This is an optimization exercise on Yosys and OpenROAD, whose aim is small area, not a production implementation. RTL that was checked went through simulation tests only; none was proved equivalent to the original. Not every run is shown, and edits may drop behaviour that the tests do not exercise. The RTL of run 5 was laid out without a check of its function.

==> flow/design.v <==
`timescale 1ns / 1ps
module stopwatch(input CLOCK, input rst, input tick, input SW1, SW0, SW2, SW3, SW4, input [3:0] layer, input [31:0] x, y, output reg [15:0] oled_data); 
    parameter [6:0] a = 62;  
    parameter [6:0] b = 24;
    parameter [6:0] c = 48;
    parameter [6:0] d = 30;
    wire stopwatch, one, two, three, four, five, six, seven, eight, nine, zero, 
        zero1, one1, two1, three1, four1, five1, six1, 
        zero2, one2, two2, three2, four2, five2, 
        vert, vert2, colon1;
    reg [300:0] state;
    reg [31:0] COUNT;
    wire [15:0] timer [300:0];
    assign vert2 = (y >=7 && y <=13);
    assign stopwatch = (x == b && (y==8 || y==9||y==12)) || (x == b+1 && (y==7 || y==10||y==13)) || (x == b+2 && (y==7 || y==10||y==13)) || (x == b+3 && (y==7 || y==10||y==13)) || (x == b+4 && (y==8 || y==11||y==12))
                    || (x==b+6 && y==7) || (x==b+7 && y==7) || (x==b+8 && vert2) || (x==b+9 && y==7) || (x==b+10 && y==7)
                    || (x==b+12 && (y>= 8 && y<= 12)) || (x == b+13 && (y==7||y==13)) || (x == b+14 && (y==7||y==13)) || (x == b+15 && (y==7||y==13)) || (x==b+16 && (y>= 8 && y<= 12))
                    || (x==b+18 && vert2) || (x == b+19 && (y==7||y==10)) || (x == b+20 && (y==7||y==10)) || (x == b+21 && (y==7||y==10)) || (x == b+22 && (y==8||y==9))
                    || (x==b+24 && (y >=7 && y <=12)) || (x==b+25 && y==13) || (x == b+26 && (y==11||y==12)) || (x==b+27 && y==13)  || (x==b+28 && (y >=7 && y <=12))
                    || (x==b+30 && (y >=9 && y <=12)) || (x == b+31 && (y==8||y==11)) || (x == b+32 && (y==7||y==11)) || (x == b+33 && (y==8||y==11)) || (x==b+34 && (y >=9 && y <=12))
                    || (x==b+36 && y==7) || (x==b+37 && y==7) || (x==b+38 && vert2) || (x==b+39 && y==7) || (x==b+40 && y==7)
                    || (x==b+42 && (y >=8 && y <=12)) || (x == b+43 && (y==7||y==13)) || (x == b+44 && (y==7||y==13)) || (x == b+45 && (y==7||y==13)) || (x == b+46 && (y==8||y==12))
                    || (x==b+48 && vert2) || (x==b+49 && y==10) || (x==b+50 && y==10) || (x==b+51 && y==10) || (x==b+52 && vert2)
                    || ((x >=23 && x<=77) && y ==15);
    assign vert = (y >= 24 && y <= 37);
    assign colon1 = ((x==43 || x == 44) && (y==27 || y==28 || y==33 || y==34));
    assign zero = ((x == a || x == a+1) && (y >= 26 && y <= 35)) || ((x >= a+2 && x <= a+7) && (y == 24 || y == 25 || y == 36 || y == 37)) || ((x == a+8 || x == a+9) && (y >= 26 && y <= 35));
    assign one = ((x >= a && x <= a+3) && (y == 27 || y == 26 || y == 37 || y == 36)) || ((x == a+4 || x == a+5) && vert) || ((x >= a+6 && x <= a+9) && (y == 36 || y==37));
    assign two = ((x == a || x==a+1) && (y == 27 || y == 26 || (y >= 34 && y <= 37))) || ((x == a+2 || x==a+3) && (y == 24 || y == 25 || y == 32 || y == 33 || y == 36 || y == 37)) || ((x == a+4 || x==a+5) && (y == 24 || y == 25 || y == 30 || y == 31 || y == 36 || y == 37)) || ((x == a+6 || x==a+7) && (y == 24 || y == 25 || y == 28 || y == 29 || y == 36 || y == 37)) || ((x == a+8 || x==a+9) && (y == 26 || y == 27 || y == 36 || y == 37));
    assign three = ((x == a || x == a+1) && (y == 26 || y == 27 || y == 34 || y == 35)) || ((x == a+2 || x == a+3) && (y == 24 || y == 25 || y == 36 || y == 37)) || ((x == a+4 || x == a+5) && (y == 24 || y == 25 || y == 36 || y == 37 || y == 30 || y == 31)) || ((x == a+6 || x == a+7) && (y == 24 || y == 25 || y == 36 || y == 37 || y == 30 || y == 31)) || ((x == a+8 || x == a+9) && (y == 26 || y == 27 || y == 28 || y == 29 || y == 35 || y == 32 || y == 33 || y == 34));
    assign four = ((x==a || x ==a+1) && (y>=24 && y<=33)) || ((x>=a+2 && x <= a+5) && (y==32 || y==33)) || ((x==a+6 || x ==a+7) && (y>=26 && y<=37)) || ((x==a+8 || x ==a+9) && (y==33 || y==32));
    assign five = ((x==a || x ==a+1) && ((y>=24 && y<=31) || y == 36 || y ==37)) || ((x>=a+2 && x <=a+7) && (y==24 || y==25 || y==30 || y==31 || y==36 ||y==37)) || ((x==a+8 || x ==a+9) && (y==24 || y==25 || y==32 || y==33 || y==34 ||y==35));
    assign six = ((x==a || x ==a+1) && (y>=26 && y<=35)) || ((x>=a+2 && x <=a+7) && (y==24 || y==25 || y==30 || y==31 || y==36 ||y==37)) || ((x==a+8 || x ==a+9) && (y==24 || y==25 || y==32 || y==33 || y==34 ||y==35));
    assign seven = ((x>=a && x <=a+3) && (y==24 || y==25)) || ((x==a+4 || x ==a+5) && ((y>= 30 && y<=37) || y==24 || y==25)) || ((x==a+6 || x ==a+7) && (y== 28 || y==29 || y==24 || y==25)) || ((x==a+8 || x ==a+9) && (y== 26 || y==27 || y==24 || y==25));
    assign eight = ((x==a || x ==a+1) && ((y>=26 && y<=29) || (y>=32 && y<=35))) || ((x==a+8 || x ==a+9) && ((y>=26 && y<=29) || (y>=32 && y<=35))) || ((x>=a+2 && x <=a+7) && (y==24 || y==25 || y==30 || y==31 || y==36 || y==37));
    assign nine = ((x==a || x ==a+1) && (y>=26 && y<=29)) || ((x==a+8 || x ==a+9) && ((y>=26 && y<=29) || (y>=32 && y<=35))) || ((x>=a+2 && x <=a+7) && (y==24 || y==25 || y==30 || y==31 || y==36 || y==37));
    assign zero1 = ((x == c || x == c+1) && (y >= 26 && y <= 35)) || ((x >= c+2 && x <= c+7) && (y == 24 || y == 25 || y == 36 || y == 37)) || ((x == c+8 || x == c+9) && (y >= 26 && y <= 35));
    assign one1 = ((x >= c && x <= c+3) && (y == 27 || y == 26 || y == 37 || y == 36)) || ((x == c+4 || x == c+5) && vert) || ((x >= c+6 && x <= c+9) && (y == 36 || y==37));
    assign two1 = ((x == c || x==c+1) && (y == 27 || y == 26 || (y >= 34 && y <= 37))) || ((x == c+2 || x==c+3) && (y == 24 || y == 25 || y == 32 || y == 33 || y == 36 || y == 37)) || ((x == c+4 || x==c+5) && (y == 24 || y == 25 || y == 30 || y == 31 || y == 36 || y == 37)) || ((x == c+6 || x==c+7) && (y == 24 || y == 25 || y == 28 || y == 29 || y == 36 || y == 37)) || ((x == c+8 || x==c+9) && (y == 26 || y == 27 || y == 36 || y == 37));
    assign three1 = ((x == c || x == c+1) && (y == 26 || y == 27 || y == 34 || y == 35)) || ((x == c+2 || x == c+3) && (y == 24 || y == 25 || y == 36 || y == 37)) || ((x == c+4 || x == c+5) && (y == 24 || y == 25 || y == 36 || y == 37 || y == 30 || y == 31)) || ((x == c+6 || x == c+7) && (y == 24 || y == 25 || y == 36 || y == 37 || y == 30 || y == 31)) || ((x == c+8 || x == c+9) && (y == 26 || y == 27 || y == 28 || y == 29 || y == 35 || y == 32 || y == 33 || y == 34));
    assign four1 = ((x==c || x ==c+1) && (y>=24 && y<=33)) || ((x>=c+2 && x <= c+5) && (y==32 || y==33)) || ((x==c+6 || x ==c+7) && (y>=26 && y<=37)) || ((x==c+8 || x ==c+9) && (y==33 || y==32));
    assign five1 = ((x==c || x ==c+1) && ((y>=24 && y<=31) || y == 36 || y ==37)) || ((x>=c+2 && x <=c+7) && (y==24 || y==25 || y==30 || y==31 || y==36 ||y==37)) || ((x==c+8 || x ==c+9) && (y==24 || y==25 || y==32 || y==33 || y==34 ||y==35));
    assign six1 = ((x==c || x ==c+1) && (y>=26 && y<=35)) || ((x>=c+2 && x <=c+7) && (y==24 || y==25 || y==30 || y==31 || y==36 ||y==37)) || ((x==c+8 || x ==c+9) && (y==24 || y==25 || y==32 || y==33 || y==34 ||y==35));
    assign zero2 = ((x == d || x == d+1) && (y >= 26 && y <= 35)) || ((x >= d+2 && x <= d+7) && (y == 24 || y == 25 || y == 36 || y == 37)) || ((x == d+8 || x == d+9) && (y >= 26 && y <= 35));
    assign one2 = ((x >= d && x <= d+3) && (y == 27 || y == 26 || y == 37 || y == 36)) || ((x == d+4 || x == d+5) && vert) || ((x >= d+6 && x <= d+9) && (y == 36 || y==37));
    assign two2 = ((x == d || x==d+1) && (y == 27 || y == 26 || (y >= 34 && y <= 37))) || ((x == d+2 || x==d+3) && (y == 24 || y == 25 || y == 32 || y == 33 || y == 36 || y == 37)) || ((x == d+4 || x==d+5) && (y == 24 || y == 25 || y == 30 || y == 31 || y == 36 || y == 37)) || ((x == d+6 || x==d+7) && (y == 24 || y == 25 || y == 28 || y == 29 || y == 36 || y == 37)) || ((x == d+8 || x==d+9) && (y == 26 || y == 27 || y == 36 || y == 37));
    assign three2 = ((x == d || x == d+1) && (y == 26 || y == 27 || y == 34 || y == 35)) || ((x == d+2 || x == d+3) && (y == 24 || y == 25 || y == 36 || y == 37)) || ((x == d+4 || x == d+5) && (y == 24 || y == 25 || y == 36 || y == 37 || y == 30 || y == 31)) || ((x == d+6 || x == d+7) && (y == 24 || y == 25 || y == 36 || y == 37 || y == 30 || y == 31)) || ((x == d+8 || x == d+9) && (y == 26 || y == 27 || y == 28 || y == 29 || y == 35 || y == 32 || y == 33 || y == 34));
    assign four2 = ((x==d || x ==d+1) && (y>=24 && y<=33)) || ((x>=d+2 && x <= d+5) && (y==32 || y==33)) || ((x==d+6 || x ==d+7) && (y>=26 && y<=37)) || ((x==d+8 || x ==d+9) && (y==33 || y==32));
    assign five2 = ((x==d || x ==d+1) && ((y>=24 && y<=31) || y == 36 || y ==37)) || ((x>=d+2 && x <=d+7) && (y==24 || y==25 || y==30 || y==31 || y==36 ||y==37)) || ((x==d+8 || x ==d+9) && (y==24 || y==25 || y==32 || y==33 || y==34 ||y==35));
    assign timer[0] = zero || colon1 || zero1 || zero2 || stopwatch;
    assign timer[1] = one || colon1 || zero1 || zero2 || stopwatch;
    assign timer[2] = two || colon1 || zero1 || zero2 || stopwatch;
    assign timer[3] = three || colon1 || zero1 || zero2 || stopwatch;
    assign timer[4] = four || colon1 || zero1 || zero2 || stopwatch;
    assign timer[5] = five || colon1 || zero1 || zero2 || stopwatch;
    assign timer[6] = six || colon1 || zero1 || zero2 || stopwatch;
    assign timer[7] = seven || colon1 || zero1 || zero2 || stopwatch;
    assign timer[8] = eight || colon1 || zero1 || zero2 || stopwatch;
    assign timer[9] = nine || colon1 || zero1 || zero2 || stopwatch;
    assign timer[10] = zero || colon1 || one1 || zero2 || stopwatch;
    assign timer[11] = one || colon1 || one1 || zero2 || stopwatch;
    assign timer[12] = two || colon1 || one1 || zero2 || stopwatch;
    assign timer[13] = three || colon1 || one1 || zero2 || stopwatch;
    assign timer[14] = four || colon1 || one1 || zero2 || stopwatch;
    assign timer[15] = five || colon1 || one1 || zero2 || stopwatch;
    assign timer[16] = six || colon1 || one1 || zero2 || stopwatch;
    assign timer[17] = seven || colon1 || one1 || zero2 || stopwatch;
    assign timer[18] = eight || colon1 || one1 || zero2 || stopwatch;
    assign timer[19] = nine || colon1 || one1 || zero2 || stopwatch;
    assign timer[20] = zero || colon1 || two1 || zero2 || stopwatch;
    assign timer[21] = one || colon1 || two1 || zero2 || stopwatch;
    assign timer[22] = two || colon1 || two1 || zero2 || stopwatch;
    assign timer[23] = three || colon1 || two1 || zero2 || stopwatch;
    assign timer[24] = four || colon1 || two1 || zero2 || stopwatch;
    assign timer[25] = five || colon1 || two1 || zero2 || stopwatch;
    assign timer[26] = six || colon1 || two1 || zero2 || stopwatch;
    assign timer[27] = seven || colon1 || two1 || zero2 || stopwatch;
    assign timer[28] = eight || colon1 || two1 || zero2 || stopwatch;
    assign timer[29] = nine || colon1 || two1 || zero2 || stopwatch;
    assign timer[30] = zero || colon1 || three1 || zero2 || stopwatch;
    assign timer[31] = one || colon1 || three1 || zero2 || stopwatch;
    assign timer[32] = two || colon1 || three1 || zero2 || stopwatch;
    assign timer[33] = three || colon1 || three1 || zero2 || stopwatch;
    assign timer[34] = four || colon1 || three1 || zero2 || stopwatch;
    assign timer[35] = five || colon1 || three1 || zero2 || stopwatch;
    assign timer[36] = six || colon1 || three1 || zero2 || stopwatch;
    assign timer[37] = seven || colon1 || three1 || zero2 || stopwatch;
    assign timer[38] = eight || colon1 || three1 || zero2 || stopwatch;
    assign timer[39] = nine || colon1 || three1 || zero2 || stopwatch;
    assign timer[40] = zero || colon1 || four1 || zero2 || stopwatch;
    assign timer[41] = one || colon1 || four1 || zero2 || stopwatch;
    assign timer[42] = two || colon1 || four1 || zero2 || stopwatch;
    assign timer[43] = three || colon1 || four1 || zero2 || stopwatch;
    assign timer[44] = four || colon1 || four1 || zero2 || stopwatch;
    assign timer[45] = five || colon1 || four1 || zero2 || stopwatch;
    assign timer[46] = six || colon1 || four1 || zero2 || stopwatch;
    assign timer[47] = seven || colon1 || four1 || zero2 || stopwatch;
    assign timer[48] = eight || colon1 || four1 || zero2 || stopwatch;
    assign timer[49] = nine || colon1 || four1 || zero2 || stopwatch;
    assign timer[50] = zero || colon1 || five1 || zero2 || stopwatch;
    assign timer[51] = one || colon1 || five1 || zero2 || stopwatch;
    assign timer[52] = two || colon1 || five1 || zero2 || stopwatch;
    assign timer[53] = three || colon1 || five1 || zero2 || stopwatch;
    assign timer[54] = four || colon1 || five1 || zero2 || stopwatch; 
    assign timer[55] = five || colon1 || five1 || zero2 || stopwatch;
    assign timer[56] = six || colon1 || five1 || zero2 || stopwatch;
    assign timer[57] = seven || colon1 || five1 || zero2 || stopwatch;
    assign timer[58] = eight || colon1 || five1 || zero2 || stopwatch;
    assign timer[59] = nine || colon1 || five1 || zero2 || stopwatch;
    assign timer[60] = zero || colon1 || zero1 || one2 || stopwatch;
    assign timer[61] = one || colon1 || zero1 || one2 || stopwatch;
    assign timer[62] = two || colon1 || zero1 || one2 || stopwatch;
    assign timer[63] = three || colon1 || zero1 || one2 || stopwatch;
    assign timer[64] = four || colon1 || zero1 || one2 || stopwatch;
    assign timer[65] = five || colon1 || zero1 || one2 || stopwatch;
    assign timer[66] = six || colon1 || zero1 || one2 || stopwatch;
    assign timer[67] = seven || colon1 || zero1 || one2 || stopwatch;
    assign timer[68] = eight || colon1 || zero1 || one2 || stopwatch;
    assign timer[69] = nine || colon1 || zero1 || one2 || stopwatch;
    assign timer[70] = zero || colon1 || one1 || one2 || stopwatch;
    assign timer[71] = one || colon1 || one1 || one2 || stopwatch;
    assign timer[72] = two || colon1 || one1 || one2 || stopwatch;
    assign timer[73] = three || colon1 || one1 || one2 || stopwatch;
    assign timer[74] = four || colon1 || one1 || one2 || stopwatch;
    assign timer[75] = five || colon1 || one1 || one2 || stopwatch;
    assign timer[76] = six || colon1 || one1 || one2 || stopwatch;
    assign timer[77] = seven || colon1 || one1 || one2 || stopwatch;
    assign timer[78] = eight || colon1 || one1 || one2 || stopwatch;
    assign timer[79] = nine || colon1 || one1 || one2 || stopwatch;
    assign timer[80] = zero || colon1 || two1 || one2 || stopwatch;
    assign timer[81] = one || colon1 || two1 || one2 || stopwatch;
    assign timer[82] = two || colon1 || two1 || one2 || stopwatch;
    assign timer[83] = three || colon1 || two1 || one2 || stopwatch;
    assign timer[84] = four || colon1 || two1 || one2 || stopwatch;
    assign timer[85] = five || colon1 || two1 || one2 || stopwatch;
    assign timer[86] = six || colon1 || two1 || one2 || stopwatch;
    assign timer[87] = seven || colon1 || two1 || one2 || stopwatch;
    assign timer[88] = eight || colon1 || two1 || one2 || stopwatch;
    assign timer[89] = nine || colon1 || two1 || one2 || stopwatch;
    assign timer[90] = zero || colon1 || three1 || one2 || stopwatch;
    assign timer[91] = one || colon1 || three1 || one2 || stopwatch;
    assign timer[92] = two || colon1 || three1 || one2 || stopwatch;
    assign timer[93] = three || colon1 || three1 || one2 || stopwatch;
    assign timer[94] = four || colon1 || three1 || one2 || stopwatch;
    assign timer[95] = five || colon1 || three1 || one2 || stopwatch;
    assign timer[96] = six || colon1 || three1 || one2 || stopwatch;
    assign timer[97] = seven || colon1 || three1 || one2 || stopwatch;
    assign timer[98] = eight || colon1 || three1 || one2 || stopwatch;
    assign timer[99] = nine || colon1 || three1 || one2|| stopwatch;
    assign timer[100] = zero || colon1 || four1 || one2|| stopwatch;
    assign timer[101] = one || colon1 || four1 || one2|| stopwatch;
    assign timer[102] = two || colon1 || four1 || one2|| stopwatch;
    assign timer[103] = three || colon1 || four1 || one2|| stopwatch;
    assign timer[104] = four || colon1 || four1 || one2|| stopwatch;
    assign timer[105] = five || colon1 || four1 || one2|| stopwatch;
    assign timer[106] = six || colon1 || four1 || one2|| stopwatch;
    assign timer[107] = seven || colon1 || four1 || one2|| stopwatch;
    assign timer[108] = eight || colon1 || four1 || one2|| stopwatch;
    assign timer[109] = nine || colon1 || four1 || one2|| stopwatch;
    assign timer[110] = zero || colon1 || five1 || one2|| stopwatch;
    assign timer[111] = one || colon1 || five1 || one2|| stopwatch;
    assign timer[112] = two || colon1 || five1 || one2|| stopwatch;
    assign timer[113] = three || colon1 || five1 || one2|| stopwatch;
    assign timer[114] = four || colon1 || five1 || one2|| stopwatch;
    assign timer[115] = five || colon1 || five1 || one2|| stopwatch;
    assign timer[116] = six || colon1 || five1 || one2|| stopwatch;
    assign timer[117] = seven || colon1 || five1 || one2|| stopwatch;
    assign timer[118] = eight || colon1 || five1 || one2|| stopwatch;
    assign timer[119] = nine || colon1 || five1 || one2|| stopwatch;
    assign timer[120] = zero || colon1 || zero1 || two2 || stopwatch;
    assign timer[121] = one || colon1 || zero1 || two2|| stopwatch;
    assign timer[122] = two || colon1 || zero1 || two2|| stopwatch;
    assign timer[123] = three || colon1 || zero1 || two2|| stopwatch;
    assign timer[124] = four || colon1 || zero1 || two2|| stopwatch;
    assign timer[125] = five || colon1 || zero1 || two2|| stopwatch;
    assign timer[126] = six || colon1 || zero1 || two2|| stopwatch;
    assign timer[127] = seven || colon1 || zero1 || two2|| stopwatch;
    assign timer[128] = eight || colon1 || zero1 || two2|| stopwatch;
    assign timer[129] = nine || colon1 || zero1 || two2|| stopwatch;
    assign timer[130] = zero || colon1 || one1 || two2|| stopwatch;
    assign timer[131] = one || colon1 || one1 || two2|| stopwatch;
    assign timer[132] = two || colon1 || one1 || two2|| stopwatch;
    assign timer[133] = three || colon1 || one1 || two2|| stopwatch;
    assign timer[134] = four || colon1 || one1 || two2|| stopwatch;
    assign timer[135] = five || colon1 || one1 || two2|| stopwatch;
    assign timer[136] = six || colon1 || one1 || two2|| stopwatch;
    assign timer[137] = seven || colon1 || one1 || two2|| stopwatch;
    assign timer[138] = eight || colon1 || one1 || two2|| stopwatch;
    assign timer[139] = nine || colon1 || one1 || two2|| stopwatch;
    assign timer[140] = zero || colon1 || two1 || two2|| stopwatch;
    assign timer[141] = one || colon1 || two1 || two2|| stopwatch;
    assign timer[142] = two || colon1 || two1 || two2|| stopwatch;
    assign timer[143] = three || colon1 || two1 || two2|| stopwatch;
    assign timer[144] = four || colon1 || two1 || two2|| stopwatch;
    assign timer[145] = five || colon1 || two1 || two2|| stopwatch;
    assign timer[146] = six || colon1 || two1 || two2|| stopwatch;
    assign timer[147] = seven || colon1 || two1 || two2|| stopwatch;
    assign timer[148] = eight || colon1 || two1 || two2|| stopwatch;
    assign timer[149] = nine || colon1 || two1 || two2|| stopwatch;
    assign timer[150] = zero || colon1 || three1 || two2|| stopwatch;
    assign timer[151] = one || colon1 || three1 || two2|| stopwatch;
    assign timer[152] = two || colon1 || three1 || two2|| stopwatch;
    assign timer[153] = three || colon1 || three1 || two2|| stopwatch;
    assign timer[154] = four || colon1 || three1 || two2|| stopwatch;
    assign timer[155] = five || colon1 || three1 || two2|| stopwatch;
    assign timer[156] = six || colon1 || three1 || two2|| stopwatch;
    assign timer[157] = seven || colon1 || three1 || two2|| stopwatch;
    assign timer[158] = eight || colon1 || three1 || two2|| stopwatch;
    assign timer[159] = nine || colon1 || three1 || two2|| stopwatch;
    assign timer[160] = zero || colon1 || four1 || two2|| stopwatch;
    assign timer[161] = one || colon1 || four1 || two2|| stopwatch;
    assign timer[162] = two || colon1 || four1 || two2|| stopwatch;
    assign timer[163] = three || colon1 || four1 || two2|| stopwatch;
    assign timer[164] = four || colon1 || four1 || two2|| stopwatch;
    assign timer[165] = five || colon1 || four1 || two2|| stopwatch;
    assign timer[166] = six || colon1 || four1 || two2|| stopwatch;
    assign timer[167] = seven || colon1 || four1 || two2|| stopwatch;
    assign timer[168] = eight || colon1 || four1 || two2|| stopwatch;
    assign timer[169] = nine || colon1 || four1 || two2|| stopwatch;
    assign timer[170] = zero || colon1 || five1 || two2|| stopwatch;
    assign timer[171] = one || colon1 || five1 || two2|| stopwatch;
    assign timer[172] = two || colon1 || five1 || two2|| stopwatch;
    assign timer[173] = three || colon1 || five1 || two2|| stopwatch;
    assign timer[174] = four || colon1 || five1 || two2|| stopwatch;
    assign timer[175] = five || colon1 || five1 || two2|| stopwatch;
    assign timer[176] = six || colon1 || five1 || two2|| stopwatch;
    assign timer[177] = seven || colon1 || five1 || two2|| stopwatch;
    assign timer[178] = eight || colon1 || five1 || two2|| stopwatch;
    assign timer[179] = nine || colon1 || five1 || two2|| stopwatch;
    assign timer[180] = zero || colon1 || zero1 || three2|| stopwatch;
    assign timer[181] = one || colon1 || zero1 || three2|| stopwatch;
    assign timer[182] = two || colon1 || zero1 || three2|| stopwatch;
    assign timer[183] = three || colon1 || zero1 || three2|| stopwatch;
    assign timer[184] = four || colon1 || zero1 || three2|| stopwatch;
    assign timer[185] = five || colon1 ||zero1 || three2|| stopwatch;
    assign timer[186] = six || colon1 ||zero1 || three2|| stopwatch;
    assign timer[187] = seven || colon1 || zero1 || three2|| stopwatch;
    assign timer[188] = eight || colon1 || zero1 || three2|| stopwatch;
    assign timer[189] = nine || colon1 || zero1 || three2|| stopwatch;
    assign timer[190] = zero || colon1 || one1 || three2|| stopwatch;
    assign timer[191] = one || colon1 || one1 || three2|| stopwatch;
    assign timer[192] = two || colon1 || one1 || three2|| stopwatch;
    assign timer[193] = three || colon1 || one1 || three2|| stopwatch;
    assign timer[194] = four || colon1 || one1 || three2|| stopwatch;
    assign timer[195] = five || colon1 ||one1 || three2|| stopwatch;
    assign timer[196] = six || colon1 ||one1 || three2|| stopwatch;
    assign timer[197] = seven || colon1 || one1 || three2|| stopwatch;
    assign timer[198] = eight || colon1 || one1 || three2|| stopwatch;
    assign timer[199] = nine || colon1 || one1 || three2|| stopwatch;    
    assign timer[200] = zero || colon1 || two1 || three2|| stopwatch;
    assign timer[201] = one || colon1 || two1 || three2|| stopwatch;
    assign timer[202] = two || colon1 || two1 || three2|| stopwatch;
    assign timer[203] = three || colon1 || two1 || three2|| stopwatch;
    assign timer[204] = four || colon1 || two1 || three2|| stopwatch;
    assign timer[205] = five || colon1 ||two1 || three2|| stopwatch;
    assign timer[206] = six || colon1 ||two1 || three2|| stopwatch;
    assign timer[207] = seven || colon1 || two1 || three2|| stopwatch;
    assign timer[208] = eight || colon1 || two1 || three2|| stopwatch;
    assign timer[209] = nine || colon1 || two1 || three2|| stopwatch;    
    assign timer[210] = zero || colon1 || three1 || three2|| stopwatch;
    assign timer[211] = one || colon1 || three1 || three2|| stopwatch;
    assign timer[212] = two || colon1 || three1 || three2|| stopwatch;
    assign timer[213] = three || colon1 || three1 || three2|| stopwatch;
    assign timer[214] = four || colon1 || three1 || three2|| stopwatch;
    assign timer[215] = five || colon1 || three1 || three2|| stopwatch;
    assign timer[216] = six || colon1 ||three1 || three2|| stopwatch;
    assign timer[217] = seven || colon1 || three1 || three2|| stopwatch;
    assign timer[218] = eight || colon1 || three1 || three2|| stopwatch;
    assign timer[219] = nine || colon1 || three1 || three2|| stopwatch;    
    assign timer[220] = zero || colon1 || four1 || three2|| stopwatch;
    assign timer[221] = one || colon1 || four1 || three2|| stopwatch;
    assign timer[222] = two || colon1 || four1 || three2|| stopwatch;
    assign timer[223] = three || colon1 || four1 || three2|| stopwatch;
    assign timer[224] = four || colon1 || four1 || three2|| stopwatch;
    assign timer[225] = five || colon1 || four1 || three2|| stopwatch;
    assign timer[226] = six || colon1 || four1 || three2|| stopwatch;
    assign timer[227] = seven || colon1 || four1 || three2|| stopwatch;
    assign timer[228] = eight || colon1 || four1 || three2|| stopwatch;
    assign timer[229] = nine || colon1 || four1 || three2|| stopwatch;
    assign timer[230] = zero || colon1 || five1 || three2|| stopwatch;
    assign timer[231] = one || colon1 || five1 || three2|| stopwatch;
    assign timer[232] = two || colon1 || five1 || three2|| stopwatch;
    assign timer[233] = three || colon1 || five1 || three2|| stopwatch;
    assign timer[234] = four || colon1 || five1 || three2|| stopwatch;
    assign timer[235] = five || colon1 || five1 || three2|| stopwatch;
    assign timer[236] = six || colon1 || five1 || three2|| stopwatch;
    assign timer[237] = seven || colon1 || five1 || three2|| stopwatch;
    assign timer[238] = eight || colon1 || five1 || three2|| stopwatch;
    assign timer[239] = nine || colon1 || five1 || three2|| stopwatch;
    assign timer[240] = zero || colon1 || zero1 || four2|| stopwatch;
    assign timer[241] = one || colon1 || zero1 || four2|| stopwatch;
    assign timer[242] = two || colon1 || zero1 || four2|| stopwatch;
    assign timer[243] = three || colon1 || zero1 || four2|| stopwatch;
    assign timer[244] = four || colon1 || zero1 || four2|| stopwatch;
    assign timer[245] = five || colon1 ||zero1 || four2|| stopwatch;
    assign timer[246] = six || colon1 ||zero1 || four2|| stopwatch;
    assign timer[247] = seven || colon1 || zero1 || four2|| stopwatch;
    assign timer[248] = eight || colon1 || zero1 || four2|| stopwatch;
    assign timer[249] = nine || colon1 || zero1 ||four2|| stopwatch;
    assign timer[250] = zero || colon1 || one1 || four2|| stopwatch;
    assign timer[251] = one || colon1 || one1 || four2|| stopwatch;
    assign timer[252] = two || colon1 || one1 || four2|| stopwatch;
    assign timer[253] = three || colon1 || one1 || four2|| stopwatch;
    assign timer[254] = four || colon1 || one1 || four2|| stopwatch;
    assign timer[255] = five || colon1 ||one1 || four2|| stopwatch;
    assign timer[256] = six || colon1 ||one1 || four2|| stopwatch;
    assign timer[257] = seven || colon1 || one1 || four2|| stopwatch;
    assign timer[258] = eight || colon1 || one1 ||four2|| stopwatch;
    assign timer[259] = nine || colon1 || one1 || four2|| stopwatch;    
    assign timer[260] = zero || colon1 || two1 || four2|| stopwatch;
    assign timer[261] = one || colon1 || two1 || four2|| stopwatch;
    assign timer[262] = two || colon1 || two1 || four2|| stopwatch;
    assign timer[263] = three || colon1 || two1 || four2|| stopwatch;
    assign timer[264] = four || colon1 || two1 || four2|| stopwatch;
    assign timer[265] = five || colon1 ||two1 || four2|| stopwatch;
    assign timer[266] = six || colon1 ||two1 || four2|| stopwatch;
    assign timer[267] = seven || colon1 || two1 || four2|| stopwatch;
    assign timer[268] = eight || colon1 || two1 || four2|| stopwatch;
    assign timer[269] = nine || colon1 || two1 || four2 || stopwatch;    
    assign timer[270] = zero || colon1 || three1 || four2|| stopwatch;
    assign timer[271] = one || colon1 || three1 || four2|| stopwatch;
    assign timer[272] = two || colon1 || three1 || four2|| stopwatch;
    assign timer[273] = three || colon1 || three1 || four2|| stopwatch;
    assign timer[274] = four || colon1 || three1 || four2|| stopwatch;
    assign timer[275] = five || colon1 || three1 || four2|| stopwatch;
    assign timer[276] = six || colon1 ||three1 || four2|| stopwatch;
    assign timer[277] = seven || colon1 || three1 || four2|| stopwatch;
    assign timer[278] = eight || colon1 || three1 || four2|| stopwatch;
    assign timer[279] = nine || colon1 || three1 || four2|| stopwatch;    
    assign timer[280] = zero || colon1 || four1 || four2|| stopwatch;
    assign timer[281] = one || colon1 || four1 || four2|| stopwatch;
    assign timer[282] = two || colon1 || four1 || four2|| stopwatch;
    assign timer[283] = three || colon1 || four1 || four2|| stopwatch;
    assign timer[284] = four || colon1 || four1 || four2|| stopwatch;
    assign timer[285] = five || colon1 || four1 || four2|| stopwatch;
    assign timer[286] = six || colon1 || four1 || four2|| stopwatch;
    assign timer[287] = seven || colon1 || four1 || four2|| stopwatch;
    assign timer[288] = eight || colon1 || four1 || four2|| stopwatch;
    assign timer[289] = nine || colon1 || four1 || four2|| stopwatch;
    assign timer[290] = zero || colon1 || five1 || four2|| stopwatch;
    assign timer[291] = one || colon1 || five1 || four2|| stopwatch;
    assign timer[292] = two || colon1 || five1 || four2|| stopwatch;
    assign timer[293] = three || colon1 || five1 || four2|| stopwatch;
    assign timer[294] = four || colon1 || five1 || four2|| stopwatch;
    assign timer[295] = five || colon1 || five1 || four2|| stopwatch;
    assign timer[296] = six || colon1 || five1 || four2|| stopwatch;
    assign timer[297] = seven || colon1 || five1 || four2|| stopwatch;
    assign timer[298] = eight || colon1 || five1 || four2|| stopwatch;
    assign timer[299] = nine || colon1 || five1 || four2|| stopwatch;
    assign timer[300] = zero || colon1 || zero1 || five2|| stopwatch;
    always @ (posedge CLOCK) begin
        if (rst) begin
            state <= 0;
            COUNT <= 0;
        end
        else if (!tick) begin
            state <= state;
            COUNT <= COUNT;
        end
        else if (SW1 && layer == 5) begin
            state <= 0;
            COUNT <= 0;
        end
        else if (SW0 && layer == 5) begin
            COUNT <= COUNT + 1;
            if (COUNT == 50 && state < 240) begin
                state <= state + 1;
                COUNT <= 0;
            end
            else state <= state;
        end
        else COUNT <= COUNT;
    end
    always @ (posedge CLOCK) begin  
        if (rst) oled_data <= 0;
        else if (SW2 && layer == 5) oled_data <= timer[state] ? 16'b1111100000000000 : 16'b1111111111100000;
        else if (SW3 && layer ==5) oled_data <= timer[state] ? 16'b0000000000011111 : 16'b0000011111100000;
        else if (SW4 && layer ==5) oled_data <= timer[state] ? 16'b0 : 16'b1111100000011111;
        else oled_data <= timer[state] ? 16'b1111111111111111 : 0;
    end
endmodule
==> flow/run.sh <==
#!/bin/bash
# synth_recipe.tcl (not shown) runs the flow's synth.tcl, then flattens the netlist and writes it again
# the make line also repeats each setting of config.mk as NAME=value (left out here)
make -C /OpenROAD-flow-scripts/flow DESIGN_CONFIG=/design/flow/config.mk WORK_HOME=/design/flow/orfs CLKGATE_MAP_FILE= SYNTH_SCRIPT=/design/flow/synth_recipe.tcl finish
==> flow/config.mk <==
export PLATFORM = sky130hd
export DESIGN_NAME = stopwatch
export DESIGN_NICKNAME = stopwatch
export VERILOG_FILES = /design/flow/design.v
export SDC_FILE = /design/flow/constraint.sdc
export NUM_CORES = 4
export LEC_CHECK = 0
export CAP_MARGIN = 20
export CORE_MARGIN = 2
export CORE_UTILIZATION = 40
export SLEW_MARGIN = 20
==> flow/constraint.sdc <==
create_clock -name core_clock -period 10.0 [get_ports {CLOCK}]
set_input_delay 2.0000 -clock core_clock [delete_from_list [all_inputs] [get_ports {CLOCK}]]
set_output_delay 2.0000 -clock core_clock [all_outputs]
set_load 0.01 [all_outputs]
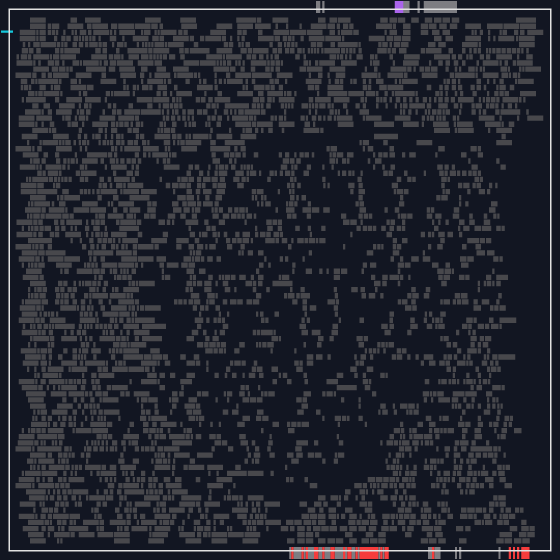
(run_1/io_placement.png)
Pins as bars across the die edge, other pins in gray.
Key: cyan = `CLOCK` [pins 1, direction input, edge left]; red = `y` [pins 32, direction input, edge bottom]; purple = `layer` [pins 4, direction input, edge top]
All pins by edge: 64 bottom, 27 top, 1 left.
Die Height: 239.8 um
Die Width: 239.8 um
IO Port Bufs: 91

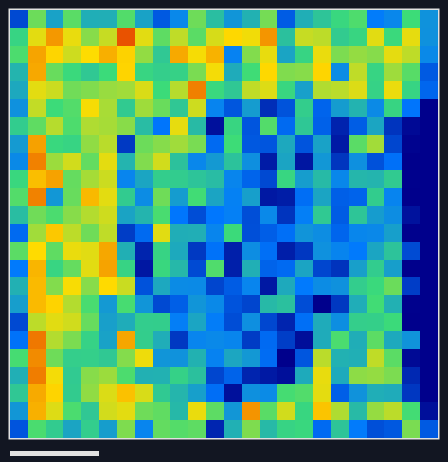
(run_1/cell_density.png)
Scale bar: 50 um. The die is cut into 24 by 24 equal tiles; dark blue is low, red is high, 0 to 100% covered.
The emptiest ninth of the die: middle right. 4.9% of the tiles are nearly empty. The mean over all tiles is 42%. 6.9% of the tiles are over 75% full.
fin util: 45.68%
Initial Util: 40.44%

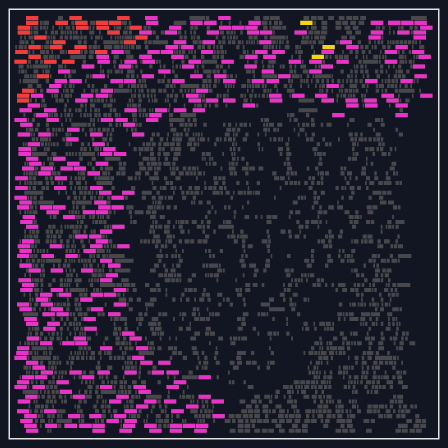
(run_1/flops_by_reg.png)
Other cells in gray.
Key: yellow = `oled_data` [placed flops 3]; red = `COUNT` [placed flops 32, where upper left]; magenta = `state` [placed flops 301, where spread over the die]
sequential fraction of total cell area: 26.78%
Reg area: 6726 um^2

## run 1: worst paths after layout
check	depth (start not counted)	from	end	slack, ns
max reg2reg	17	state[2]	oled_data[14]	2.94
max	17	y[3]	oled_data[14]	2.76
min	2	state[292]	state[292]	0.47
min reg2reg	2	state[292]	state[292]	0.47
## run 1: cell families (layout without fill, tap and decap cells)
kind of cell             Yosys count  count (layout)  share of synthesized area, %
AO/OA/AOI/OAI                    714             714                         22.61
other                              0               1                             0
flip-flops                       336             336                         30.25
adder cells (fa/ha/maj)            8               8                        0.4502
multiplexers                       3               3                        0.1351
XOR/XNOR                          39              39                         1.536
buffers and inverters            245             292                         5.306
AND/OR/NAND/NOR                 1699            1699                         39.71
## run 1: worst reg2reg max path, delay by kind of cell, from the launching register on
| family | cells | cell delay (ns) |
|---|---|---|
| adders and majority gates | 1 | 0.35 |
| DFF | 1 | 0.60 |
| and+or+nand+nor | 8 | 3.25 |
| buffers and inverters | 2 | 0.65 |
| AOI/OAI and AO/OA | 6 | 2.14 |
## run 1: synthesized netlist by cell type, types with 21 or more instances
master	count
xor2_1	22
a31oi_1	128
a41oi_1	49
inv_1	40
nor4_1	164
clkbuf_1	102
o21ai_0	67
nand4_1	115
o21a_1	22
nand3_1	140
dfxtp_1	336
and3_1	86
buf_4	28
o22ai_1	52
a221oi_1	26
nand2_1	223
nor3_1	104
a32oi_1	21
buf_2	47
and4_1	33
nor2_1	574
and2_1	69
a21oi_1	145
a211oi_1	21
nand2b_1	22
## run 1: layout make-up
class                   count  area, um^2
fillers                  5595       29870
clock inverters            14       219.0
flip-flops and latches    336        6726
diodes                      1       2.502
clock buffers              54        1071
repair buffers            181        1599
multi-input cells        2463       14400
well taps                 748       935.9
inverters                  43       163.9
## run 1: per-stage QoR
step           instances  setup slack [ns]  hold WS, ns
6_report            3840             2.756       0.4699
3_3_place_gp        3771             2.434       0.4460
4_1_cts             3839             2.988       0.4662
2_1_floorplan       3044             4.807       0.4315
5_1_grt             3839             2.651       0.4944
3_5_place_dp        3771             2.388       0.4582
==> impl_results.md, run 1 <==
- Outcome: timing/DRC/antenna clean
- CP arrival: approximately 7.7 ns
- Post-CTS setup buffers: 0
- Antenna violations before repair: 4
- Critical path endpoint category: register
- Tcrit/Tclk final: about 72%
- Drt wl/cell: 31.05 um
- Clock slew at reported path FFs: roughly 0.06 ns
- Num ports: slightly above 90
- Htree depth: 2
- WP data required: 10.45 ns
- CP Cell Sequence: clkdlybuf4s50_1 > or3b_1 > or3_4 > a32oi_1 > o211ai_1 > buf_4 > nor3_1 > nor4b_1 > a31oi_1 > a21oi_1 > nand4_1 > nor4_2 > a21oi_1 > ha_1 > a21oi_1 > a21oi_1 > nor2_1
- Global Route Usage Sum: between 40% and 50%
- Most Used Layer, Global Route: met2
- Top Layer Used: met5
- Mapped Area: approximately 22000 um^2
- EDFF count, synth: 0
- Final Setup Violations: 0
- Area contributors post-synth: dfxtp_1 (30%), nor2_1 (9.7%), nor4_1 (4.6%)
- Vias/cell: approximately 7
- Met3 Resource Use GR: about 14%
- Achievable clock frequency: ~140 MHz
- CTS Buf Count: 38
- Synthesis Warnings: 1
- Worst slew pin tran: approximately 1.3 ns
- Final wirelength: ~120000 um
- Setup Total Neg Slack: 0 ns
- Post-DP HPWL: 89340 um
- Core box area: around 55000 um^2
- Largest regs: state x301, COUNT x32, oled_data x3
- Global-route wire length before repair: between 150000 and 200000 um
- DIE AREA: approximately 57000 um^2
- Layout cells sized above 1: about 7.6%
- Largest net degree at the start of global routing: between 150 and 200
- Top cell by count, worst path: a21oi_1
- Met1 GRT Util: 50.93%
- Max reg flops: about 300
- Slowest cell delay on critical path: around 1.1 ns
- Initial DRC Count: ~4500
- Critical path type: input port to register
- Metal1 wirelength: about 46000 um
- Post-route cell area: about 25000 um^2
- DRT antenna net count: 0
- Worst Path Buf+Inv: 2
- # rows: 86
- Sequential area share after synthesis: slightly above 30%
- Synth top area share: between 30 and 40%
- Fin. max-slew vios: 0
- WL met3: 15940 um
- Post-synth cell types: roughly 110
- Gpl congestion: 1.105
- M2 GR Usage: around three fifths
- Layout net count: about 3100
- Overflow after GRT: 0
- Skew final: 0.05229 ns
==> run_1/chip.png <==
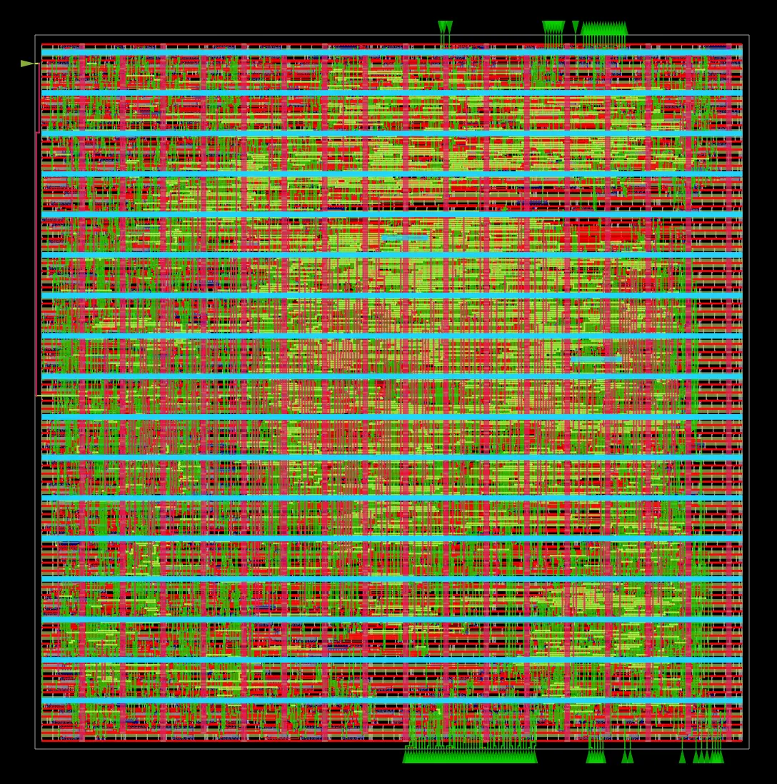

==> run 2: a larger rewrite; changed files in full <==
removed: flow/run.sh
==> flow/design.v <==
module stopwatch(input CLOCK, input rst, input tick, input SW1, SW0, SW2, SW3, SW4, input [3:0] layer, input [31:0] x, y, output [15:0] oled_data);
    reg [5:0] cnt;
    reg [3:0] u;
    reg [2:0] t;
    reg [2:0] m;
    reg r, g_, b;
    wire l5 = layer == 4'd5;
    wire act = tick & l5;
    wire top = cnt[5] & cnt[4] & cnt[1];
    always @(posedge CLOCK) begin
        if (rst | (act & SW1)) begin
            cnt <= 0; u <= 0; t <= 0; m <= 0;
        end else if (act & SW0) begin
            cnt <= top ? 6'd0 : cnt + 6'd1;
            if (top & ~m[2]) begin
                if (u[3] & u[0]) begin
                    u <= 0;
                    if (t[2] & t[0]) begin t <= 0; m <= m + 3'd1; end
                    else t <= t + 3'd1;
                end else u <= u + 4'd1;
            end
        end
    end
    wire [5:0] X = x[6:1];
    wire [4:0] Y = y[5:1];
    wire inrow = Y >= 5'd12 && Y <= 5'd18;
    wire ru = X >= 6'd31 && X <= 6'd35;
    wire rt = X >= 6'd24 && X <= 6'd28;
    wire rm = X >= 6'd15 && X <= 6'd19;
    wire [3:0] d = ru ? u : rt ? {1'b0, t} : {1'b0, m};
    wire [2:0] c = X[2:0] + {2'b00, ~rt};
    reg g;
    always @* begin
        case ({d, c, Y[2:0]})
            10'd5,
            10'd6,
            10'd7,
            10'd0,
            10'd1,
            10'd12,
            10'd10,
            10'd20,
            10'd18,
            10'd28,
            10'd26,
            10'd37,
            10'd38,
            10'd39,
            10'd32,
            10'd33,
            10'd69,
            10'd66,
            10'd77,
            10'd74,
            10'd84,
            10'd85,
            10'd86,
            10'd87,
            10'd80,
            10'd81,
            10'd82,
            10'd90,
            10'd98,
            10'd133,
            10'd129,
            10'd130,
            10'd140,
            10'd136,
            10'd138,
            10'd148,
            10'd151,
            10'd146,
            10'd156,
            10'd158,
            10'd154,
            10'd165,
            10'd162,
            10'd197,
            10'd193,
            10'd204,
            10'd202,
            10'd212,
            10'd215,
            10'd210,
            10'd220,
            10'd223,
            10'd218,
            10'd229,
            10'd230,
            10'd224,
            10'd225,
            10'd260,
            10'd261,
            10'd262,
            10'd263,
            10'd256,
            10'd264,
            10'd272,
            10'd285,
            10'd286,
            10'd287,
            10'd280,
            10'd281,
            10'd282,
            10'd288,
            10'd324,
            10'd325,
            10'd326,
            10'd327,
            10'd322,
            10'd332,
            10'd335,
            10'd330,
            10'd340,
            10'd343,
            10'd338,
            10'd348,
            10'd351,
            10'd346,
            10'd356,
            10'd352,
            10'd353,
            10'd389,
            10'd390,
            10'd391,
            10'd384,
            10'd385,
            10'd396,
            10'd399,
            10'd394,
            10'd404,
            10'd407,
            10'd402,
            10'd412,
            10'd415,
            10'd410,
            10'd420,
            10'd416,
            10'd417,
            10'd452,
            10'd460,
            10'd468,
            10'd471,
            10'd464,
            10'd465,
            10'd466,
            10'd476,
            10'd478,
            10'd484,
            10'd485,
            10'd517,
            10'd518,
            10'd512,
            10'd513,
            10'd524,
            10'd527,
            10'd522,
            10'd532,
            10'd535,
            10'd530,
            10'd540,
            10'd543,
            10'd538,
            10'd549,
            10'd550,
            10'd544,
            10'd545,
            10'd581,
            10'd582,
            10'd588,
            10'd591,
            10'd586,
            10'd596,
            10'd599,
            10'd594,
            10'd604,
            10'd607,
            10'd602,
            10'd613,
            10'd614,
            10'd608,
            10'd609,
            10'd1023: g = 1'b1;
            default: g = 1'b0;
        endcase
    end
    wire dig = inrow & (ru | rt | rm) & g;
    reg [52:0] trow;
    always @* begin
        case (y[5:0])
            6'd7: trow = 53'b10001001110011111000100010001001111001110011111001110;
            6'd8: trow = 53'b10001010001000100001010010001010001010001000100010001;
            6'd9: trow = 53'b10001000001000100010001010001010001010001000100000001;
            6'd10: trow = 53'b11111000001000100010001010001001111010001000100001110;
            6'd11: trow = 53'b10001000001000100011111010101000001010001000100010000;
            6'd12: trow = 53'b10001010001000100010001010101000001010001000100010001;
            6'd13: trow = 53'b10001001110000100000000001010000001001110000100001110;
            default: trow = 53'd0;
        endcase
    end
    wire [6:0] tx = x[6:0] - 7'd24;
    wire ttl = (x[6:0] >= 7'd24 && x[6:0] <= 7'd76 && trow[tx[5:0]]) || (y[5:0] == 6'd15 && x[6:0] >= 7'd23 && x[6:0] <= 7'd77);
    wire col = (x[6:0] == 7'd43 || x[6:0] == 7'd44) && (y[5:0] == 6'd27 || y[5:0] == 6'd28 || y[5:0] == 6'd33 || y[5:0] == 6'd34);
    wire lit = ttl | col | dig;
    wire s2 = SW2 & l5;
    wire s3 = ~SW2 & SW3 & l5;
    wire s4 = ~SW2 & ~SW3 & SW4 & l5;
    wire sd = ~(s2 | s3 | s4);
    always @(posedge CLOCK) begin
        if (rst) begin r <= 0; g_ <= 0; b <= 0; end
        else begin
            r <= lit ? (s2 | sd) : (s2 | s4);
            g_ <= lit ? sd : (s2 | s3);
            b <= lit ? (s3 | sd) : s4;
        end
    end
    assign oled_data = {{5{r}}, {6{g_}}, {5{b}}};
endmodule
==> flow/flow/run.sh <==
#!/bin/bash
# Own layout flow: the standard ORFS flow, with two changes:
#  1. synthesis uses an area-oriented ABC recipe (flow/abc_area.script) in place of ORFS's;
#     the rest of the synthesis script is ORFS's own, so registers keep their names and cells.
#  2. ports are buffered with sky130_fd_sc_hd__buf_1 instead of the buffer buffer_ports picks.
set -euo pipefail
W=$(pwd)
rm -rf "$W/scripts_mod"
cp -r "$FLOW_HOME/scripts" "$W/scripts_mod"
cp "$W/flow/abc_area.script" "$W/scripts_mod/abc_area.script"
SCRIPTS_DIR="$W/scripts_mod" bash standard.sh synth > "$W/flow_synth.log" 2>&1
BUFFER_PORTS_ARGS="-buffer_cell sky130_fd_sc_hd__buf_1" bash standard.sh > "$W/flow_layout.log" 2>&1
==> flow/flow/abc_area.script <==
strash
dch -f
map -a
topo
==> flow/standard.sh <==
#!/bin/bash
# synth_recipe.tcl (not shown) runs the flow's synth.tcl, then flattens the netlist and writes it again
# the make line also repeats each setting of config.mk as NAME=value (left out here)
make -C /OpenROAD-flow-scripts/flow DESIGN_CONFIG=/design/flow/config.mk WORK_HOME=/design/flow/orfs CLKGATE_MAP_FILE= SYNTH_SCRIPT=/design/flow/synth_recipe.tcl "${@:-finish}"
==> flow/config.mk <==
export PLATFORM = sky130hd
export DESIGN_NAME = stopwatch
export DESIGN_NICKNAME = stopwatch
export VERILOG_FILES = /design/flow/design.v
export SDC_FILE = /design/flow/constraint.sdc
export NUM_CORES = 4
export LEC_CHECK = 0
export ABC_AREA = 1
export CAP_MARGIN = 20
export CORE_MARGIN = 2
export CORE_UTILIZATION = 40
export SLEW_MARGIN = 20
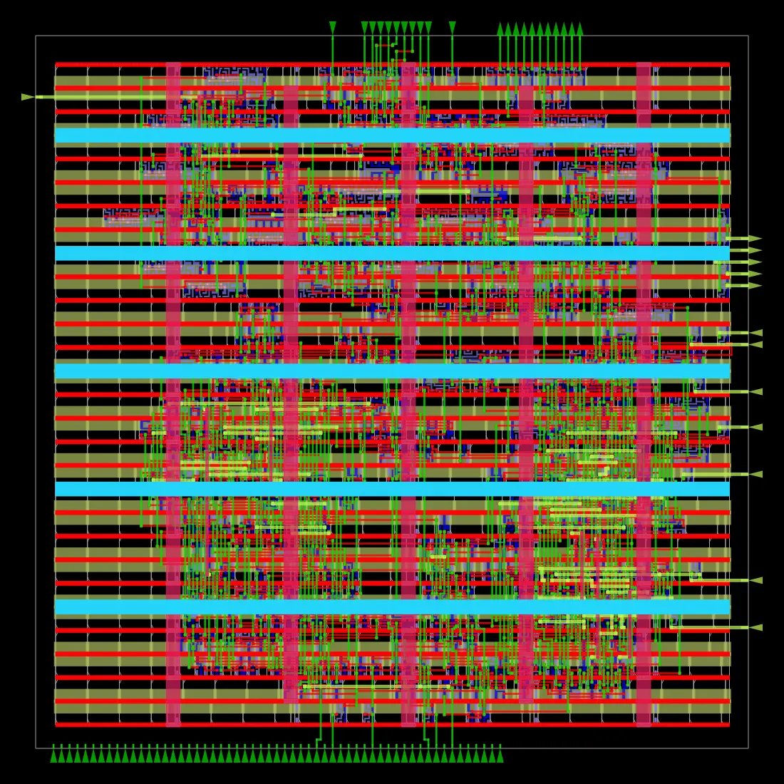
(run_2/chip.png)
fin util: 44.19%
post-route cell area: 2616 um^2

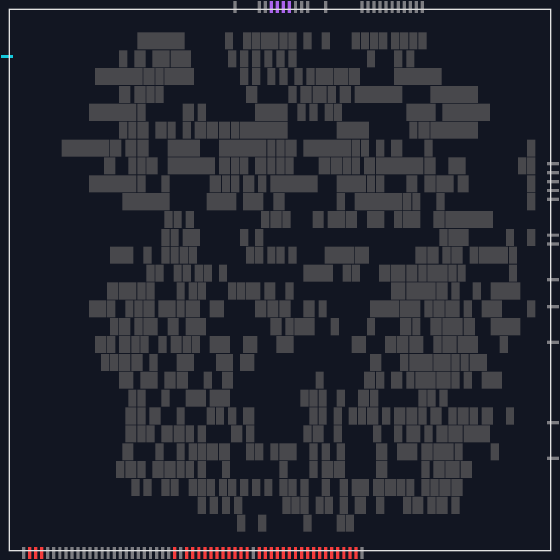
(run_2/io_placement.png)
Pins as bars across the die edge, other pins in gray.
Key: red = `y` [pins 32, direction input, edge bottom]; cyan = `CLOCK` [pins 1, direction input, edge left]; purple = `layer` [pins 4, direction input, edge top]
All pins by edge: 57 bottom, 22 top, 12 right, 1 left.
IO Port Bufs: 40
Die Height: 82.22 um
Die Width: 82.22 um

==> impl_results.md, run 2 <==
- # rows: 28
- Footprint of the multi-input gates: 1643 um^2
- Layout cells sized above 1: under 10%
- Reg2reg end: r
- Critical path endpoint category: register
- CTS Buf Count: 3
- Slowest cell delay on critical path: just under 0.4 ns
- Vias/cell: approximately 5.5
- Clock slew at reported path FFs: about 0.07 ns
- Drt wl/cell: between 10 and 15 um
- Dominant cell by count in the synthesized netlist: nor2_1
- Final wirelength: roughly 6700 um
- Fillers: 684
- DIE AREA: approximately 6800 um^2
- Global-route wire length before repair: ~11000 um
- CP Cell Sequence: buf_1 > clkinv_1 > ha_1 > or2_2 > nand3_1 > ha_1 > clkinv_1 > nor2_1 > clkinv_1 > nor2_1 > nor2_1 > o21ai_0 > nor2_1 > nor3_1 > a21oi_1 > nand4_1 > o211ai_1 > a311oi_1 > nor2_1 > clkinv_1 > nand2_1 > a31oi_1
- Most Used Layer, Global Route: met2
- Synthesis Warnings: 1
- Outcome: timing/DRC/antenna clean
- Layout net count: 547
- Htree depth: 1
- Reg-to-Reg Start: t[0]
- R2r worst-path depth: 17
- Post-CTS setup buffers: 0
- Antenna violations before repair: 0
- Post-DP HPWL: between 5000 and 6000 um
- DRT antenna net count: 0
- Most frequent cells after synthesis: nor2_1 (86), clkinv_1 (81), nand2_1 (51), o21ai_0 (35), a21oi_1 (29)
- Area contributors post-synth: dfxtp_1 (16%), nor2_1 (13%), clkinv_1 (12%)
- Final non-filler cell total: 534
- Max reg flops: 6
- Fin. max-slew vios: 0
- Overflow after GRT: 0
- Mapped Area: 2447 um^2
- Met1 GRT Util: between 20% and 30%
- Worst Path Buf+Inv: 5
- Critical path type: input port to register
- Worst R2R Setup Slack: between 7 and 8 ns
- Post-synth cell types: 33
- Post-Place Cells: between 500 and 600
- Top cell by count, worst path: nor2_1
- Worst slew pin tran: 0.6600 ns
- Gpl congestion: 0.9207
- Post-Place Setup Slack: 3.798 ns
- Reg area: 380.4 um^2
- Setup Total Neg Slack: 0 ns
- Largest regs: cnt x6, u x4
- Tcrit/Tclk final: 60.26%
- Hold path startpoint: cnt[5]
- CP arrival: 6.20 ns
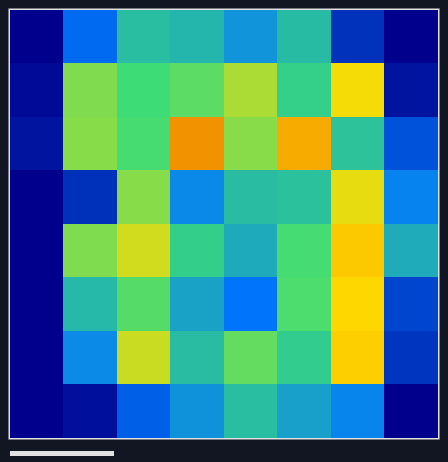
(run_2/cell_density.png)
Scale bar: 20 um. The die is cut into 8 by 8 equal tiles; dark blue is low, red is high, 0 to 100% covered.
The fullest tile reaches 83%. 7.8% of the tiles are over 75% full. The emptiest ninth of the die: lower left. The mean over all tiles is 37%. 13% of the tiles are nearly empty.
core box area: 5921 um^2
Initial Util: 41.34%

==> run 2: changes by cell type after synthesis, sizes merged, moves of 81 or more <==
cell	before	now
and3	86	2
nand2	226	51
a21oi	148	29
nand3	141	24
nor4	170	1
nor3	107	19
clkbuf	102	0
clkinv	0	81
nor2	579	86
dfxtp	336	19
a31oi	128	5
buf	100	16
nand4	115	8
==> run 2: worst max-delay path by stage <==
stage | start | endpoint | depth (start not counted)
2_1_floorplan | x[3] | b | 23
3_3_place_gp | x[3] | r | 22
3_5_place_dp | x[3] | r | 22
4_1_cts | x[3] | r | 22
5_1_grt | x[3] | r | 21
6_report | x[3] | r | 22
==> run 2: area by class of cell <==
type | instances | share of cell area, %
inverter | 81 | 11.62
multi-input combinational | 315 | 62.79
clock buffer | 4 | 1.722
tap | 75 | 3.587
sequential | 19 | 14.54
timing repair buffer | 40 | 5.739
==> run 2: metal layers <==
metal / part of all wire [%] / vias up / wire (um)
met5: 0 / - / 0
met4: 0.97 / 0 / 65
met3: 6.6 / 12 / 444
met2: 45 / 120 / 3039
met1: 47 / 1305 / 3156
li1: - / 1507 / -
==> run 2: kinds of logic after synthesis <==
| family | after synthesis | share of synthesized area, % |
|---|---|---|
| flops | 19 | 15.54 |
| fa+ha+maj | 11 | 5.624 |
| compound gates | 106 | 26.59 |
| simple gates | 195 | 33.84 |
| xor+xnor | 3 | 1.074 |
| buf+inv | 97 | 17.33 |
==> run 2: worst reg2reg max path, stage by stage (launching register included) <==
cell and delay [ns]:
dfxtp_1 0.37, nand2_1 0.09, nand3_1 0.08, o21ai_0 0.20
clkinv_1 0.14, nor2_1 0.17, clkinv_1 0.12, nor2_1 0.24
clkinv_1 0.15, o21ai_0 0.25, nor3b_1 0.09, nand3b_1 0.12
a21oi_1 0.08, a311oi_1 0.25, nor2_1 0.12, clkinv_1 0.07
nand2_1 0.06, a31oi_1 0.16
==> run_2/flops_by_reg.png <==
Other sequential cells in the stronger gray, the rest of the logic in the fainter gray.
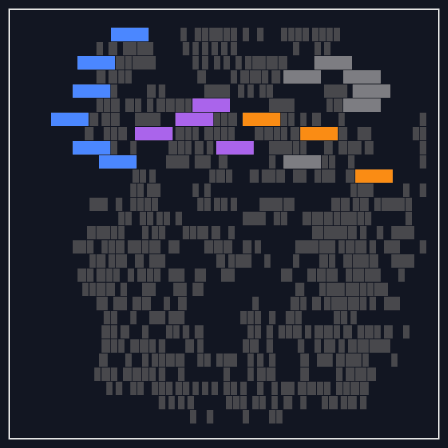

--- run 3 (diff from run 2) ---
==> flow/run.sh (new file) <==
#!/bin/bash
# synth_recipe.tcl (not shown) runs the flow's synth.tcl, then flattens the netlist and writes it again
# the make line also repeats each setting of config.mk as NAME=value (left out here)
make -C /OpenROAD-flow-scripts/flow DESIGN_CONFIG=/design/flow/config.mk WORK_HOME=/design/flow/orfs CLKGATE_MAP_FILE= SYNTH_SCRIPT=/design/flow/synth_recipe.tcl finish
--- a/flow/config.mk
+++ b/flow/config.mk
@@ -6,5 +6,4 @@
 export NUM_CORES = 4
 export LEC_CHECK = 0
-export ABC_AREA = 1
 export CAP_MARGIN = 20
 export CORE_MARGIN = 2
removed: flow/flow/run.sh
removed: flow/flow/abc_area.script
removed: flow/standard.sh
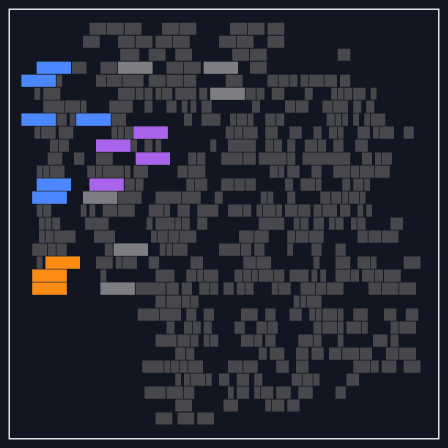
(run_3/flops_by_reg.png)
Other sequential cells in the stronger gray, the rest of the logic in the fainter gray.
Key: blue = `cnt` [placed flops 6, where upper left]; orange = `t` [placed flops 3]; purple = `u` [placed flops 4]
fin util: 45.63%
sequential fraction of total cell area: 11.62%

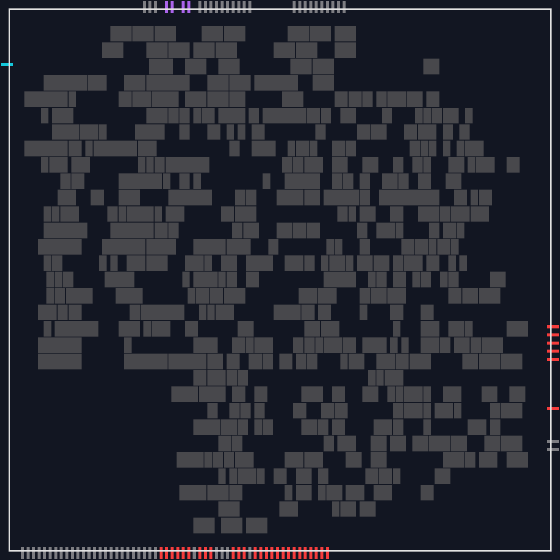
(run_3/io_placement.png)
Pins as bars across the die edge, other pins in gray.
Key: cyan = `CLOCK` [pins 1, direction input, edge left]; purple = `layer` [pins 4, direction input, edge top]; red = `y` [pins 32, direction input, edge 26 bottom, 6 right]
All pins by edge: 56 bottom, 27 top, 8 right, 1 left.
Die Height: 89.61 um
Die Width: 89.61 um

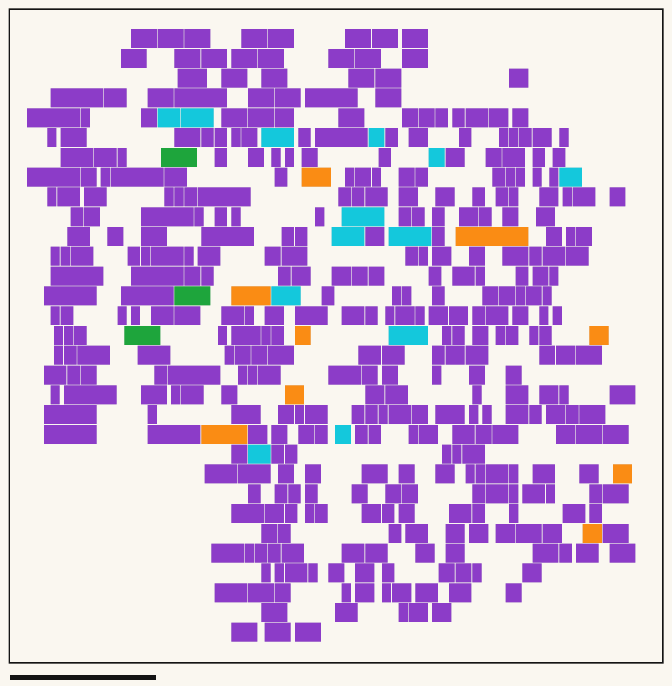
(run_3/sizes.png)
Scale bar: 20 um.
Key: cyan = _2 cells [cells 13, share 3.1%]; orange = _3 and _4 cells [cells 9, share 2.2%]; purple = _0 and _1 cells [cells 391, share 94%]; green = _6 and larger [cells 3, share 0.72%]
final setup margin: 3.560 ns
number of non-clock buffers: 44

==> impl_results.md, run 3 <==
- Area contributors post-synth: dfxtp_1 (13%), nor2_1 (5.2%), ha_1 (4.7%)
- Most frequent cells after synthesis: nor2_1 (41), nand2_1 (33), clkbuf_1 (24), a21oi_1 (23), nand3_1 (21)
- Setup Total Neg Slack: 0 ns
- DIE AREA: 8030 um^2
- Achievable clock frequency: around 160 MHz
- Fillers: about 730
- Max reg flops: 6
- Final Setup Violations: 0
- Worst R2R Setup Slack: about 7.4 ns
- Layout net count: between 500 and 600
- Initial Util: 40.85%
- Reg-to-Reg Start: t[0]
- Synth top area share: 12.97%
- CP arrival: about 6.6 ns
- Num ports: 92
- Dominant cell by count in the synthesized netlist: nor2_1
- WP data required: 10.13 ns
- WL met3: 381 um
- Outcome: timing/DRC/antenna clean
- Drt wl/cell: 15.02 um
- EDFF count, synth: 0
- Largest regs: cnt x6, u x4
- Fin. max-slew vios: 0
- Reg2reg end: r
- Final wirelength: approximately 7700 um
- CTS Buf Count: 3
- Metal1 wirelength: ~3700 um
- Largest net degree at the start of global routing: 44
- Global Route Usage Sum: a little under a fifth
- Antenna violations before repair: 0
- Critical path type: input port to register
- Slowest cell delay on critical path: about 0.79 ns
- Htree depth: 1
- Critical path endpoint category: register
- Top cell by count, worst path: ha_1
- Clock slew at reported path FFs: around 0.070 ns
- Hold Path Depth: 2
- Skew final: roughly 0.0054 ns
- Ant. Diodes: 0
- Layout cells sized above 1: under 10%
- Post-synth cell types: 75
- Mapped Area: around 3000 um^2
- Post-CTS setup buffers: 0
- Global-route wire length before repair: 12730 um
- Gpl congestion: a little under 0.9
- CP Cell Sequence: clkdlybuf4s50_1 > inv_1 > ha_1 > or2_1 > o211a_4 > inv_4 > ha_1 > ha_1 > xor2_1 > nand2_1 > nor4_1 > nand3_1 > a21oi_1 > a2111oi_4 > o211ai_2 > nor2_4 > nor4_1 > a211oi_2
- Core box area: about 7000 um^2
- Tcrit/Tclk final: about 64%
- Worst slew pin tran: between 0.9 and 1 ns
- Met2 WL: about 3600 um
- # rows: 31
- Hold worst-path end: m[2]
- Worst Path Buf+Inv: 3
- Initial DRC Count: between 200 and 300
[run 3: cell types whose count changed in the layout (fill, tap and decap cells not counted), moves of 9 or more]
| cell | before | now |
|---|---|---|
| nor2b_1 | 0 | 10 |
| xnor2_1 | 0 | 9 |
| nand2b_1 | 0 | 12 |
| buf_1 | 40 | 0 |
| clkdlybuf4s50_1 | 0 | 40 |
| o21ai_0 | 35 | 18 |
| clkinv_1 | 81 | 0 |
| nor2_1 | 86 | 41 |
| nand2_1 | 51 | 33 |
[run 3: logic make-up (layout without fill, tap and decap cells)]
logic type | Yosys count | count (layout) | share of synthesized area, %
AOI/OAI and AO/OA | 126 | 126 | 31.75
xor gates and xnor gates | 18 | 18 | 5.378
adders and majority gates | 11 | 11 | 4.695
buffers and inverters | 59 | 57 | 9.988
DFF | 19 | 19 | 12.97
muxes | 9 | 9 | 3.329
and+or+nand+nor | 176 | 176 | 31.88
[run 3: area by class of cell]
| cell class | instances | area, um^2 | area share [%] |
|---|---|---|---|
| inverters | 9 | 36.28 | 1.108 |
| well taps | 99 | 123.9 | 3.783 |
| flip-flops and latches | 19 | 380.4 | 11.62 |
| repair buffers | 44 | 430.4 | 13.14 |
| clock buffers | 4 | 45.04 | 1.376 |
| multi-input cells | 340 | 2258 | 68.97 |
[run 3: per-stage QoR]
step / worst slack, ns / hold WS (ns) / utilization, % / cells / instance area, um^2
floorplan: 4.732 / 0.4627 / - / 418 / 2932
global placement: 3.311 / 0.4959 / 45.00 / 511 / 3229
detailed placement: 3.343 / 0.4984 / 45.00 / 511 / 3229
CTS: 3.610 / 0.5139 / 45.63 / 515 / 3274
global route: 3.281 / 0.5614 / 45.63 / 515 / 3274
finish: 3.560 / 0.5159 / 45.63 / 515 / 3274
[run 3: worst max path at each step]
stage | from | to | slack [ns] | cells past startpoint
final | x[3] | r | 3.56 | 18
after global routing | x[3] | r | 3.28 | 18
after CTS | x[3] | r | 3.61 | 18
after detailed placement | x[3] | r | 3.34 | 18
after global placement | x[3] | r | 3.31 | 18
after floorplan | x[3] | r | 4.73 | 18
[run 3: metal layers]
metal | vias up | track usage, %
li1 | 1532 | -
met1 | 1408 | 28.96
met2 | 99 | 30.28
met3 | 4 | 1.097
met4 | 0 | 3.528
met5 | - | 0
==> run_3/chip.png <==
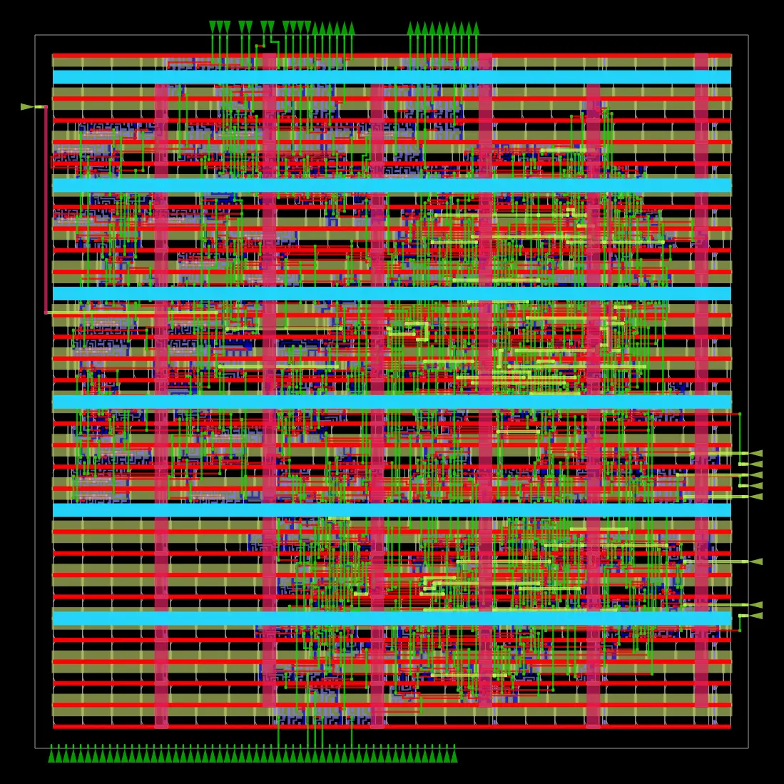

## Run 4: files that changed since run 3, shown whole
removed: flow/run.sh
==> flow/design.v <==
module stopwatch(input CLOCK, input rst, input tick, input SW1, SW0, SW2, SW3, SW4, input [3:0] layer, input [31:0] x, y, output [15:0] oled_data);
    reg [5:0] cnt;    
    reg [3:0] u;
    reg [2:0] t;
    reg [2:0] m;
    reg r, g, b;      
    wire act = tick & (layer == 4'd5);
    wire clr = rst | (act & SW1);
    wire inc = act & SW0;
    wire top = cnt[5] & cnt[4] & cnt[1];       
    wire run = ~(((m[2])));                           
    wire tinc = inc & top & run;
    wire uw = tinc & (((u[0] & ~u[1] & u[3])));                      
    wire tw = uw & (((~t[1] & t[2])));                        
    wire [3:0] u_nx = {((~u[0] & u[3]) | (u[1] & u[3]) | (u[0] & u[2])), ((u[2] & ~u[3]) | (u[0] & ~u[1] & ~u[3])), ((~u[1] & ~u[2] & ~u[3]) | (u[2] & u[3]) | (~u[0] & ~u[2] & ~u[3])), ((u[1] & ~u[3]) | (~u[0] & u[3]))};
    wire [2:0] t_nx = {((t[1] & t[2]) | (t[0] & ~t[1] & ~t[2])), ((~t[1] & ~t[2]) | (~t[0] & ~t[2])), ((t[1]))};
    wire [2:0] m_nx = {((m[2]) | (m[0] & ~m[1])), ((~m[0]) | (~m[1])), ((m[1] & ~m[2]))};
    always @(posedge CLOCK) begin
        if (clr) begin
            cnt <= 6'd0; u <= 4'd0; t <= 3'd0; m <= 3'd0;
        end else if (inc) begin
            cnt <= top ? 6'd0 : cnt + 6'd1;
            if (tinc) u <= u_nx;
            if (uw) t <= t_nx;
            if (tw) m <= m_nx;
        end
    end
    wire [12:0] xy = {x[6:0], y[5:0]};
    wire [5:0] X = x[6:1];
    wire [4:0] Y = y[5:1];
    wire ttl = (xy[0] & xy[1] & xy[2] & xy[3] & ~xy[4] & ~xy[5] & xy[11]) | (~xy[2] & xy[3] & ~xy[4] & ~xy[5] & ~xy[6] & ~xy[7] & ~xy[9] & xy[11]) | (~xy[2] & xy[3] & ~xy[4] & ~xy[5] & ~xy[6] & ~xy[8] & xy[9] & ~xy[10] & xy[11]) | (xy[0] & xy[1] & xy[2] & xy[3] & ~xy[4] & ~xy[5] & ~xy[9] & ~xy[10] & xy[12]) | (xy[0] & xy[3] & ~xy[4] & ~xy[5] & ~xy[6] & ~xy[7] & xy[9] & ~xy[10] & xy[12]) | (xy[0] & xy[1] & xy[2] & xy[3] & ~xy[4] & ~xy[5] & xy[9] & xy[10] & ~xy[12]) | (xy[0] & xy[1] & xy[3] & ~xy[4] & ~xy[5] & ~xy[6] & xy[7] & xy[10] & xy[11]) | (xy[0] & xy[1] & xy[2] & ~xy[4] & ~xy[5] & xy[8] & xy[9] & xy[10] & xy[11]) | (~xy[0] & ~xy[1] & xy[3] & ~xy[4] & ~xy[5] & ~xy[6] & ~xy[7] & ~xy[9] & xy[11]) | (~xy[2] & xy[3] & ~xy[4] & ~xy[5] & ~xy[6] & ~xy[7] & xy[9] & ~xy[10] & xy[12]) | (xy[0] & xy[1] & xy[2] & ~xy[4] & ~xy[5] & ~xy[6] & ~xy[7] & ~xy[10] & xy[12]) | (xy[0] & xy[1] & xy[2] & ~xy[4] & ~xy[5] & xy[7] & xy[9] & xy[10] & ~xy[11] & ~xy[12]) | (~xy[2] & xy[3] & ~xy[4] & ~xy[5] & ~xy[6] & xy[7] & ~xy[8] & ~xy[9] & ~xy[10] & xy[12]) | (~xy[1] & ~xy[2] & xy[3] & ~xy[4] & ~xy[5] & ~xy[6] & xy[7] & xy[8] & xy[9] & xy[11]) | (~xy[0] & ~xy[1] & xy[2] & xy[3] & ~xy[4] & ~xy[5] & ~xy[6] & xy[7] & xy[10] & xy[11]) | (~xy[0] & ~xy[1] & xy[3] & ~xy[4] & ~xy[5] & ~xy[6] & ~xy[7] & xy[9] & xy[10] & ~xy[11] & ~xy[12]) | (xy[0] & xy[1] & xy[2] & xy[3] & ~xy[4] & ~xy[5] & ~xy[8] & ~xy[10] & xy[12]) | (xy[0] & xy[1] & xy[2] & ~xy[4] & ~xy[5] & ~xy[6] & ~xy[7] & xy[10] & xy[11]) | (~xy[0] & xy[1] & ~xy[2] & xy[3] & ~xy[4] & ~xy[5] & ~xy[8] & xy[9] & ~xy[10] & xy[12]) | (~xy[0] & ~xy[1] & xy[3] & ~xy[4] & ~xy[5] & ~xy[6] & xy[7] & ~xy[9] & ~xy[10] & xy[12]) | (xy[0] & xy[1] & xy[2] & ~xy[4] & ~xy[5] & ~xy[7] & xy[8] & xy[9] & xy[11]) | (~xy[1] & xy[3] & ~xy[4] & ~xy[5] & ~xy[6] & ~xy[7] & xy[9] & ~xy[10] & xy[12]) | (xy[0] & xy[1] & xy[2] & ~xy[4] & ~xy[5] & xy[7] & ~xy[8] & xy[9] & ~xy[10] & xy[11]) | (xy[0] & xy[2] & xy[3] & ~xy[4] & ~xy[5] & ~xy[7] & xy[8] & ~xy[9] & ~xy[10] & xy[12]) | (xy[0] & xy[1] & xy[2] & ~xy[4] & ~xy[5] & xy[6] & xy[8] & ~xy[9] & ~xy[10] & xy[11]) | (xy[0] & xy[1] & xy[3] & ~xy[4] & ~xy[5] & ~xy[7] & ~xy[8] & xy[9] & xy[10] & xy[11]) | (xy[0] & xy[2] & xy[3] & ~xy[4] & ~xy[5] & xy[7] & xy[8] & ~xy[9] & ~xy[10] & xy[11]) | (xy[0] & xy[1] & xy[2] & ~xy[4] & ~xy[5] & ~xy[7] & ~xy[8] & ~xy[9] & ~xy[10] & xy[11]) | (~xy[0] & ~xy[1] & xy[3] & ~xy[4] & ~xy[5] & ~xy[6] & ~xy[8] & xy[9] & ~xy[10] & xy[11]) | (xy[1] & ~xy[2] & xy[3] & ~xy[4] & ~xy[5] & ~xy[6] & xy[7] & xy[8] & xy[10] & xy[11]) | (xy[0] & xy[2] & xy[3] & ~xy[4] & ~xy[5] & xy[6] & ~xy[8] & ~xy[9] & xy[10] & xy[11]) | (xy[0] & xy[1] & xy[2] & ~xy[4] & ~xy[5] & ~xy[6] & xy[7] & ~xy[9] & ~xy[10] & xy[11]) | (xy[0] & xy[2] & xy[3] & ~xy[4] & ~xy[5] & xy[7] & ~xy[8] & xy[9] & xy[10] & ~xy[11] & ~xy[12]) | (~xy[0] & xy[1] & ~xy[2] & xy[3] & ~xy[4] & ~xy[5] & ~xy[7] & xy[8] & xy[9] & ~xy[10] & xy[11]) | (~xy[0] & xy[1] & ~xy[2] & xy[3] & ~xy[4] & ~xy[5] & xy[7] & ~xy[8] & xy[9] & xy[10] & ~xy[11] & ~xy[12]) | (xy[0] & xy[1] & xy[2] & xy[3] & ~xy[4] & ~xy[5] & ~xy[7] & ~xy[10] & xy[12]) | (xy[0] & xy[3] & ~xy[4] & ~xy[5] & ~xy[6] & xy[7] & xy[8] & xy[9] & xy[10] & xy[11]) | (xy[0] & ~xy[1] & ~xy[2] & xy[3] & ~xy[4] & ~xy[5] & ~xy[6] & xy[7] & xy[9] & xy[11]) | (xy[0] & xy[1] & xy[2] & ~xy[4] & ~xy[5] & ~xy[7] & xy[8] & ~xy[9] & ~xy[10] & xy[12]) | (xy[0] & ~xy[2] & xy[3] & ~xy[4] & ~xy[5] & ~xy[6] & xy[8] & ~xy[9] & xy[10] & xy[11]) | (xy[0] & xy[3] & ~xy[4] & ~xy[5] & ~xy[6] & ~xy[7] & ~xy[8] & ~xy[9] & ~xy[10] & xy[11]) | (xy[0] & xy[1] & xy[3] & ~xy[4] & ~xy[5] & xy[7] & xy[8] & ~xy[9] & xy[10] & xy[11]) | (xy[1] & ~xy[2] & xy[3] & ~xy[4] & ~xy[5] & ~xy[6] & xy[7] & ~xy[8] & xy[9] & xy[11]) | (~xy[1] & xy[3] & ~xy[4] & ~xy[5] & ~xy[6] & xy[7] & ~xy[8] & xy[9] & ~xy[10] & xy[11]) | (xy[0] & xy[2] & xy[3] & ~xy[4] & ~xy[5] & xy[6] & xy[8] & ~xy[9] & ~xy[10] & xy[11]) | (~xy[0] & xy[1] & ~xy[2] & xy[3] & ~xy[4] & ~xy[5] & xy[7] & ~xy[8] & xy[9] & ~xy[10] & xy[11]) | (xy[0] & xy[1] & xy[2] & ~xy[4] & ~xy[5] & xy[6] & ~xy[8] & xy[9] & xy[10] & ~xy[11] & ~xy[12]) | (xy[0] & xy[1] & xy[2] & xy[3] & ~xy[4] & ~xy[5] & xy[6] & xy[7] & xy[8] & xy[10] & ~xy[12]) | (xy[0] & xy[2] & xy[3] & ~xy[4] & ~xy[5] & xy[6] & ~xy[8] & xy[9] & xy[10] & ~xy[11] & ~xy[12]) | (xy[0] & xy[1] & xy[2] & ~xy[4] & ~xy[5] & xy[6] & xy[7] & ~xy[8] & ~xy[9] & ~xy[10] & xy[12]) | (xy[0] & xy[2] & xy[3] & ~xy[4] & ~xy[5] & xy[6] & xy[7] & ~xy[8] & ~xy[9] & ~xy[10] & xy[12]) | (~xy[0] & ~xy[1] & xy[2] & xy[3] & xy[4] & ~xy[5] & xy[6] & xy[7] & ~xy[8] & xy[9] & ~xy[10] & xy[11]) | (xy[0] & xy[1] & xy[3] & ~xy[4] & ~xy[5] & ~xy[6] & ~xy[7] & xy[8] & xy[9] & xy[10] & ~xy[11] & ~xy[12]) | (~xy[0] & xy[1] & ~xy[2] & ~xy[3] & ~xy[4] & xy[5] & ~xy[6] & ~xy[7] & xy[8] & xy[9] & ~xy[10] & xy[11]) | (~xy[0] & xy[1] & ~xy[2] & ~xy[3] & ~xy[4] & xy[5] & xy[6] & xy[7] & ~xy[8] & xy[9] & ~xy[10] & xy[11]) | (xy[0] & xy[1] & ~xy[2] & xy[3] & xy[4] & ~xy[5] & xy[6] & xy[7] & ~xy[8] & xy[9] & ~xy[10] & xy[11]) | (~xy[0] & ~xy[1] & ~xy[2] & xy[3] & ~xy[4] & ~xy[5] & xy[6] & ~xy[7] & ~xy[8] & xy[9] & xy[10] & xy[11]) | (~xy[0] & ~xy[1] & xy[2] & xy[3] & xy[4] & ~xy[5] & ~xy[6] & ~xy[7] & xy[8] & xy[9] & ~xy[10] & xy[11]) | (~xy[0] & ~xy[1] & ~xy[2] & xy[3] & ~xy[4] & ~xy[5] & xy[6] & xy[7] & xy[8] & ~xy[9] & xy[10] & xy[11]) | (~xy[0] & xy[1] & ~xy[2] & xy[3] & ~xy[4] & ~xy[5] & xy[6] & ~xy[8] & xy[9] & xy[10] & ~xy[11] & ~xy[12]) | (xy[0] & xy[1] & ~xy[2] & xy[3] & xy[4] & ~xy[5] & ~xy[6] & ~xy[7] & xy[8] & xy[9] & ~xy[10] & xy[11]) | (xy[0] & ~xy[1] & ~xy[2] & ~xy[3] & ~xy[4] & xy[5] & ~xy[6] & ~xy[7] & xy[8] & xy[9] & ~xy[10] & xy[11]) | (xy[0] & ~xy[1] & ~xy[2] & ~xy[3] & ~xy[4] & xy[5] & xy[6] & xy[7] & ~xy[8] & xy[9] & ~xy[10] & xy[11]) | (~xy[1] & ~xy[2] & xy[3] & ~xy[4] & ~xy[5] & ~xy[6] & ~xy[7] & ~xy[8] & xy[9] & xy[10] & ~xy[11] & ~xy[12]);    
    wire su = (X[5]) | (X[1] & X[2] & X[4]);
    wire st = (X[3] & X[4]);
    wire [3:0] d = su ? u : st ? {1'b0, t} : {1'b0, m};
    wire [2:0] cc = {(~X[0] & ~X[3]) | (X[0] & ~X[2] & X[3]), (X[0] & ~X[1]) | (~X[0] & X[1]) | (~X[1] & ~X[3]) | (X[1] & ~X[2] & X[3]), (X[1] & ~X[2]) | (~X[0] & X[2]) | (X[0] & ~X[3])};
    wire [9:0] rom_in = {d, cc, Y[2:0]};
    wire glyph = (rom_in[1] & ~rom_in[2] & rom_in[4] & ~rom_in[7]) | (~rom_in[0] & ~rom_in[1] & rom_in[2] & rom_in[4] & ~rom_in[7]) | (~rom_in[1] & ~rom_in[2] & ~rom_in[4] & ~rom_in[6] & ~rom_in[7]) | (rom_in[1] & ~rom_in[2] & rom_in[7] & ~rom_in[8] & ~rom_in[9]) | (rom_in[0] & rom_in[1] & rom_in[4] & ~rom_in[7] & rom_in[9]) | (rom_in[2] & ~rom_in[3] & ~rom_in[4] & rom_in[8] & ~rom_in[9]) | (rom_in[0] & ~rom_in[1] & rom_in[2] & ~rom_in[4] & ~rom_in[7] & ~rom_in[8]) | (rom_in[4] & ~rom_in[5] & ~rom_in[6] & rom_in[7] & ~rom_in[8]) | (~rom_in[0] & ~rom_in[1] & rom_in[2] & rom_in[4] & rom_in[6]) | (~rom_in[1] & ~rom_in[2] & rom_in[3] & ~rom_in[4] & ~rom_in[7]) | (~rom_in[0] & ~rom_in[1] & ~rom_in[2] & rom_in[7] & rom_in[8]) | (rom_in[0] & rom_in[1] & rom_in[4] & ~rom_in[5] & rom_in[6]) | (rom_in[1] & rom_in[2] & ~rom_in[4] & ~rom_in[6] & ~rom_in[7] & ~rom_in[9]) | (~rom_in[0] & rom_in[1] & rom_in[2] & ~rom_in[4] & ~rom_in[7] & ~rom_in[8] & rom_in[9]) | (rom_in[0] & rom_in[3] & rom_in[5] & rom_in[7] & rom_in[8]) | (~rom_in[2] & rom_in[4] & ~rom_in[5] & rom_in[7] & rom_in[9]) | (rom_in[0] & ~rom_in[1] & ~rom_in[3] & ~rom_in[4] & rom_in[6] & ~rom_in[8] & ~rom_in[9]) | (rom_in[0] & rom_in[2] & ~rom_in[3] & ~rom_in[4] & rom_in[8]) | (rom_in[0] & rom_in[1] & rom_in[4] & rom_in[6] & rom_in[8]) | (~rom_in[0] & ~rom_in[1] & rom_in[2] & rom_in[7] & rom_in[9]) | (rom_in[1] & rom_in[3] & rom_in[5] & rom_in[7] & rom_in[8]) | (~rom_in[0] & ~rom_in[1] & rom_in[2] & rom_in[3] & ~rom_in[7] & rom_in[8]) | (~rom_in[0] & rom_in[2] & rom_in[3] & rom_in[5] & rom_in[6] & rom_in[7]) | (rom_in[0] & ~rom_in[1] & rom_in[2] & rom_in[3] & ~rom_in[4] & rom_in[6] & ~rom_in[8]) | (rom_in[0] & ~rom_in[1] & rom_in[2] & ~rom_in[3] & ~rom_in[6] & rom_in[7] & ~rom_in[8]) | (rom_in[1] & ~rom_in[2] & ~rom_in[3] & rom_in[6] & rom_in[8]) | (rom_in[1] & rom_in[2] & ~rom_in[3] & ~rom_in[4] & rom_in[8]) | (rom_in[0] & rom_in[1] & rom_in[3] & rom_in[4] & rom_in[6] & ~rom_in[7]) | (~rom_in[0] & ~rom_in[2] & ~rom_in[3] & rom_in[4] & rom_in[6] & rom_in[7] & ~rom_in[9]) | (~rom_in[0] & rom_in[1] & rom_in[2] & rom_in[3] & ~rom_in[4] & ~rom_in[7] & ~rom_in[8]);
    wire inrow = (Y >= 5'd12) && (Y <= 5'd18);
    wire inreg = (X >= 6'd15 && X <= 6'd19) || (X >= 6'd24 && X <= 6'd28) || (X >= 6'd31 && X <= 6'd35);
    wire lit = ttl | (inrow & inreg & glyph);
    wire l5 = layer == 4'd5;
    wire s2 = SW2 & l5;
    wire s3 = ~SW2 & SW3 & l5;
    wire s4 = ~SW2 & ~SW3 & SW4 & l5;
    wire sd = ~(s2 | s3 | s4);
    always @(posedge CLOCK) begin
        if (rst) begin
            r <= 1'b0; g <= 1'b0; b <= 1'b0;
        end else begin
            r <= lit ? (s2 | sd) : (s2 | s4);
            g <= lit ? sd : (s2 | s3);
            b <= lit ? (s3 | sd) : s4;
        end
    end
    assign oled_data = {{5{r}}, {6{g}}, {5{b}}};
endmodule
==> flow/flow/run.sh <==
#!/bin/bash
# Own layout flow: the standard ORFS flow, with two changes:
#  1. synthesis uses an area-oriented ABC recipe (flow/abc_area.script) in place of ORFS's;
#     the rest of the synthesis script is ORFS's own, so registers keep their names and cells.
#  2. ports are buffered with sky130_fd_sc_hd__buf_1 instead of the buffer buffer_ports picks.
set -euo pipefail
W=$(pwd)
rm -rf "$W/scripts_mod"
cp -r "$FLOW_HOME/scripts" "$W/scripts_mod"
cp "$W/flow/abc_area.script" "$W/scripts_mod/abc_area.script"
SCRIPTS_DIR="$W/scripts_mod" bash standard.sh synth > "$W/flow_synth.log" 2>&1
BUFFER_PORTS_ARGS="-buffer_cell sky130_fd_sc_hd__buf_1" bash standard.sh > "$W/flow_layout.log" 2>&1
==> flow/flow/abc_area.script <==
strash
dc2
balance
rewrite
refactor
balance
rewrite
rewrite -z
balance
refactor -z
rewrite -z
balance
dc2
balance -l
resub -K 6 -l
rewrite -l
resub -K 6 -N 2 -l
refactor -l
resub -K 8 -l
balance -l
resub -K 8 -N 2 -l
rewrite -l
resub -K 10 -l
rewrite -z -l
resub -K 10 -N 2 -l
balance -l
resub -K 12 -l
refactor -z -l
resub -K 12 -N 2 -l
rewrite -z -l
balance -l
balance
rewrite
refactor
balance
rewrite
rewrite -z
balance
refactor -z
rewrite -z
balance
balance -l
resub -K 6 -l
rewrite -l
resub -K 6 -N 2 -l
refactor -l
resub -K 8 -l
balance -l
resub -K 8 -N 2 -l
rewrite -l
resub -K 10 -l
rewrite -z -l
resub -K 10 -N 2 -l
balance -l
resub -K 12 -l
refactor -z -l
resub -K 12 -N 2 -l
rewrite -z -l
balance -l
dch -f
map -a
strash
dch -f
map -a
topo
==> flow/standard.sh <==
#!/bin/bash
# synth_recipe.tcl (not shown) runs the flow's synth.tcl, then flattens the netlist and writes it again
# the make line also repeats each setting of config.mk as NAME=value (left out here)
make -C /OpenROAD-flow-scripts/flow DESIGN_CONFIG=/design/flow/config.mk WORK_HOME=/design/flow/orfs CLKGATE_MAP_FILE= SYNTH_SCRIPT=/design/flow/synth_recipe.tcl "${@:-finish}"
==> flow/config.mk <==
export PLATFORM = sky130hd
export DESIGN_NAME = stopwatch
export DESIGN_NICKNAME = stopwatch
export VERILOG_FILES = /design/flow/design.v
export SDC_FILE = /design/flow/constraint.sdc
export NUM_CORES = 4
export LEC_CHECK = 0
export ABC_AREA = 1
export CAP_MARGIN = 20
export CORE_MARGIN = 2
export CORE_UTILIZATION = 40
export SLEW_MARGIN = 20
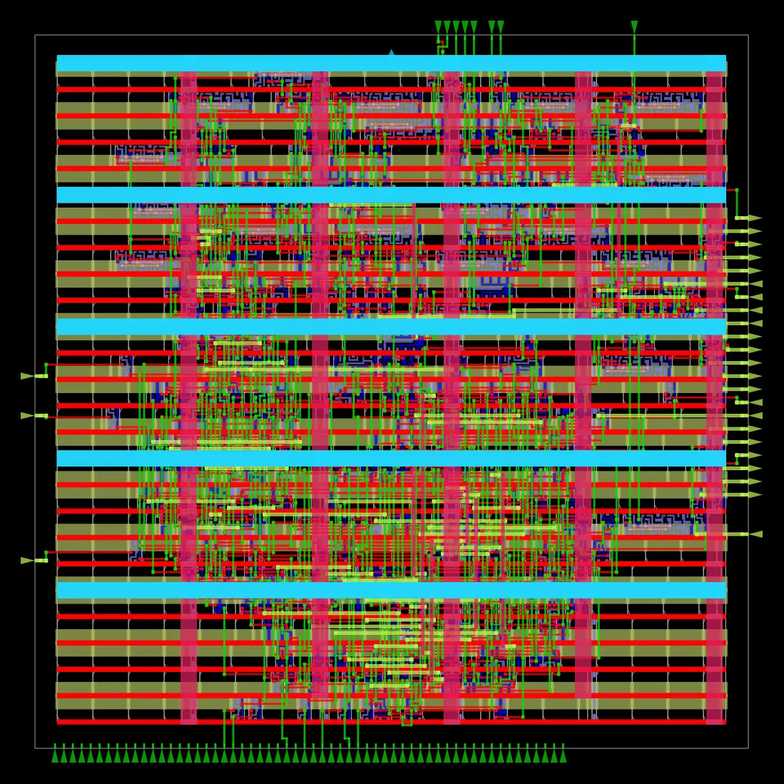
(run_4/chip.png)
final non-filler cell total: 415
final wirelength: 5606 um
fin util: 44.40%

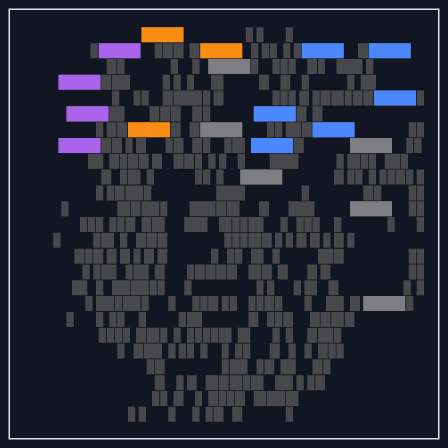
(run_4/flops_by_reg.png)
Other sequential cells in the stronger gray, the rest of the logic in the fainter gray.
Key: blue = `cnt` [placed flops 6, where upper right]; orange = `t` [placed flops 3]; purple = `u` [placed flops 4, where upper left]
Reg area: 380.4 um^2
sequential fraction of total cell area: 18.26%

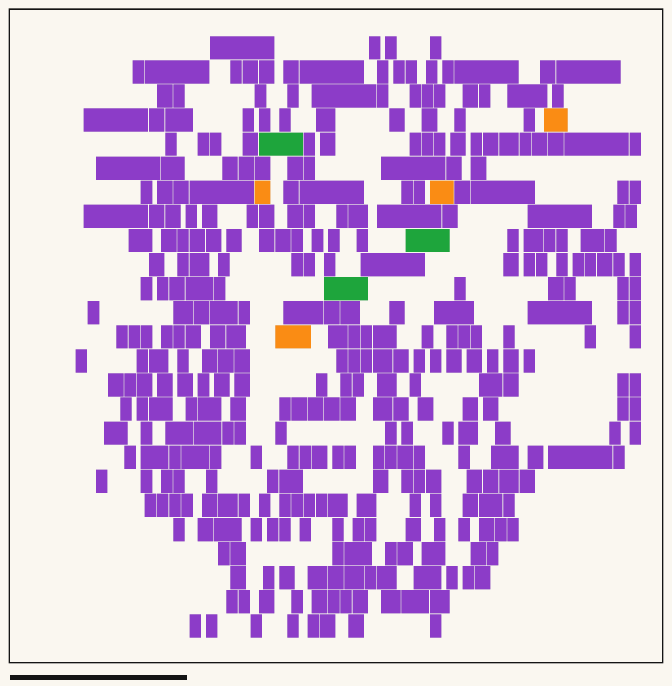
(run_4/sizes.png)
Scale bar: 20 um.
Key: green = _6 and larger [cells 3, share 0.83%]; purple = _0 and _1 cells [cells 354, share 98%]; orange = _2 cells [cells 4, share 1.1%]
number of non-clock buffers: 40
final setup margin: 4.589 ns

==> impl_results.md, run 4 <==
- Outcome: timing/DRC/antenna clean
- Clock slew at reported path FFs: around 0.08 ns
- Post-route cell area: 2083 um^2
- Hold slack: 0.4745 ns
- Tcrit/Tclk final: 54.11%
- IO Port Bufs: 40
- Vias/cell: between 5 and 6
- R2r worst-path depth: 10
- WL met3: around 470 um
- Worst slew pin tran: 0.6924 ns
- Core box area: roughly 4700 um^2
- Global Route Usage Sum: 20.90%
- Achievable clock frequency: 184.8 MHz
- Final Setup Violations: 0
- Gpl congestion: 0.9249
- Fin. max-slew vios: 0
- Post-Place Setup Slack: between 4 and 5 ns
- Met2 WL: ~2500 um
- Initial DRC Count: 200
- CTS Buf Count: 3
- Reg-to-Reg Start: u[1]
- Post-CTS setup buffers: 0
- WP data required: around 10 ns
- Htree depth: 1
- Post-synth cell types: 28
- Die Height: 73.63 um
- Post-Place Cells: around 410
- Layout net count: between 400 and 500
- Most frequent cells after synthesis: nor2_1 (62), clkinv_1 (52), nand2_1 (36), o21ai_0 (29), nor3_1 (27)
- Num ports: 92
- Global-route wire length before repair: 9156 um
- Post-DP HPWL: 4422 um
- Reg2reg end: g
- Mapped Area: 1939 um^2
- DIE AREA: 5421 um^2
- Initial Util: around 41%
- Die Width: 73.63 um
- # rows: 25
- Max reg flops: 6
- Top Layer Used: met4
- Largest regs: cnt x6, u x4
- Setup Total Neg Slack: 0 ns
- Worst R2R Setup Slack: between 7 and 8 ns
run 4: changes by cell type after synthesis, moves of 7 or more:
| cell | previous run | this run |
|---|---|---|
| buf_2 | 7 | 0 |
| clkbuf_1 | 24 | 0 |
| clkinv_1 | 0 | 52 |
| ha_1 | 11 | 3 |
| inv_1 | 8 | 0 |
| nand2b_1 | 12 | 0 |
| nor2_1 | 41 | 62 |
| nor2b_1 | 10 | 0 |
| nor3_1 | 11 | 27 |
| o211ai_1 | 10 | 2 |
| o21ai_0 | 18 | 29 |
| xnor2_1 | 9 | 0 |
| xor2_1 | 9 | 0 |
run 4: cells by family after synthesis:
group / Yosys count / synth area share (%)
AO/OA/AOI/OAI: 90 / 28.13
adder cells (fa/ha/maj): 3 / 1.936
buffers and inverters: 68 / 16.26
flip-flops: 19 / 19.61
AND/OR/NAND/NOR: 153 / 34.06
run 4: how the worst max path moves through the flow:
stage                     start  to
final                      x[2]   g
after global routing       x[2]   g
after CTS                  x[2]   g
after detailed placement   x[2]   g
after global placement     x[2]   g
after floorplan            x[2]   r
run 4: final cells by class:
cell class | instances | area [um^2]
multi-input cells | 246 | 1244
clock buffers | 3 | 41.29
inverters | 52 | 195.2
fillers | 517 | 2609
clock inverters | 1 | 5.005
well taps | 54 | 67.56
flip-flops and latches | 19 | 380.4
repair buffers | 40 | 150.1
run 4: layer usage:
layer  up-vias  GRT usage [%]
li1       1217              -
met4         0          7.071
met3        18          2.606
met5         -              0
met2       138          32.04
met1      1081          30.04
run 4: critical path, stage by stage:
cell	delay, ns
buf_1	0.37
clkinv_1	0.37
ha_1	0.37
nor3_1	0.59
clkinv_1	0.24
nor2_1	0.15
clkinv_1	0.09
nor2_1	0.10
clkinv_1	0.10
nor2_1	0.10
clkinv_1	0.10
nor3_1	0.21
o32ai_1	0.15
nand4_1	0.11
o221a_2	0.20
nor2_1	0.07
nor2_1	0.09
nand2_1	0.07
a21oi_1	0.14
==> run_4/cell_density.png <==
Scale bar: 20 um. The die is cut into 7 by 7 equal tiles; dark blue is low, red is high, 0 to 100% covered.
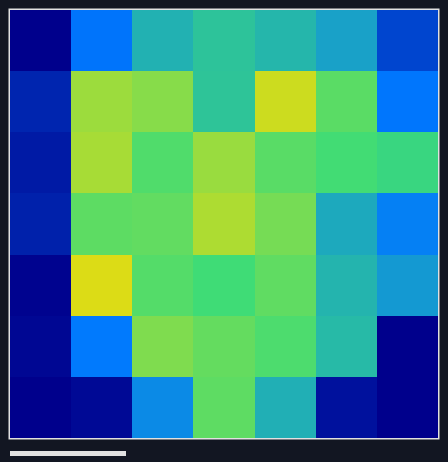

## Run 5: files that changed since run 4, shown whole
==> flow/design.v <==
module stopwatch(input CLOCK, input rst, input tick, input SW1, SW0, SW2, SW3, SW4, input [3:0] layer, input [31:0] x, y, output [15:0] oled_data);
    reg [2:0] t;
    reg [2:0] m;
    reg [3:0] u;
    reg [5:0] cnt;
    reg g;
    reg r;
    reg b;
    wire n0, n1, n2, n3, n4, n5, n6, n7, n8, n9, n10, n11, n12, n13, n14, n15, n16, n17, n18, n19, n20, n21, n22, n23, n24, n25, n26, n27, n28, n29, n30, n31, n32, n33, n34, n35, n36, n37, n38, n39, n40, n41, n42, n43, n44, n45, n46, n47, n48, n49, n50, n51, n52, n53, n54, n55, n56, n57, n58, n59, n60, n61, n62, n63, n64, n65, n66, n67, n68, n69, n70, n71, n72, n73, n74, n75, n76, n77, n78, n79, n80, n81, n82, n83, n84, n85, n86, n87, n88, n89, n90, n91, n92, n93, n94, n95, n96, n97, n98, n99, n100, n101, n102, n103, n104, n105, n106, n107, n108, n109, n110, n111, n112, n113, n114, n115, n116, n117, n118, n119, n120, n121, n122, n123, n124, n125, n126, n127, n128, n129, n130, n131, n132, n133, n134, n135, n136, n137, n138, n139, n140, n141, n142, n143, n144, n145, n146, n147, n148, n149, n150, n151, n152, n153, n154, n155, n156, n157, n158, n159, n160, n161, n162, n163, n164, n165, n166, n167, n168, n169, n170, n171, n172, n173, n174, n175, n176, n177, n178, n179, n180, n181, n182, n183, n184, n185, n186, n187, n188, n189, n190, n191, n192, n193, n194, n195, n196, n197, n198, n199, n200, n201, n202, n203, n204, n205, n206, n207, n208, n209, n210, n211, n212, n213, n214, n215, n216, n217, n218, n219, n220, n221, n222, n223, n224, n225, n226, n227, n228, n229, n230, n231, n232, n233, n234, n235, n236, n237, n238, n239, n240, n241, n242, n243, n244, n245, n246, n247, n248, n249, n250, n251, n252, n253, n254, n255, n256, n257, n258, n259, n260, n261, n262, n263, n264, n265, n266, n267, n268, n269, n270, n271, n272, n273, n274, n275, n276, n277, n278, n279, n280, n281, n282, n283, n284, n285, n286, n287, n288, n289, n290, n291, n292, n293, n294, n295, n296, n297, n298, n299, n300, n301, n302, n303, n304, n305, n306, n307, n308, n309, n310, n311, n312, n313, n314, n315, n316, n317, n318, n319, n320, n321, n322, n323, n324, n325, n326, n327, n328, n329, n330, n331, n332, n333, n334, n335, n336, n337, n338, n339, n340, n341, n342, n343, n344, n345, n346, n347;
    assign n0 = layer[0] & ~layer[1];
    assign n1 = layer[2] & ~layer[3];
    assign n2 = n0 & n1;
    assign n3 = tick & n2;
    assign n4 = SW1 & n3;
    assign n5 = ~rst & ~n4;
    assign n6 = SW0 & n3;
    assign n7 = cnt[1] & cnt[4];
    assign n8 = cnt[5] & n7;
    assign n9 = n6 & n8;
    assign n10 = ~m[2] & n9;
    assign n11 = u[3] & n10;
    assign n12 = u[0] & ~u[1];
    assign n13 = n11 & n12;
    assign n14 = ~t[1] & n13;
    assign n15 = n5 & ~n14;
    assign n16 = ~t[0] & ~n13;
    assign n17 = n15 & ~n16;
    assign n18 = n5 & ~n13;
    assign n19 = t[1] & n18;
    assign n20 = t[0] & t[1];
    assign n21 = ~t[2] & ~n20;
    assign n22 = n5 & n21;
    assign n23 = n13 & n22;
    assign n24 = ~(~n19 & ~n23);
    assign n25 = t[2] & n15;
    assign n26 = t[0] & n23;
    assign n27 = ~(~n25 & ~n26);
    assign n28 = t[2] & n14;
    assign n29 = m[1] & n28;
    assign n30 = m[0] & ~n28;
    assign n31 = ~n29 & ~n30;
    assign n32 = n5 & ~n31;
    assign n33 = m[0] & n29;
    assign n34 = ~m[1] & ~n28;
    assign n35 = n5 & ~n34;
    assign n36 = ~n33 & n35;
    assign n37 = m[0] & n31;
    assign n38 = ~m[2] & ~n37;
    assign n39 = n5 & ~n38;
    assign n40 = ~u[3] & n10;
    assign n41 = u[1] & n40;
    assign n42 = u[0] & n10;
    assign n43 = ~u[0] & ~n11;
    assign n44 = ~n42 & ~n43;
    assign n45 = ~n41 & ~n44;
    assign n46 = n5 & ~n45;
    assign n47 = n5 & n40;
    assign n48 = u[0] & u[1];
    assign n49 = ~u[2] & ~n48;
    assign n50 = n47 & n49;
    assign n51 = u[2] & n5;
    assign n52 = n11 & n51;
    assign n53 = u[1] & n5;
    assign n54 = ~n10 & n53;
    assign n55 = ~n52 & ~n54;
    assign n56 = ~(~n50 & n55);
    assign n57 = n12 & n47;
    assign n58 = ~n11 & n51;
    assign n59 = ~(~n57 & ~n58);
    assign n60 = u[3] & n18;
    assign n61 = n42 & n51;
    assign n62 = ~(~n60 & ~n61);
    assign n63 = n5 & ~n9;
    assign n64 = cnt[0] & n6;
    assign n65 = ~cnt[0] & ~n6;
    assign n66 = ~n64 & ~n65;
    assign n67 = n63 & n66;
    assign n68 = ~cnt[1] & ~n64;
    assign n69 = cnt[1] & n64;
    assign n70 = n63 & ~n69;
    assign n71 = ~n68 & n70;
    assign n72 = cnt[2] & n69;
    assign n73 = ~cnt[2] & ~n69;
    assign n74 = n63 & ~n73;
    assign n75 = ~n72 & n74;
    assign n76 = cnt[3] & n72;
    assign n77 = ~cnt[3] & ~n72;
    assign n78 = n63 & ~n77;
    assign n79 = ~n76 & n78;
    assign n80 = cnt[4] & n76;
    assign n81 = ~cnt[4] & ~n76;
    assign n82 = n63 & ~n81;
    assign n83 = ~n80 & n82;
    assign n84 = ~cnt[5] & ~n80;
    assign n85 = n63 & ~n84;
    assign n86 = ~SW2 & ~SW3;
    assign n87 = x[1] & ~x[2];
    assign n88 = ~x[1] & x[2];
    assign n89 = ~n87 & ~n88;
    assign n90 = x[2] & x[3];
    assign n91 = x[1] & x[4];
    assign n92 = ~x[1] & ~x[4];
    assign n93 = ~n91 & ~n92;
    assign n94 = ~n90 & ~n93;
    assign n95 = n89 & ~n94;
    assign n96 = ~x[2] & ~x[3];
    assign n97 = ~n90 & ~n96;
    assign n98 = ~x[5] & ~n90;
    assign n99 = x[5] & n90;
    assign n100 = ~n98 & ~n99;
    assign n101 = u[0] & ~n100;
    assign n102 = x[4] & ~n90;
    assign n103 = t[0] & n102;
    assign n104 = x[4] & ~x[5];
    assign n105 = ~x[4] & x[5];
    assign n106 = ~n104 & ~n105;
    assign n107 = m[0] & ~n106;
    assign n108 = ~n103 & ~n107;
    assign n109 = ~n101 & n108;
    assign n110 = ~n97 & ~n109;
    assign n111 = ~y[2] & ~n110;
    assign n112 = ~y[3] & ~n111;
    assign n113 = u[2] & ~n100;
    assign n114 = t[2] & n102;
    assign n115 = m[2] & ~n106;
    assign n116 = ~n114 & ~n115;
    assign n117 = ~n113 & n116;
    assign n118 = y[1] & ~y[2];
    assign n119 = u[3] & ~n100;
    assign n120 = ~n97 & ~n119;
    assign n121 = ~y[1] & y[2];
    assign n122 = ~n120 & n121;
    assign n123 = ~n118 & ~n122;
    assign n124 = n117 & ~n123;
    assign n125 = n109 & ~n119;
    assign n126 = y[2] & n125;
    assign n127 = y[3] & ~n126;
    assign n128 = ~n124 & n127;
    assign n129 = ~n112 & ~n128;
    assign n130 = n95 & ~n129;
    assign n131 = u[1] & ~n100;
    assign n132 = t[1] & n102;
    assign n133 = m[1] & ~n106;
    assign n134 = ~n132 & ~n133;
    assign n135 = ~n131 & n134;
    assign n136 = y[1] & y[2];
    assign n137 = ~n120 & n136;
    assign n138 = ~n125 & n137;
    assign n139 = ~y[2] & y[3];
    assign n140 = ~y[1] & n139;
    assign n141 = ~n95 & ~n140;
    assign n142 = y[2] & ~y[3];
    assign n143 = n141 & ~n142;
    assign n144 = ~n138 & n143;
    assign n145 = n135 & ~n144;
    assign n146 = ~n130 & n145;
    assign n147 = ~y[2] & ~y[3];
    assign n148 = ~n117 & n147;
    assign n149 = y[3] & n97;
    assign n150 = ~x[2] & ~y[3];
    assign n151 = ~n119 & n150;
    assign n152 = ~n149 & ~n151;
    assign n153 = ~n93 & ~n109;
    assign n154 = ~n152 & n153;
    assign n155 = ~n148 & ~n154;
    assign n156 = ~y[1] & ~n155;
    assign n157 = ~y[3] & n87;
    assign n158 = ~n140 & ~n157;
    assign n159 = n119 & ~n158;
    assign n160 = ~n97 & ~n147;
    assign n161 = n118 & n160;
    assign n162 = ~n89 & n93;
    assign n163 = ~n161 & ~n162;
    assign n164 = n109 & ~n163;
    assign n165 = ~n119 & n142;
    assign n166 = ~n164 & ~n165;
    assign n167 = n117 & ~n166;
    assign n168 = ~n159 & ~n167;
    assign n169 = ~n156 & n168;
    assign n170 = ~n135 & ~n169;
    assign n171 = ~n93 & ~n140;
    assign n172 = ~n135 & ~n171;
    assign n173 = n135 & ~n140;
    assign n174 = n97 & ~n173;
    assign n175 = ~n172 & n174;
    assign n176 = ~y[3] & n109;
    assign n177 = ~y[3] & n119;
    assign n178 = ~n95 & ~n177;
    assign n179 = ~n159 & n160;
    assign n180 = ~n178 & n179;
    assign n181 = ~n176 & n180;
    assign n182 = ~n175 & ~n181;
    assign n183 = ~n117 & ~n182;
    assign n184 = ~n93 & n117;
    assign n185 = n136 & ~n184;
    assign n186 = n141 & ~n185;
    assign n187 = ~n120 & ~n149;
    assign n188 = n117 & n118;
    assign n189 = ~n187 & n188;
    assign n190 = n95 & ~n189;
    assign n191 = ~n109 & ~n190;
    assign n192 = ~n186 & n191;
    assign n193 = ~n183 & ~n192;
    assign n194 = ~n170 & n193;
    assign n195 = ~n146 & n194;
    assign n196 = y[3] & ~y[5];
    assign n197 = y[4] & n196;
    assign n198 = ~y[3] & ~y[4];
    assign n199 = y[5] & n198;
    assign n200 = ~n136 & n199;
    assign n201 = ~n197 & ~n200;
    assign n202 = x[4] & n89;
    assign n203 = x[3] & ~n202;
    assign n204 = ~x[4] & x[6];
    assign n205 = ~x[5] & n204;
    assign n206 = ~x[6] & ~n98;
    assign n207 = ~n205 & ~n206;
    assign n208 = ~n203 & ~n207;
    assign n209 = ~n201 & n208;
    assign n210 = ~n195 & n209;
    assign n211 = y[0] & ~y[4];
    assign n212 = ~y[5] & n211;
    assign n213 = n136 & n212;
    assign n214 = ~x[1] & ~y[3];
    assign n215 = n213 & ~n214;
    assign n216 = ~x[0] & ~x[1];
    assign n217 = ~x[2] & ~n216;
    assign n218 = ~n215 & ~n217;
    assign n219 = ~y[4] & n196;
    assign n220 = y[0] & y[2];
    assign n221 = n219 & n220;
    assign n222 = ~y[0] & n118;
    assign n223 = n219 & n222;
    assign n224 = ~n213 & ~n223;
    assign n225 = ~n221 & n224;
    assign n226 = ~n218 & ~n225;
    assign n227 = ~y[2] & n226;
    assign n228 = ~n136 & n216;
    assign n229 = n219 & n228;
    assign n230 = ~n227 & ~n229;
    assign n231 = n204 & ~n230;
    assign n232 = ~y[0] & ~y[1];
    assign n233 = y[2] & ~n232;
    assign n234 = ~x[0] & n219;
    assign n235 = ~n233 & n234;
    assign n236 = x[2] & ~n232;
    assign n237 = n235 & ~n236;
    assign n238 = n99 & n213;
    assign n239 = y[0] & y[1];
    assign n240 = n139 & ~n239;
    assign n241 = ~n232 & ~n239;
    assign n242 = ~y[3] & ~n241;
    assign n243 = ~n240 & ~n242;
    assign n244 = ~x[1] & x[5];
    assign n245 = n235 & ~n244;
    assign n246 = n243 & n245;
    assign n247 = ~n238 & ~n246;
    assign n248 = ~n237 & n247;
    assign n249 = y[1] & n237;
    assign n250 = ~x[1] & ~n249;
    assign n251 = ~n248 & n250;
    assign n252 = ~n226 & ~n251;
    assign n253 = ~x[6] & n104;
    assign n254 = ~n252 & n253;
    assign n255 = ~n231 & ~n254;
    assign n256 = x[3] & ~n255;
    assign n257 = x[1] & n237;
    assign n258 = ~n213 & ~n221;
    assign n259 = n213 & n216;
    assign n260 = ~n121 & ~n241;
    assign n261 = n97 & ~n260;
    assign n262 = ~n97 & ~n220;
    assign n263 = x[1] & x[3];
    assign n264 = ~x[0] & ~y[1];
    assign n265 = ~n88 & ~n264;
    assign n266 = ~n263 & n265;
    assign n267 = n219 & n266;
    assign n268 = ~n262 & n267;
    assign n269 = ~n261 & n268;
    assign n270 = ~n259 & ~n269;
    assign n271 = ~n149 & n270;
    assign n272 = n213 & ~n271;
    assign n273 = x[0] & n87;
    assign n274 = ~n88 & ~n273;
    assign n275 = ~n272 & n274;
    assign n276 = ~n258 & ~n275;
    assign n277 = ~n257 & ~n276;
    assign n278 = x[0] & ~y[3];
    assign n279 = n213 & ~n278;
    assign n280 = x[3] & ~n279;
    assign n281 = x[0] & x[2];
    assign n282 = ~x[6] & n281;
    assign n283 = n91 & n282;
    assign n284 = ~n204 & ~n283;
    assign n285 = ~n280 & ~n284;
    assign n286 = ~n277 & n285;
    assign n287 = ~x[0] & n88;
    assign n288 = ~n273 & ~n287;
    assign n289 = ~n233 & ~n288;
    assign n290 = ~n201 & n289;
    assign n291 = n243 & n290;
    assign n292 = ~n89 & ~n224;
    assign n293 = ~x[2] & ~n235;
    assign n294 = ~n90 & ~n293;
    assign n295 = ~n292 & ~n294;
    assign n296 = ~n291 & n295;
    assign n297 = ~n258 & n288;
    assign n298 = ~x[3] & ~n297;
    assign n299 = ~x[4] & ~n298;
    assign n300 = ~n296 & n299;
    assign n301 = n247 & n270;
    assign n302 = x[4] & ~n301;
    assign n303 = ~x[2] & ~x[4];
    assign n304 = y[0] & n303;
    assign n305 = n233 & ~n304;
    assign n306 = ~x[3] & ~n305;
    assign n307 = ~x[1] & ~n306;
    assign n308 = x[2] & y[2];
    assign n309 = x[3] & ~y[1];
    assign n310 = ~n308 & n309;
    assign n311 = x[1] & ~x[4];
    assign n312 = ~n310 & n311;
    assign n313 = ~y[2] & ~n96;
    assign n314 = n241 & n313;
    assign n315 = ~y[1] & n90;
    assign n316 = n91 & ~n315;
    assign n317 = ~n314 & n316;
    assign n318 = ~n312 & ~n317;
    assign n319 = ~n307 & n318;
    assign n320 = n234 & n319;
    assign n321 = ~y[3] & ~n319;
    assign n322 = n213 & ~n321;
    assign n323 = ~n320 & ~n322;
    assign n324 = ~n302 & n323;
    assign n325 = ~n300 & n324;
    assign n326 = x[5] & ~n325;
    assign n327 = ~n286 & ~n326;
    assign n328 = ~n256 & n327;
    assign n329 = ~n210 & n328;
    assign n330 = ~rst & ~n329;
    assign n331 = ~SW3 & SW4;
    assign n332 = n330 & ~n331;
    assign n333 = n86 & n332;
    assign n334 = ~rst & n2;
    assign n335 = n329 & n334;
    assign n336 = ~n86 & n335;
    assign n337 = ~n2 & n330;
    assign n338 = ~n336 & ~n337;
    assign n339 = ~(~n333 & n338);
    assign n340 = n331 & n335;
    assign n341 = ~n332 & ~n340;
    assign n342 = ~SW3 & ~n341;
    assign n343 = SW2 & n334;
    assign n344 = ~n337 & ~n343;
    assign n345 = ~(~n342 & n344);
    assign n346 = ~SW2 & ~n341;
    assign n347 = ~(~n337 & ~n346);
    assign oled_data[0] = b;
    assign oled_data[1] = b;
    assign oled_data[2] = b;
    assign oled_data[3] = b;
    assign oled_data[4] = b;
    assign oled_data[5] = g;
    assign oled_data[6] = g;
    assign oled_data[7] = g;
    assign oled_data[8] = g;
    assign oled_data[9] = g;
    assign oled_data[10] = g;
    assign oled_data[11] = r;
    assign oled_data[12] = r;
    assign oled_data[13] = r;
    assign oled_data[14] = r;
    assign oled_data[15] = r;
    always @(posedge CLOCK) begin
        t[0] <= n17;
        t[1] <= n24;
        t[2] <= n27;
        m[0] <= n32;
        m[1] <= n36;
        m[2] <= n39;
        u[0] <= n46;
        u[1] <= n56;
        u[2] <= n59;
        u[3] <= n62;
        cnt[0] <= n67;
        cnt[1] <= n71;
        cnt[2] <= n75;
        cnt[3] <= n79;
        cnt[4] <= n83;
        cnt[5] <= n85;
        g <= n339;
        r <= n345;
        b <= n347;
    end
endmodule
==> flow/flow/abc_area.script <==
strash
dc2
balance
rewrite
refactor
balance
rewrite
rewrite -z
balance
refactor -z
rewrite -z
balance
dc2
balance -l
resub -K 6 -l
rewrite -l
resub -K 6 -N 2 -l
refactor -l
resub -K 8 -l
balance -l
resub -K 8 -N 2 -l
rewrite -l
resub -K 10 -l
rewrite -z -l
resub -K 10 -N 2 -l
balance -l
resub -K 12 -l
refactor -z -l
resub -K 12 -N 2 -l
rewrite -z -l
balance -l
balance
rewrite
refactor
balance
rewrite
rewrite -z
balance
refactor -z
rewrite -z
balance
balance -l
resub -K 6 -l
rewrite -l
resub -K 6 -N 2 -l
refactor -l
resub -K 8 -l
balance -l
resub -K 8 -N 2 -l
rewrite -l
resub -K 10 -l
rewrite -z -l
resub -K 10 -N 2 -l
balance -l
resub -K 12 -l
refactor -z -l
resub -K 12 -N 2 -l
rewrite -z -l
balance -l
&get -n
&dch -f
&nf -p -a -R 1000
&put
topo
==> flow/config.mk <==
export PLATFORM = sky130hd
export DESIGN_NAME = stopwatch
export DESIGN_NICKNAME = stopwatch
export VERILOG_FILES = /design/flow/design.v
export SDC_FILE = /design/flow/constraint.sdc
export NUM_CORES = 4
export LEC_CHECK = 0
export ABC_AREA = 1
export CAP_MARGIN = 20
export CORE_MARGIN = 2
export CORE_UTILIZATION = 40
export CTS_BUF_LIST = sky130_fd_sc_hd__clkbuf_4
export CTS_CLUSTER_SIZE = 20
export SLEW_MARGIN = 20
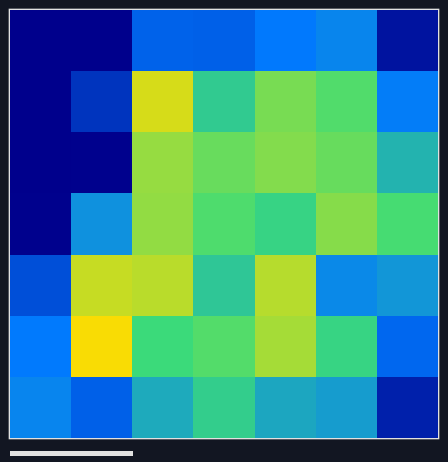
(run_5/cell_density.png)
Scale bar: 20 um. The die is cut into 7 by 7 equal tiles; dark blue is low, red is high, 0 to 100% covered.
The emptiest ninth of the die: upper left. The mean over all tiles is 37%. The fullest tile reaches 74%. The densest ninth of the die: center. 12% of the tiles are nearly empty.
fin util: 45.32%
core box area: 4086 um^2
Initial Util: 42.31%

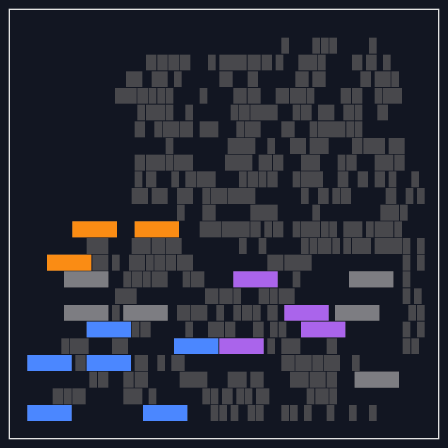
(run_5/flops_by_reg.png)
Other sequential cells in the stronger gray, the rest of the logic in the fainter gray.
Key: orange = `t` [placed flops 3]; blue = `cnt` [placed flops 6, where lower left]; purple = `u` [placed flops 4]
sequential fraction of total cell area: 20.54%

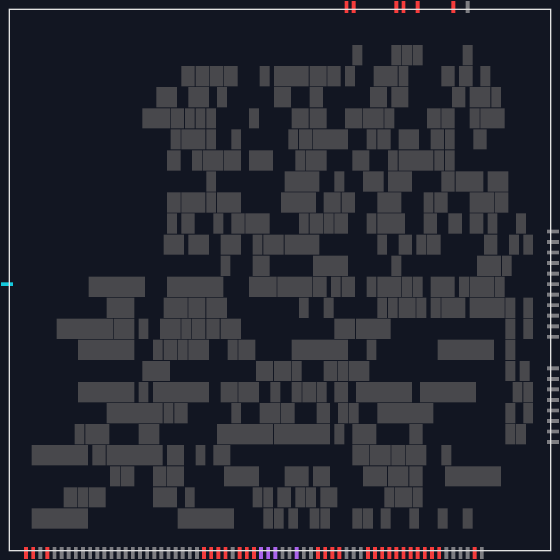
(run_5/io_placement.png)
Pins as bars across the die edge, other pins in gray.
Key: red = `y` [pins 32, direction input, edge 26 bottom, 6 top]; cyan = `CLOCK` [pins 1, direction input, edge left]; purple = `layer` [pins 4, direction input, edge bottom]
Die Width: 69.75 um
Die Height: 69.75 um

==> impl_results.md, run 5 <==
- Max reg flops: 6
- Vias/cell: between 5 and 6
- Fin. max-slew vios: 0
- Critical path type: input port to register
- Worst slew pin tran: between 0.8 and 0.9 ns
- DRT antenna net count: 0
- Dominant cell by count in the synthesized netlist: nor2_1
- Ant. Diodes: 0
- Htree depth: 1
- Layout cells sized above 1: around 1.5%
- Post-CTS setup buffers: 0
- Footprint of the multi-input gates: 1169 um^2
- Post-place instance area: 1822 um^2
- Post-synth cell types: 46
- Mapped Area: about 1700 um^2
- Num ports: slightly above 90
- Outcome: timing/DRC/antenna clean
- Initial DRC Count: 186
- Synth Area in XOR/XNOR: between 1 and 1.5%
- Top Layer Used: met4
- CP arrival: between 5 and 6 ns
- # rows: 23
- Post-Place Setup Slack: ~4.8 ns
- Sequential area share after synthesis: around 22%
- Largest family of logic cells by synthesized area: compound AO/OA/AOI/OAI gates
- Post-DP HPWL: 3426 um
- CTS Buf Count: 3
- Largest regs: cnt x6, u x4
- Reg area: between 300 and 400 um^2
- Global-route wire length before repair: around 7500 um
- Clock slew at reported path FFs: 0.11 ns
- Final Setup Violations: 0
- Post-route cell area: 1852 um^2
- EDFF count, synth: 0
- WP data required: a little over 10 ns
run 5: cell count changes in the layout (fill, tap and decap cells not counted), sizes merged, moves of 8 or more:
cell,before,now
nand2,36,24
a21oi,24,15
a31oi,11,3
nor2,62,32
ha,3,11
nand3,16,3
clkinv,53,16
nor3,27,9
run 5: cell families (layout without fill, tap and decap cells):
| kind of cell | Yosys count | after routing |
|---|---|---|
| flops | 19 | 19 |
| fa+ha+maj | 11 | 11 |
| simple gates | 96 | 96 |
| xor+xnor | 2 | 2 |
| buf+inv | 32 | 60 |
| compound gates | 81 | 81 |
| mux | 2 | 2 |
run 5: metrics by stage:
step                hold slack, ns  std cells
finish                      0.4828        321
global route                0.5055        321
CTS                         0.4843        321
detailed placement          0.4627        317
global placement            0.4560        317
floorplan                   0.4364        243
run 5: area by class of cell:
type / count / share of cell area [%]
flip-flops and latches: 19 / 20.54
inverters: 16 / 3.243
clock inverters: 1 / 0.4054
well taps: 50 / 3.378
clock buffers: 3 / 1.216
repair buffers: 40 / 8.108
multi-input cells: 192 / 63.11
run 5: worst max-delay path, cell delays in order:
cell	delay (ns)
buf_1	0.39
ha_1	0.30
o21ai_0	0.21
a22oi_1	0.23
o21ai_0	0.26
nor2_1	0.21
o21ai_0	0.10
o21ai_0	0.11
nand2_1	0.08
a311oi_1	0.30
a211oi_1	0.11
o31a_1	0.36
and3b_1	0.20
a31oi_1	0.19
o211ai_1	0.10
run 5: routing by layer:
metal	global-route usage, %	vias to the layer above
li1	-	946
met1	27.78	849
met2	26.82	66
met3	3.634	4
met4	3.632	0
met5	0	-
run 5: worst paths after layout:
kind / start / end / slack, ns / cells past startpoint
worst max register to register: m[0] / r / 7.21 / 11
worst max-delay path: x[2] / r / 5.04 / 15
worst min register to register: m[1] / m[1] / 0.48 / 2
worst min-delay path: m[1] / m[1] / 0.48 / 2
==> run_5/chip.png <==
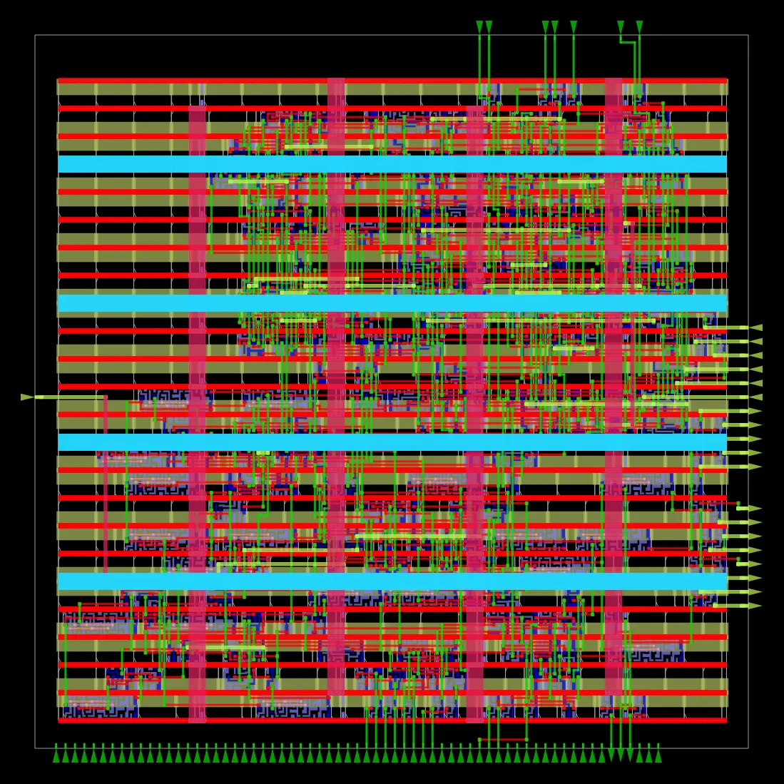

--- run 6: outline of the changes from run 5 ---
flow/design.v: 395 -> 370 lines; modules unchanged: 0
  stopwatch: edited, 395 -> 370 lines
==> flow/flow/run.sh (replaced) <==
#!/bin/bash
# Own layout flow: the standard ORFS flow (standard.sh), with three changes:
#  1. synthesis maps the logic with an area-oriented ABC recipe (flow/abc_area.script, used
#     through ABC_AREA=1 from a copy of ORFS's scripts folder); the rest of the synthesis
#     script is ORFS's own, so registers keep their names and cell types;
#  2. synthesis does not extract half/full adders (ADDER_MAP_FILE empty), so ABC maps all logic;
#  3. ports are buffered with sky130_fd_sc_hd__buf_1 instead of the cell buffer_ports picks.
# Each step's full output goes to its own log file in the work folder.
set -euo pipefail
W=$(pwd)
rm -rf "$W/scripts_mod"
cp -r "$FLOW_HOME/scripts" "$W/scripts_mod"
cp "$W/flow/abc_area.script" "$W/scripts_mod/abc_area.script"
SCRIPTS_DIR="$W/scripts_mod" ADDER_MAP_FILE= bash standard.sh synth > "$W/flow_synth.log" 2>&1
CTS_ARGS="-buf_list sky130_fd_sc_hd__clkbuf_4 -dont_use_dummy_load -sink_clustering_enable -sink_clustering_size 20 -repair_clock_nets" BUFFER_PORTS_ARGS="-buffer_cell sky130_fd_sc_hd__buf_1" bash standard.sh > "$W/flow_layout.log" 2>&1
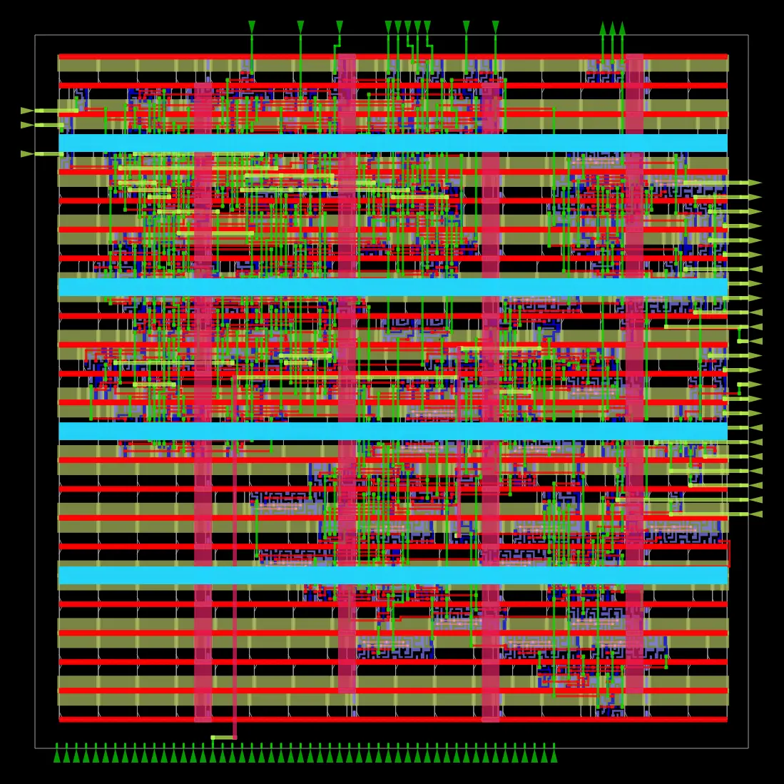
(run_6/chip.png)
final wirelength: 3843 um
# rows: 23
num ports: 92

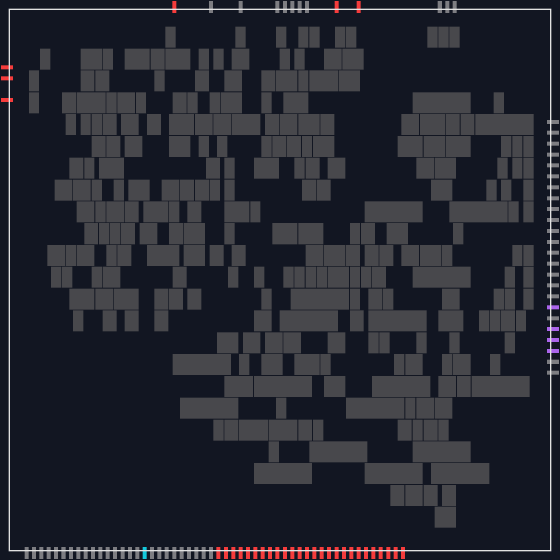
(run_6/io_placement.png)
Pins as bars across the die edge, other pins in gray.
Key: purple = `layer` [pins 4, direction input, edge right]; red = `y` [pins 32, direction input, edge 26 bottom, 3 top, 3 left]; cyan = `CLOCK` [pins 1, direction input, edge bottom]
Die Height: 67.33 um
Die Width: 67.33 um

==> impl_results.md, run 6 <==
- R2r worst-path depth: 10
- Largest family of logic cells by synthesized area: simple AND/OR/NAND/NOR gates
- Worst Path Buf+Inv: 1
- Antenna violations before repair: 0
- Skew final: about 0.032 ns
- Dominant cell by count in the synthesized netlist: nor2_1
- Mapped Area: 1604 um^2
- DIE AREA: around 4500 um^2
- Fin. max-slew vios: 0
- Critical path endpoint category: register
- Fillers: between 400 and 500
- Layout cells sized above 1: under 10%
- Synth top area share: a little under a quarter
- Ant. Diodes: 0
- Setup Total Neg Slack: 0 ns
- Layout net count: 338
- Footprint of the multi-input gates: about 1100 um^2
- Synth Area in XOR/XNOR: 3.276%
- Reg area: between 300 and 400 um^2
- IO Port Bufs: 40
- Final Setup Violations: 0
- Multiplexer share of the synthesized area: under 10%
- Slowest stage cell, crit path: nor2b_1
- Htree depth: 1
- Post-CTS setup buffers: 0
- Vias/cell: 5.706
- Max reg flops: 6
- Post-synth cell types: 43
- Initial DRC Count: just over 90
- Hold Path Depth: 1
- Largest regs: cnt x6, u x4
- Outcome: timing/DRC/antenna clean
- Sequential area share after synthesis: around a quarter
- Slowest cell delay on critical path: between 0.4 and 0.5 ns
- Global Route Usage Sum: between 10% and 20%
- EDFF count, synth: 0
- Final setup margin: between 5 and 6 ns
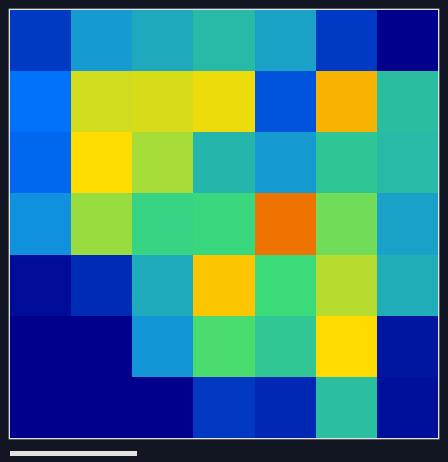
(run_6/cell_density.png)
Scale bar: 20 um. The die is cut into 7 by 7 equal tiles; dark blue is low, red is high, 0 to 100% covered.
The fullest tile reaches 87%. The mean over all tiles is 37%. 10% of the tiles are over 75% full. The emptiest ninth of the die: lower left. 12% of the tiles are nearly empty. The densest ninth of the die: center.
core box area: 3943 um^2
Initial Util: 40.69%

## run 6: worst paths after layout
kind	startpoint	to	slack, ns
setup / recovery	x[2]	g	5.03
hold / removal	cnt[2]	cnt[2]	0.49
setup reg to reg	u[3]	g	7.18
hold reg to reg	cnt[2]	cnt[2]	0.49
## run 6: final cells by class
type / instances / area share (%)
multi-input cells: 196 / 63.76
flip-flops and latches: 19 / 22.13
repair buffers: 40 / 8.734
well taps: 50 / 3.639
clock buffers: 3 / 1.310
inverters: 2 / 0.4367
## run 6: logic make-up after synthesis
family	count (synthesis)
muxes	3
DFF	19
AOI/OAI and AO/OA	72
buffers and inverters	18
xor gates and xnor gates	6
and+or+nand+nor	115
## run 6: metrics by stage
stage                     cells  instance area [um^2]
after floorplan             233                  1604
after global routing        310                  1719
after global placement      307                  1697
final                       310                  1719
after CTS                   310                  1719
after detailed placement    307                  1697
## run 6: metal layers
layer	global-route usage (%)	routed length, um	vias to the layer above
met5	0	0	-
met4	6.378	51	0
met3	2.167	254	4
met2	26.24	1621	71
met1	24.67	1915	793
li1	-	-	901

separate check: timing with driven ports:
The results above use ideal ports. As a check the final layouts listed here were re-extracted and re-timed, cells and wires unchanged.
Step 1 assumes that a clkbuf_16 drives the clock port and a buf_2 every other input.
Step 2 times the ports against the registers' clock, not the clock port: input delays grow and output delays shrink by t, the midpoint of the rising clock arrivals with the driver on.
a / b / c = ideal / step 1 / step 2; a / b = the first two.
| run | t (ns) | setup WS [ns] | worst setup path after step 2 | slew at the worst register clock pin (ns) |
|---|---|---|---|---|
| run 1 | 0.640 | 2.756 / 2.792 / 2.152 | input to register | 0.08 / 0.08 |
| run 2 | 0.274 | 3.974 / 3.974 / 3.701 | input to register | 0.07 / 0.07 |
| run 3 | 0.274 | 3.560 / 3.560 / 3.286 | input to register | 0.07 / 0.07 |
| run 4 | 0.283 | 4.589 / 4.593 / 4.310 | input to register | 0.08 / 0.08 |
| run 5 | 0.325 | 5.043 / 5.040 / 4.715 | input to register | 0.11 / 0.11 |
| run 6 | 0.316 | 5.027 / 5.020 / 4.704 | input to register | 0.12 / 0.12 |
After both steps setup and hold are still met in every run listed. For run 1, which loses most, drivers alone change the setup slack by +0.036 ns; drivers and shift together by -0.604 ns.
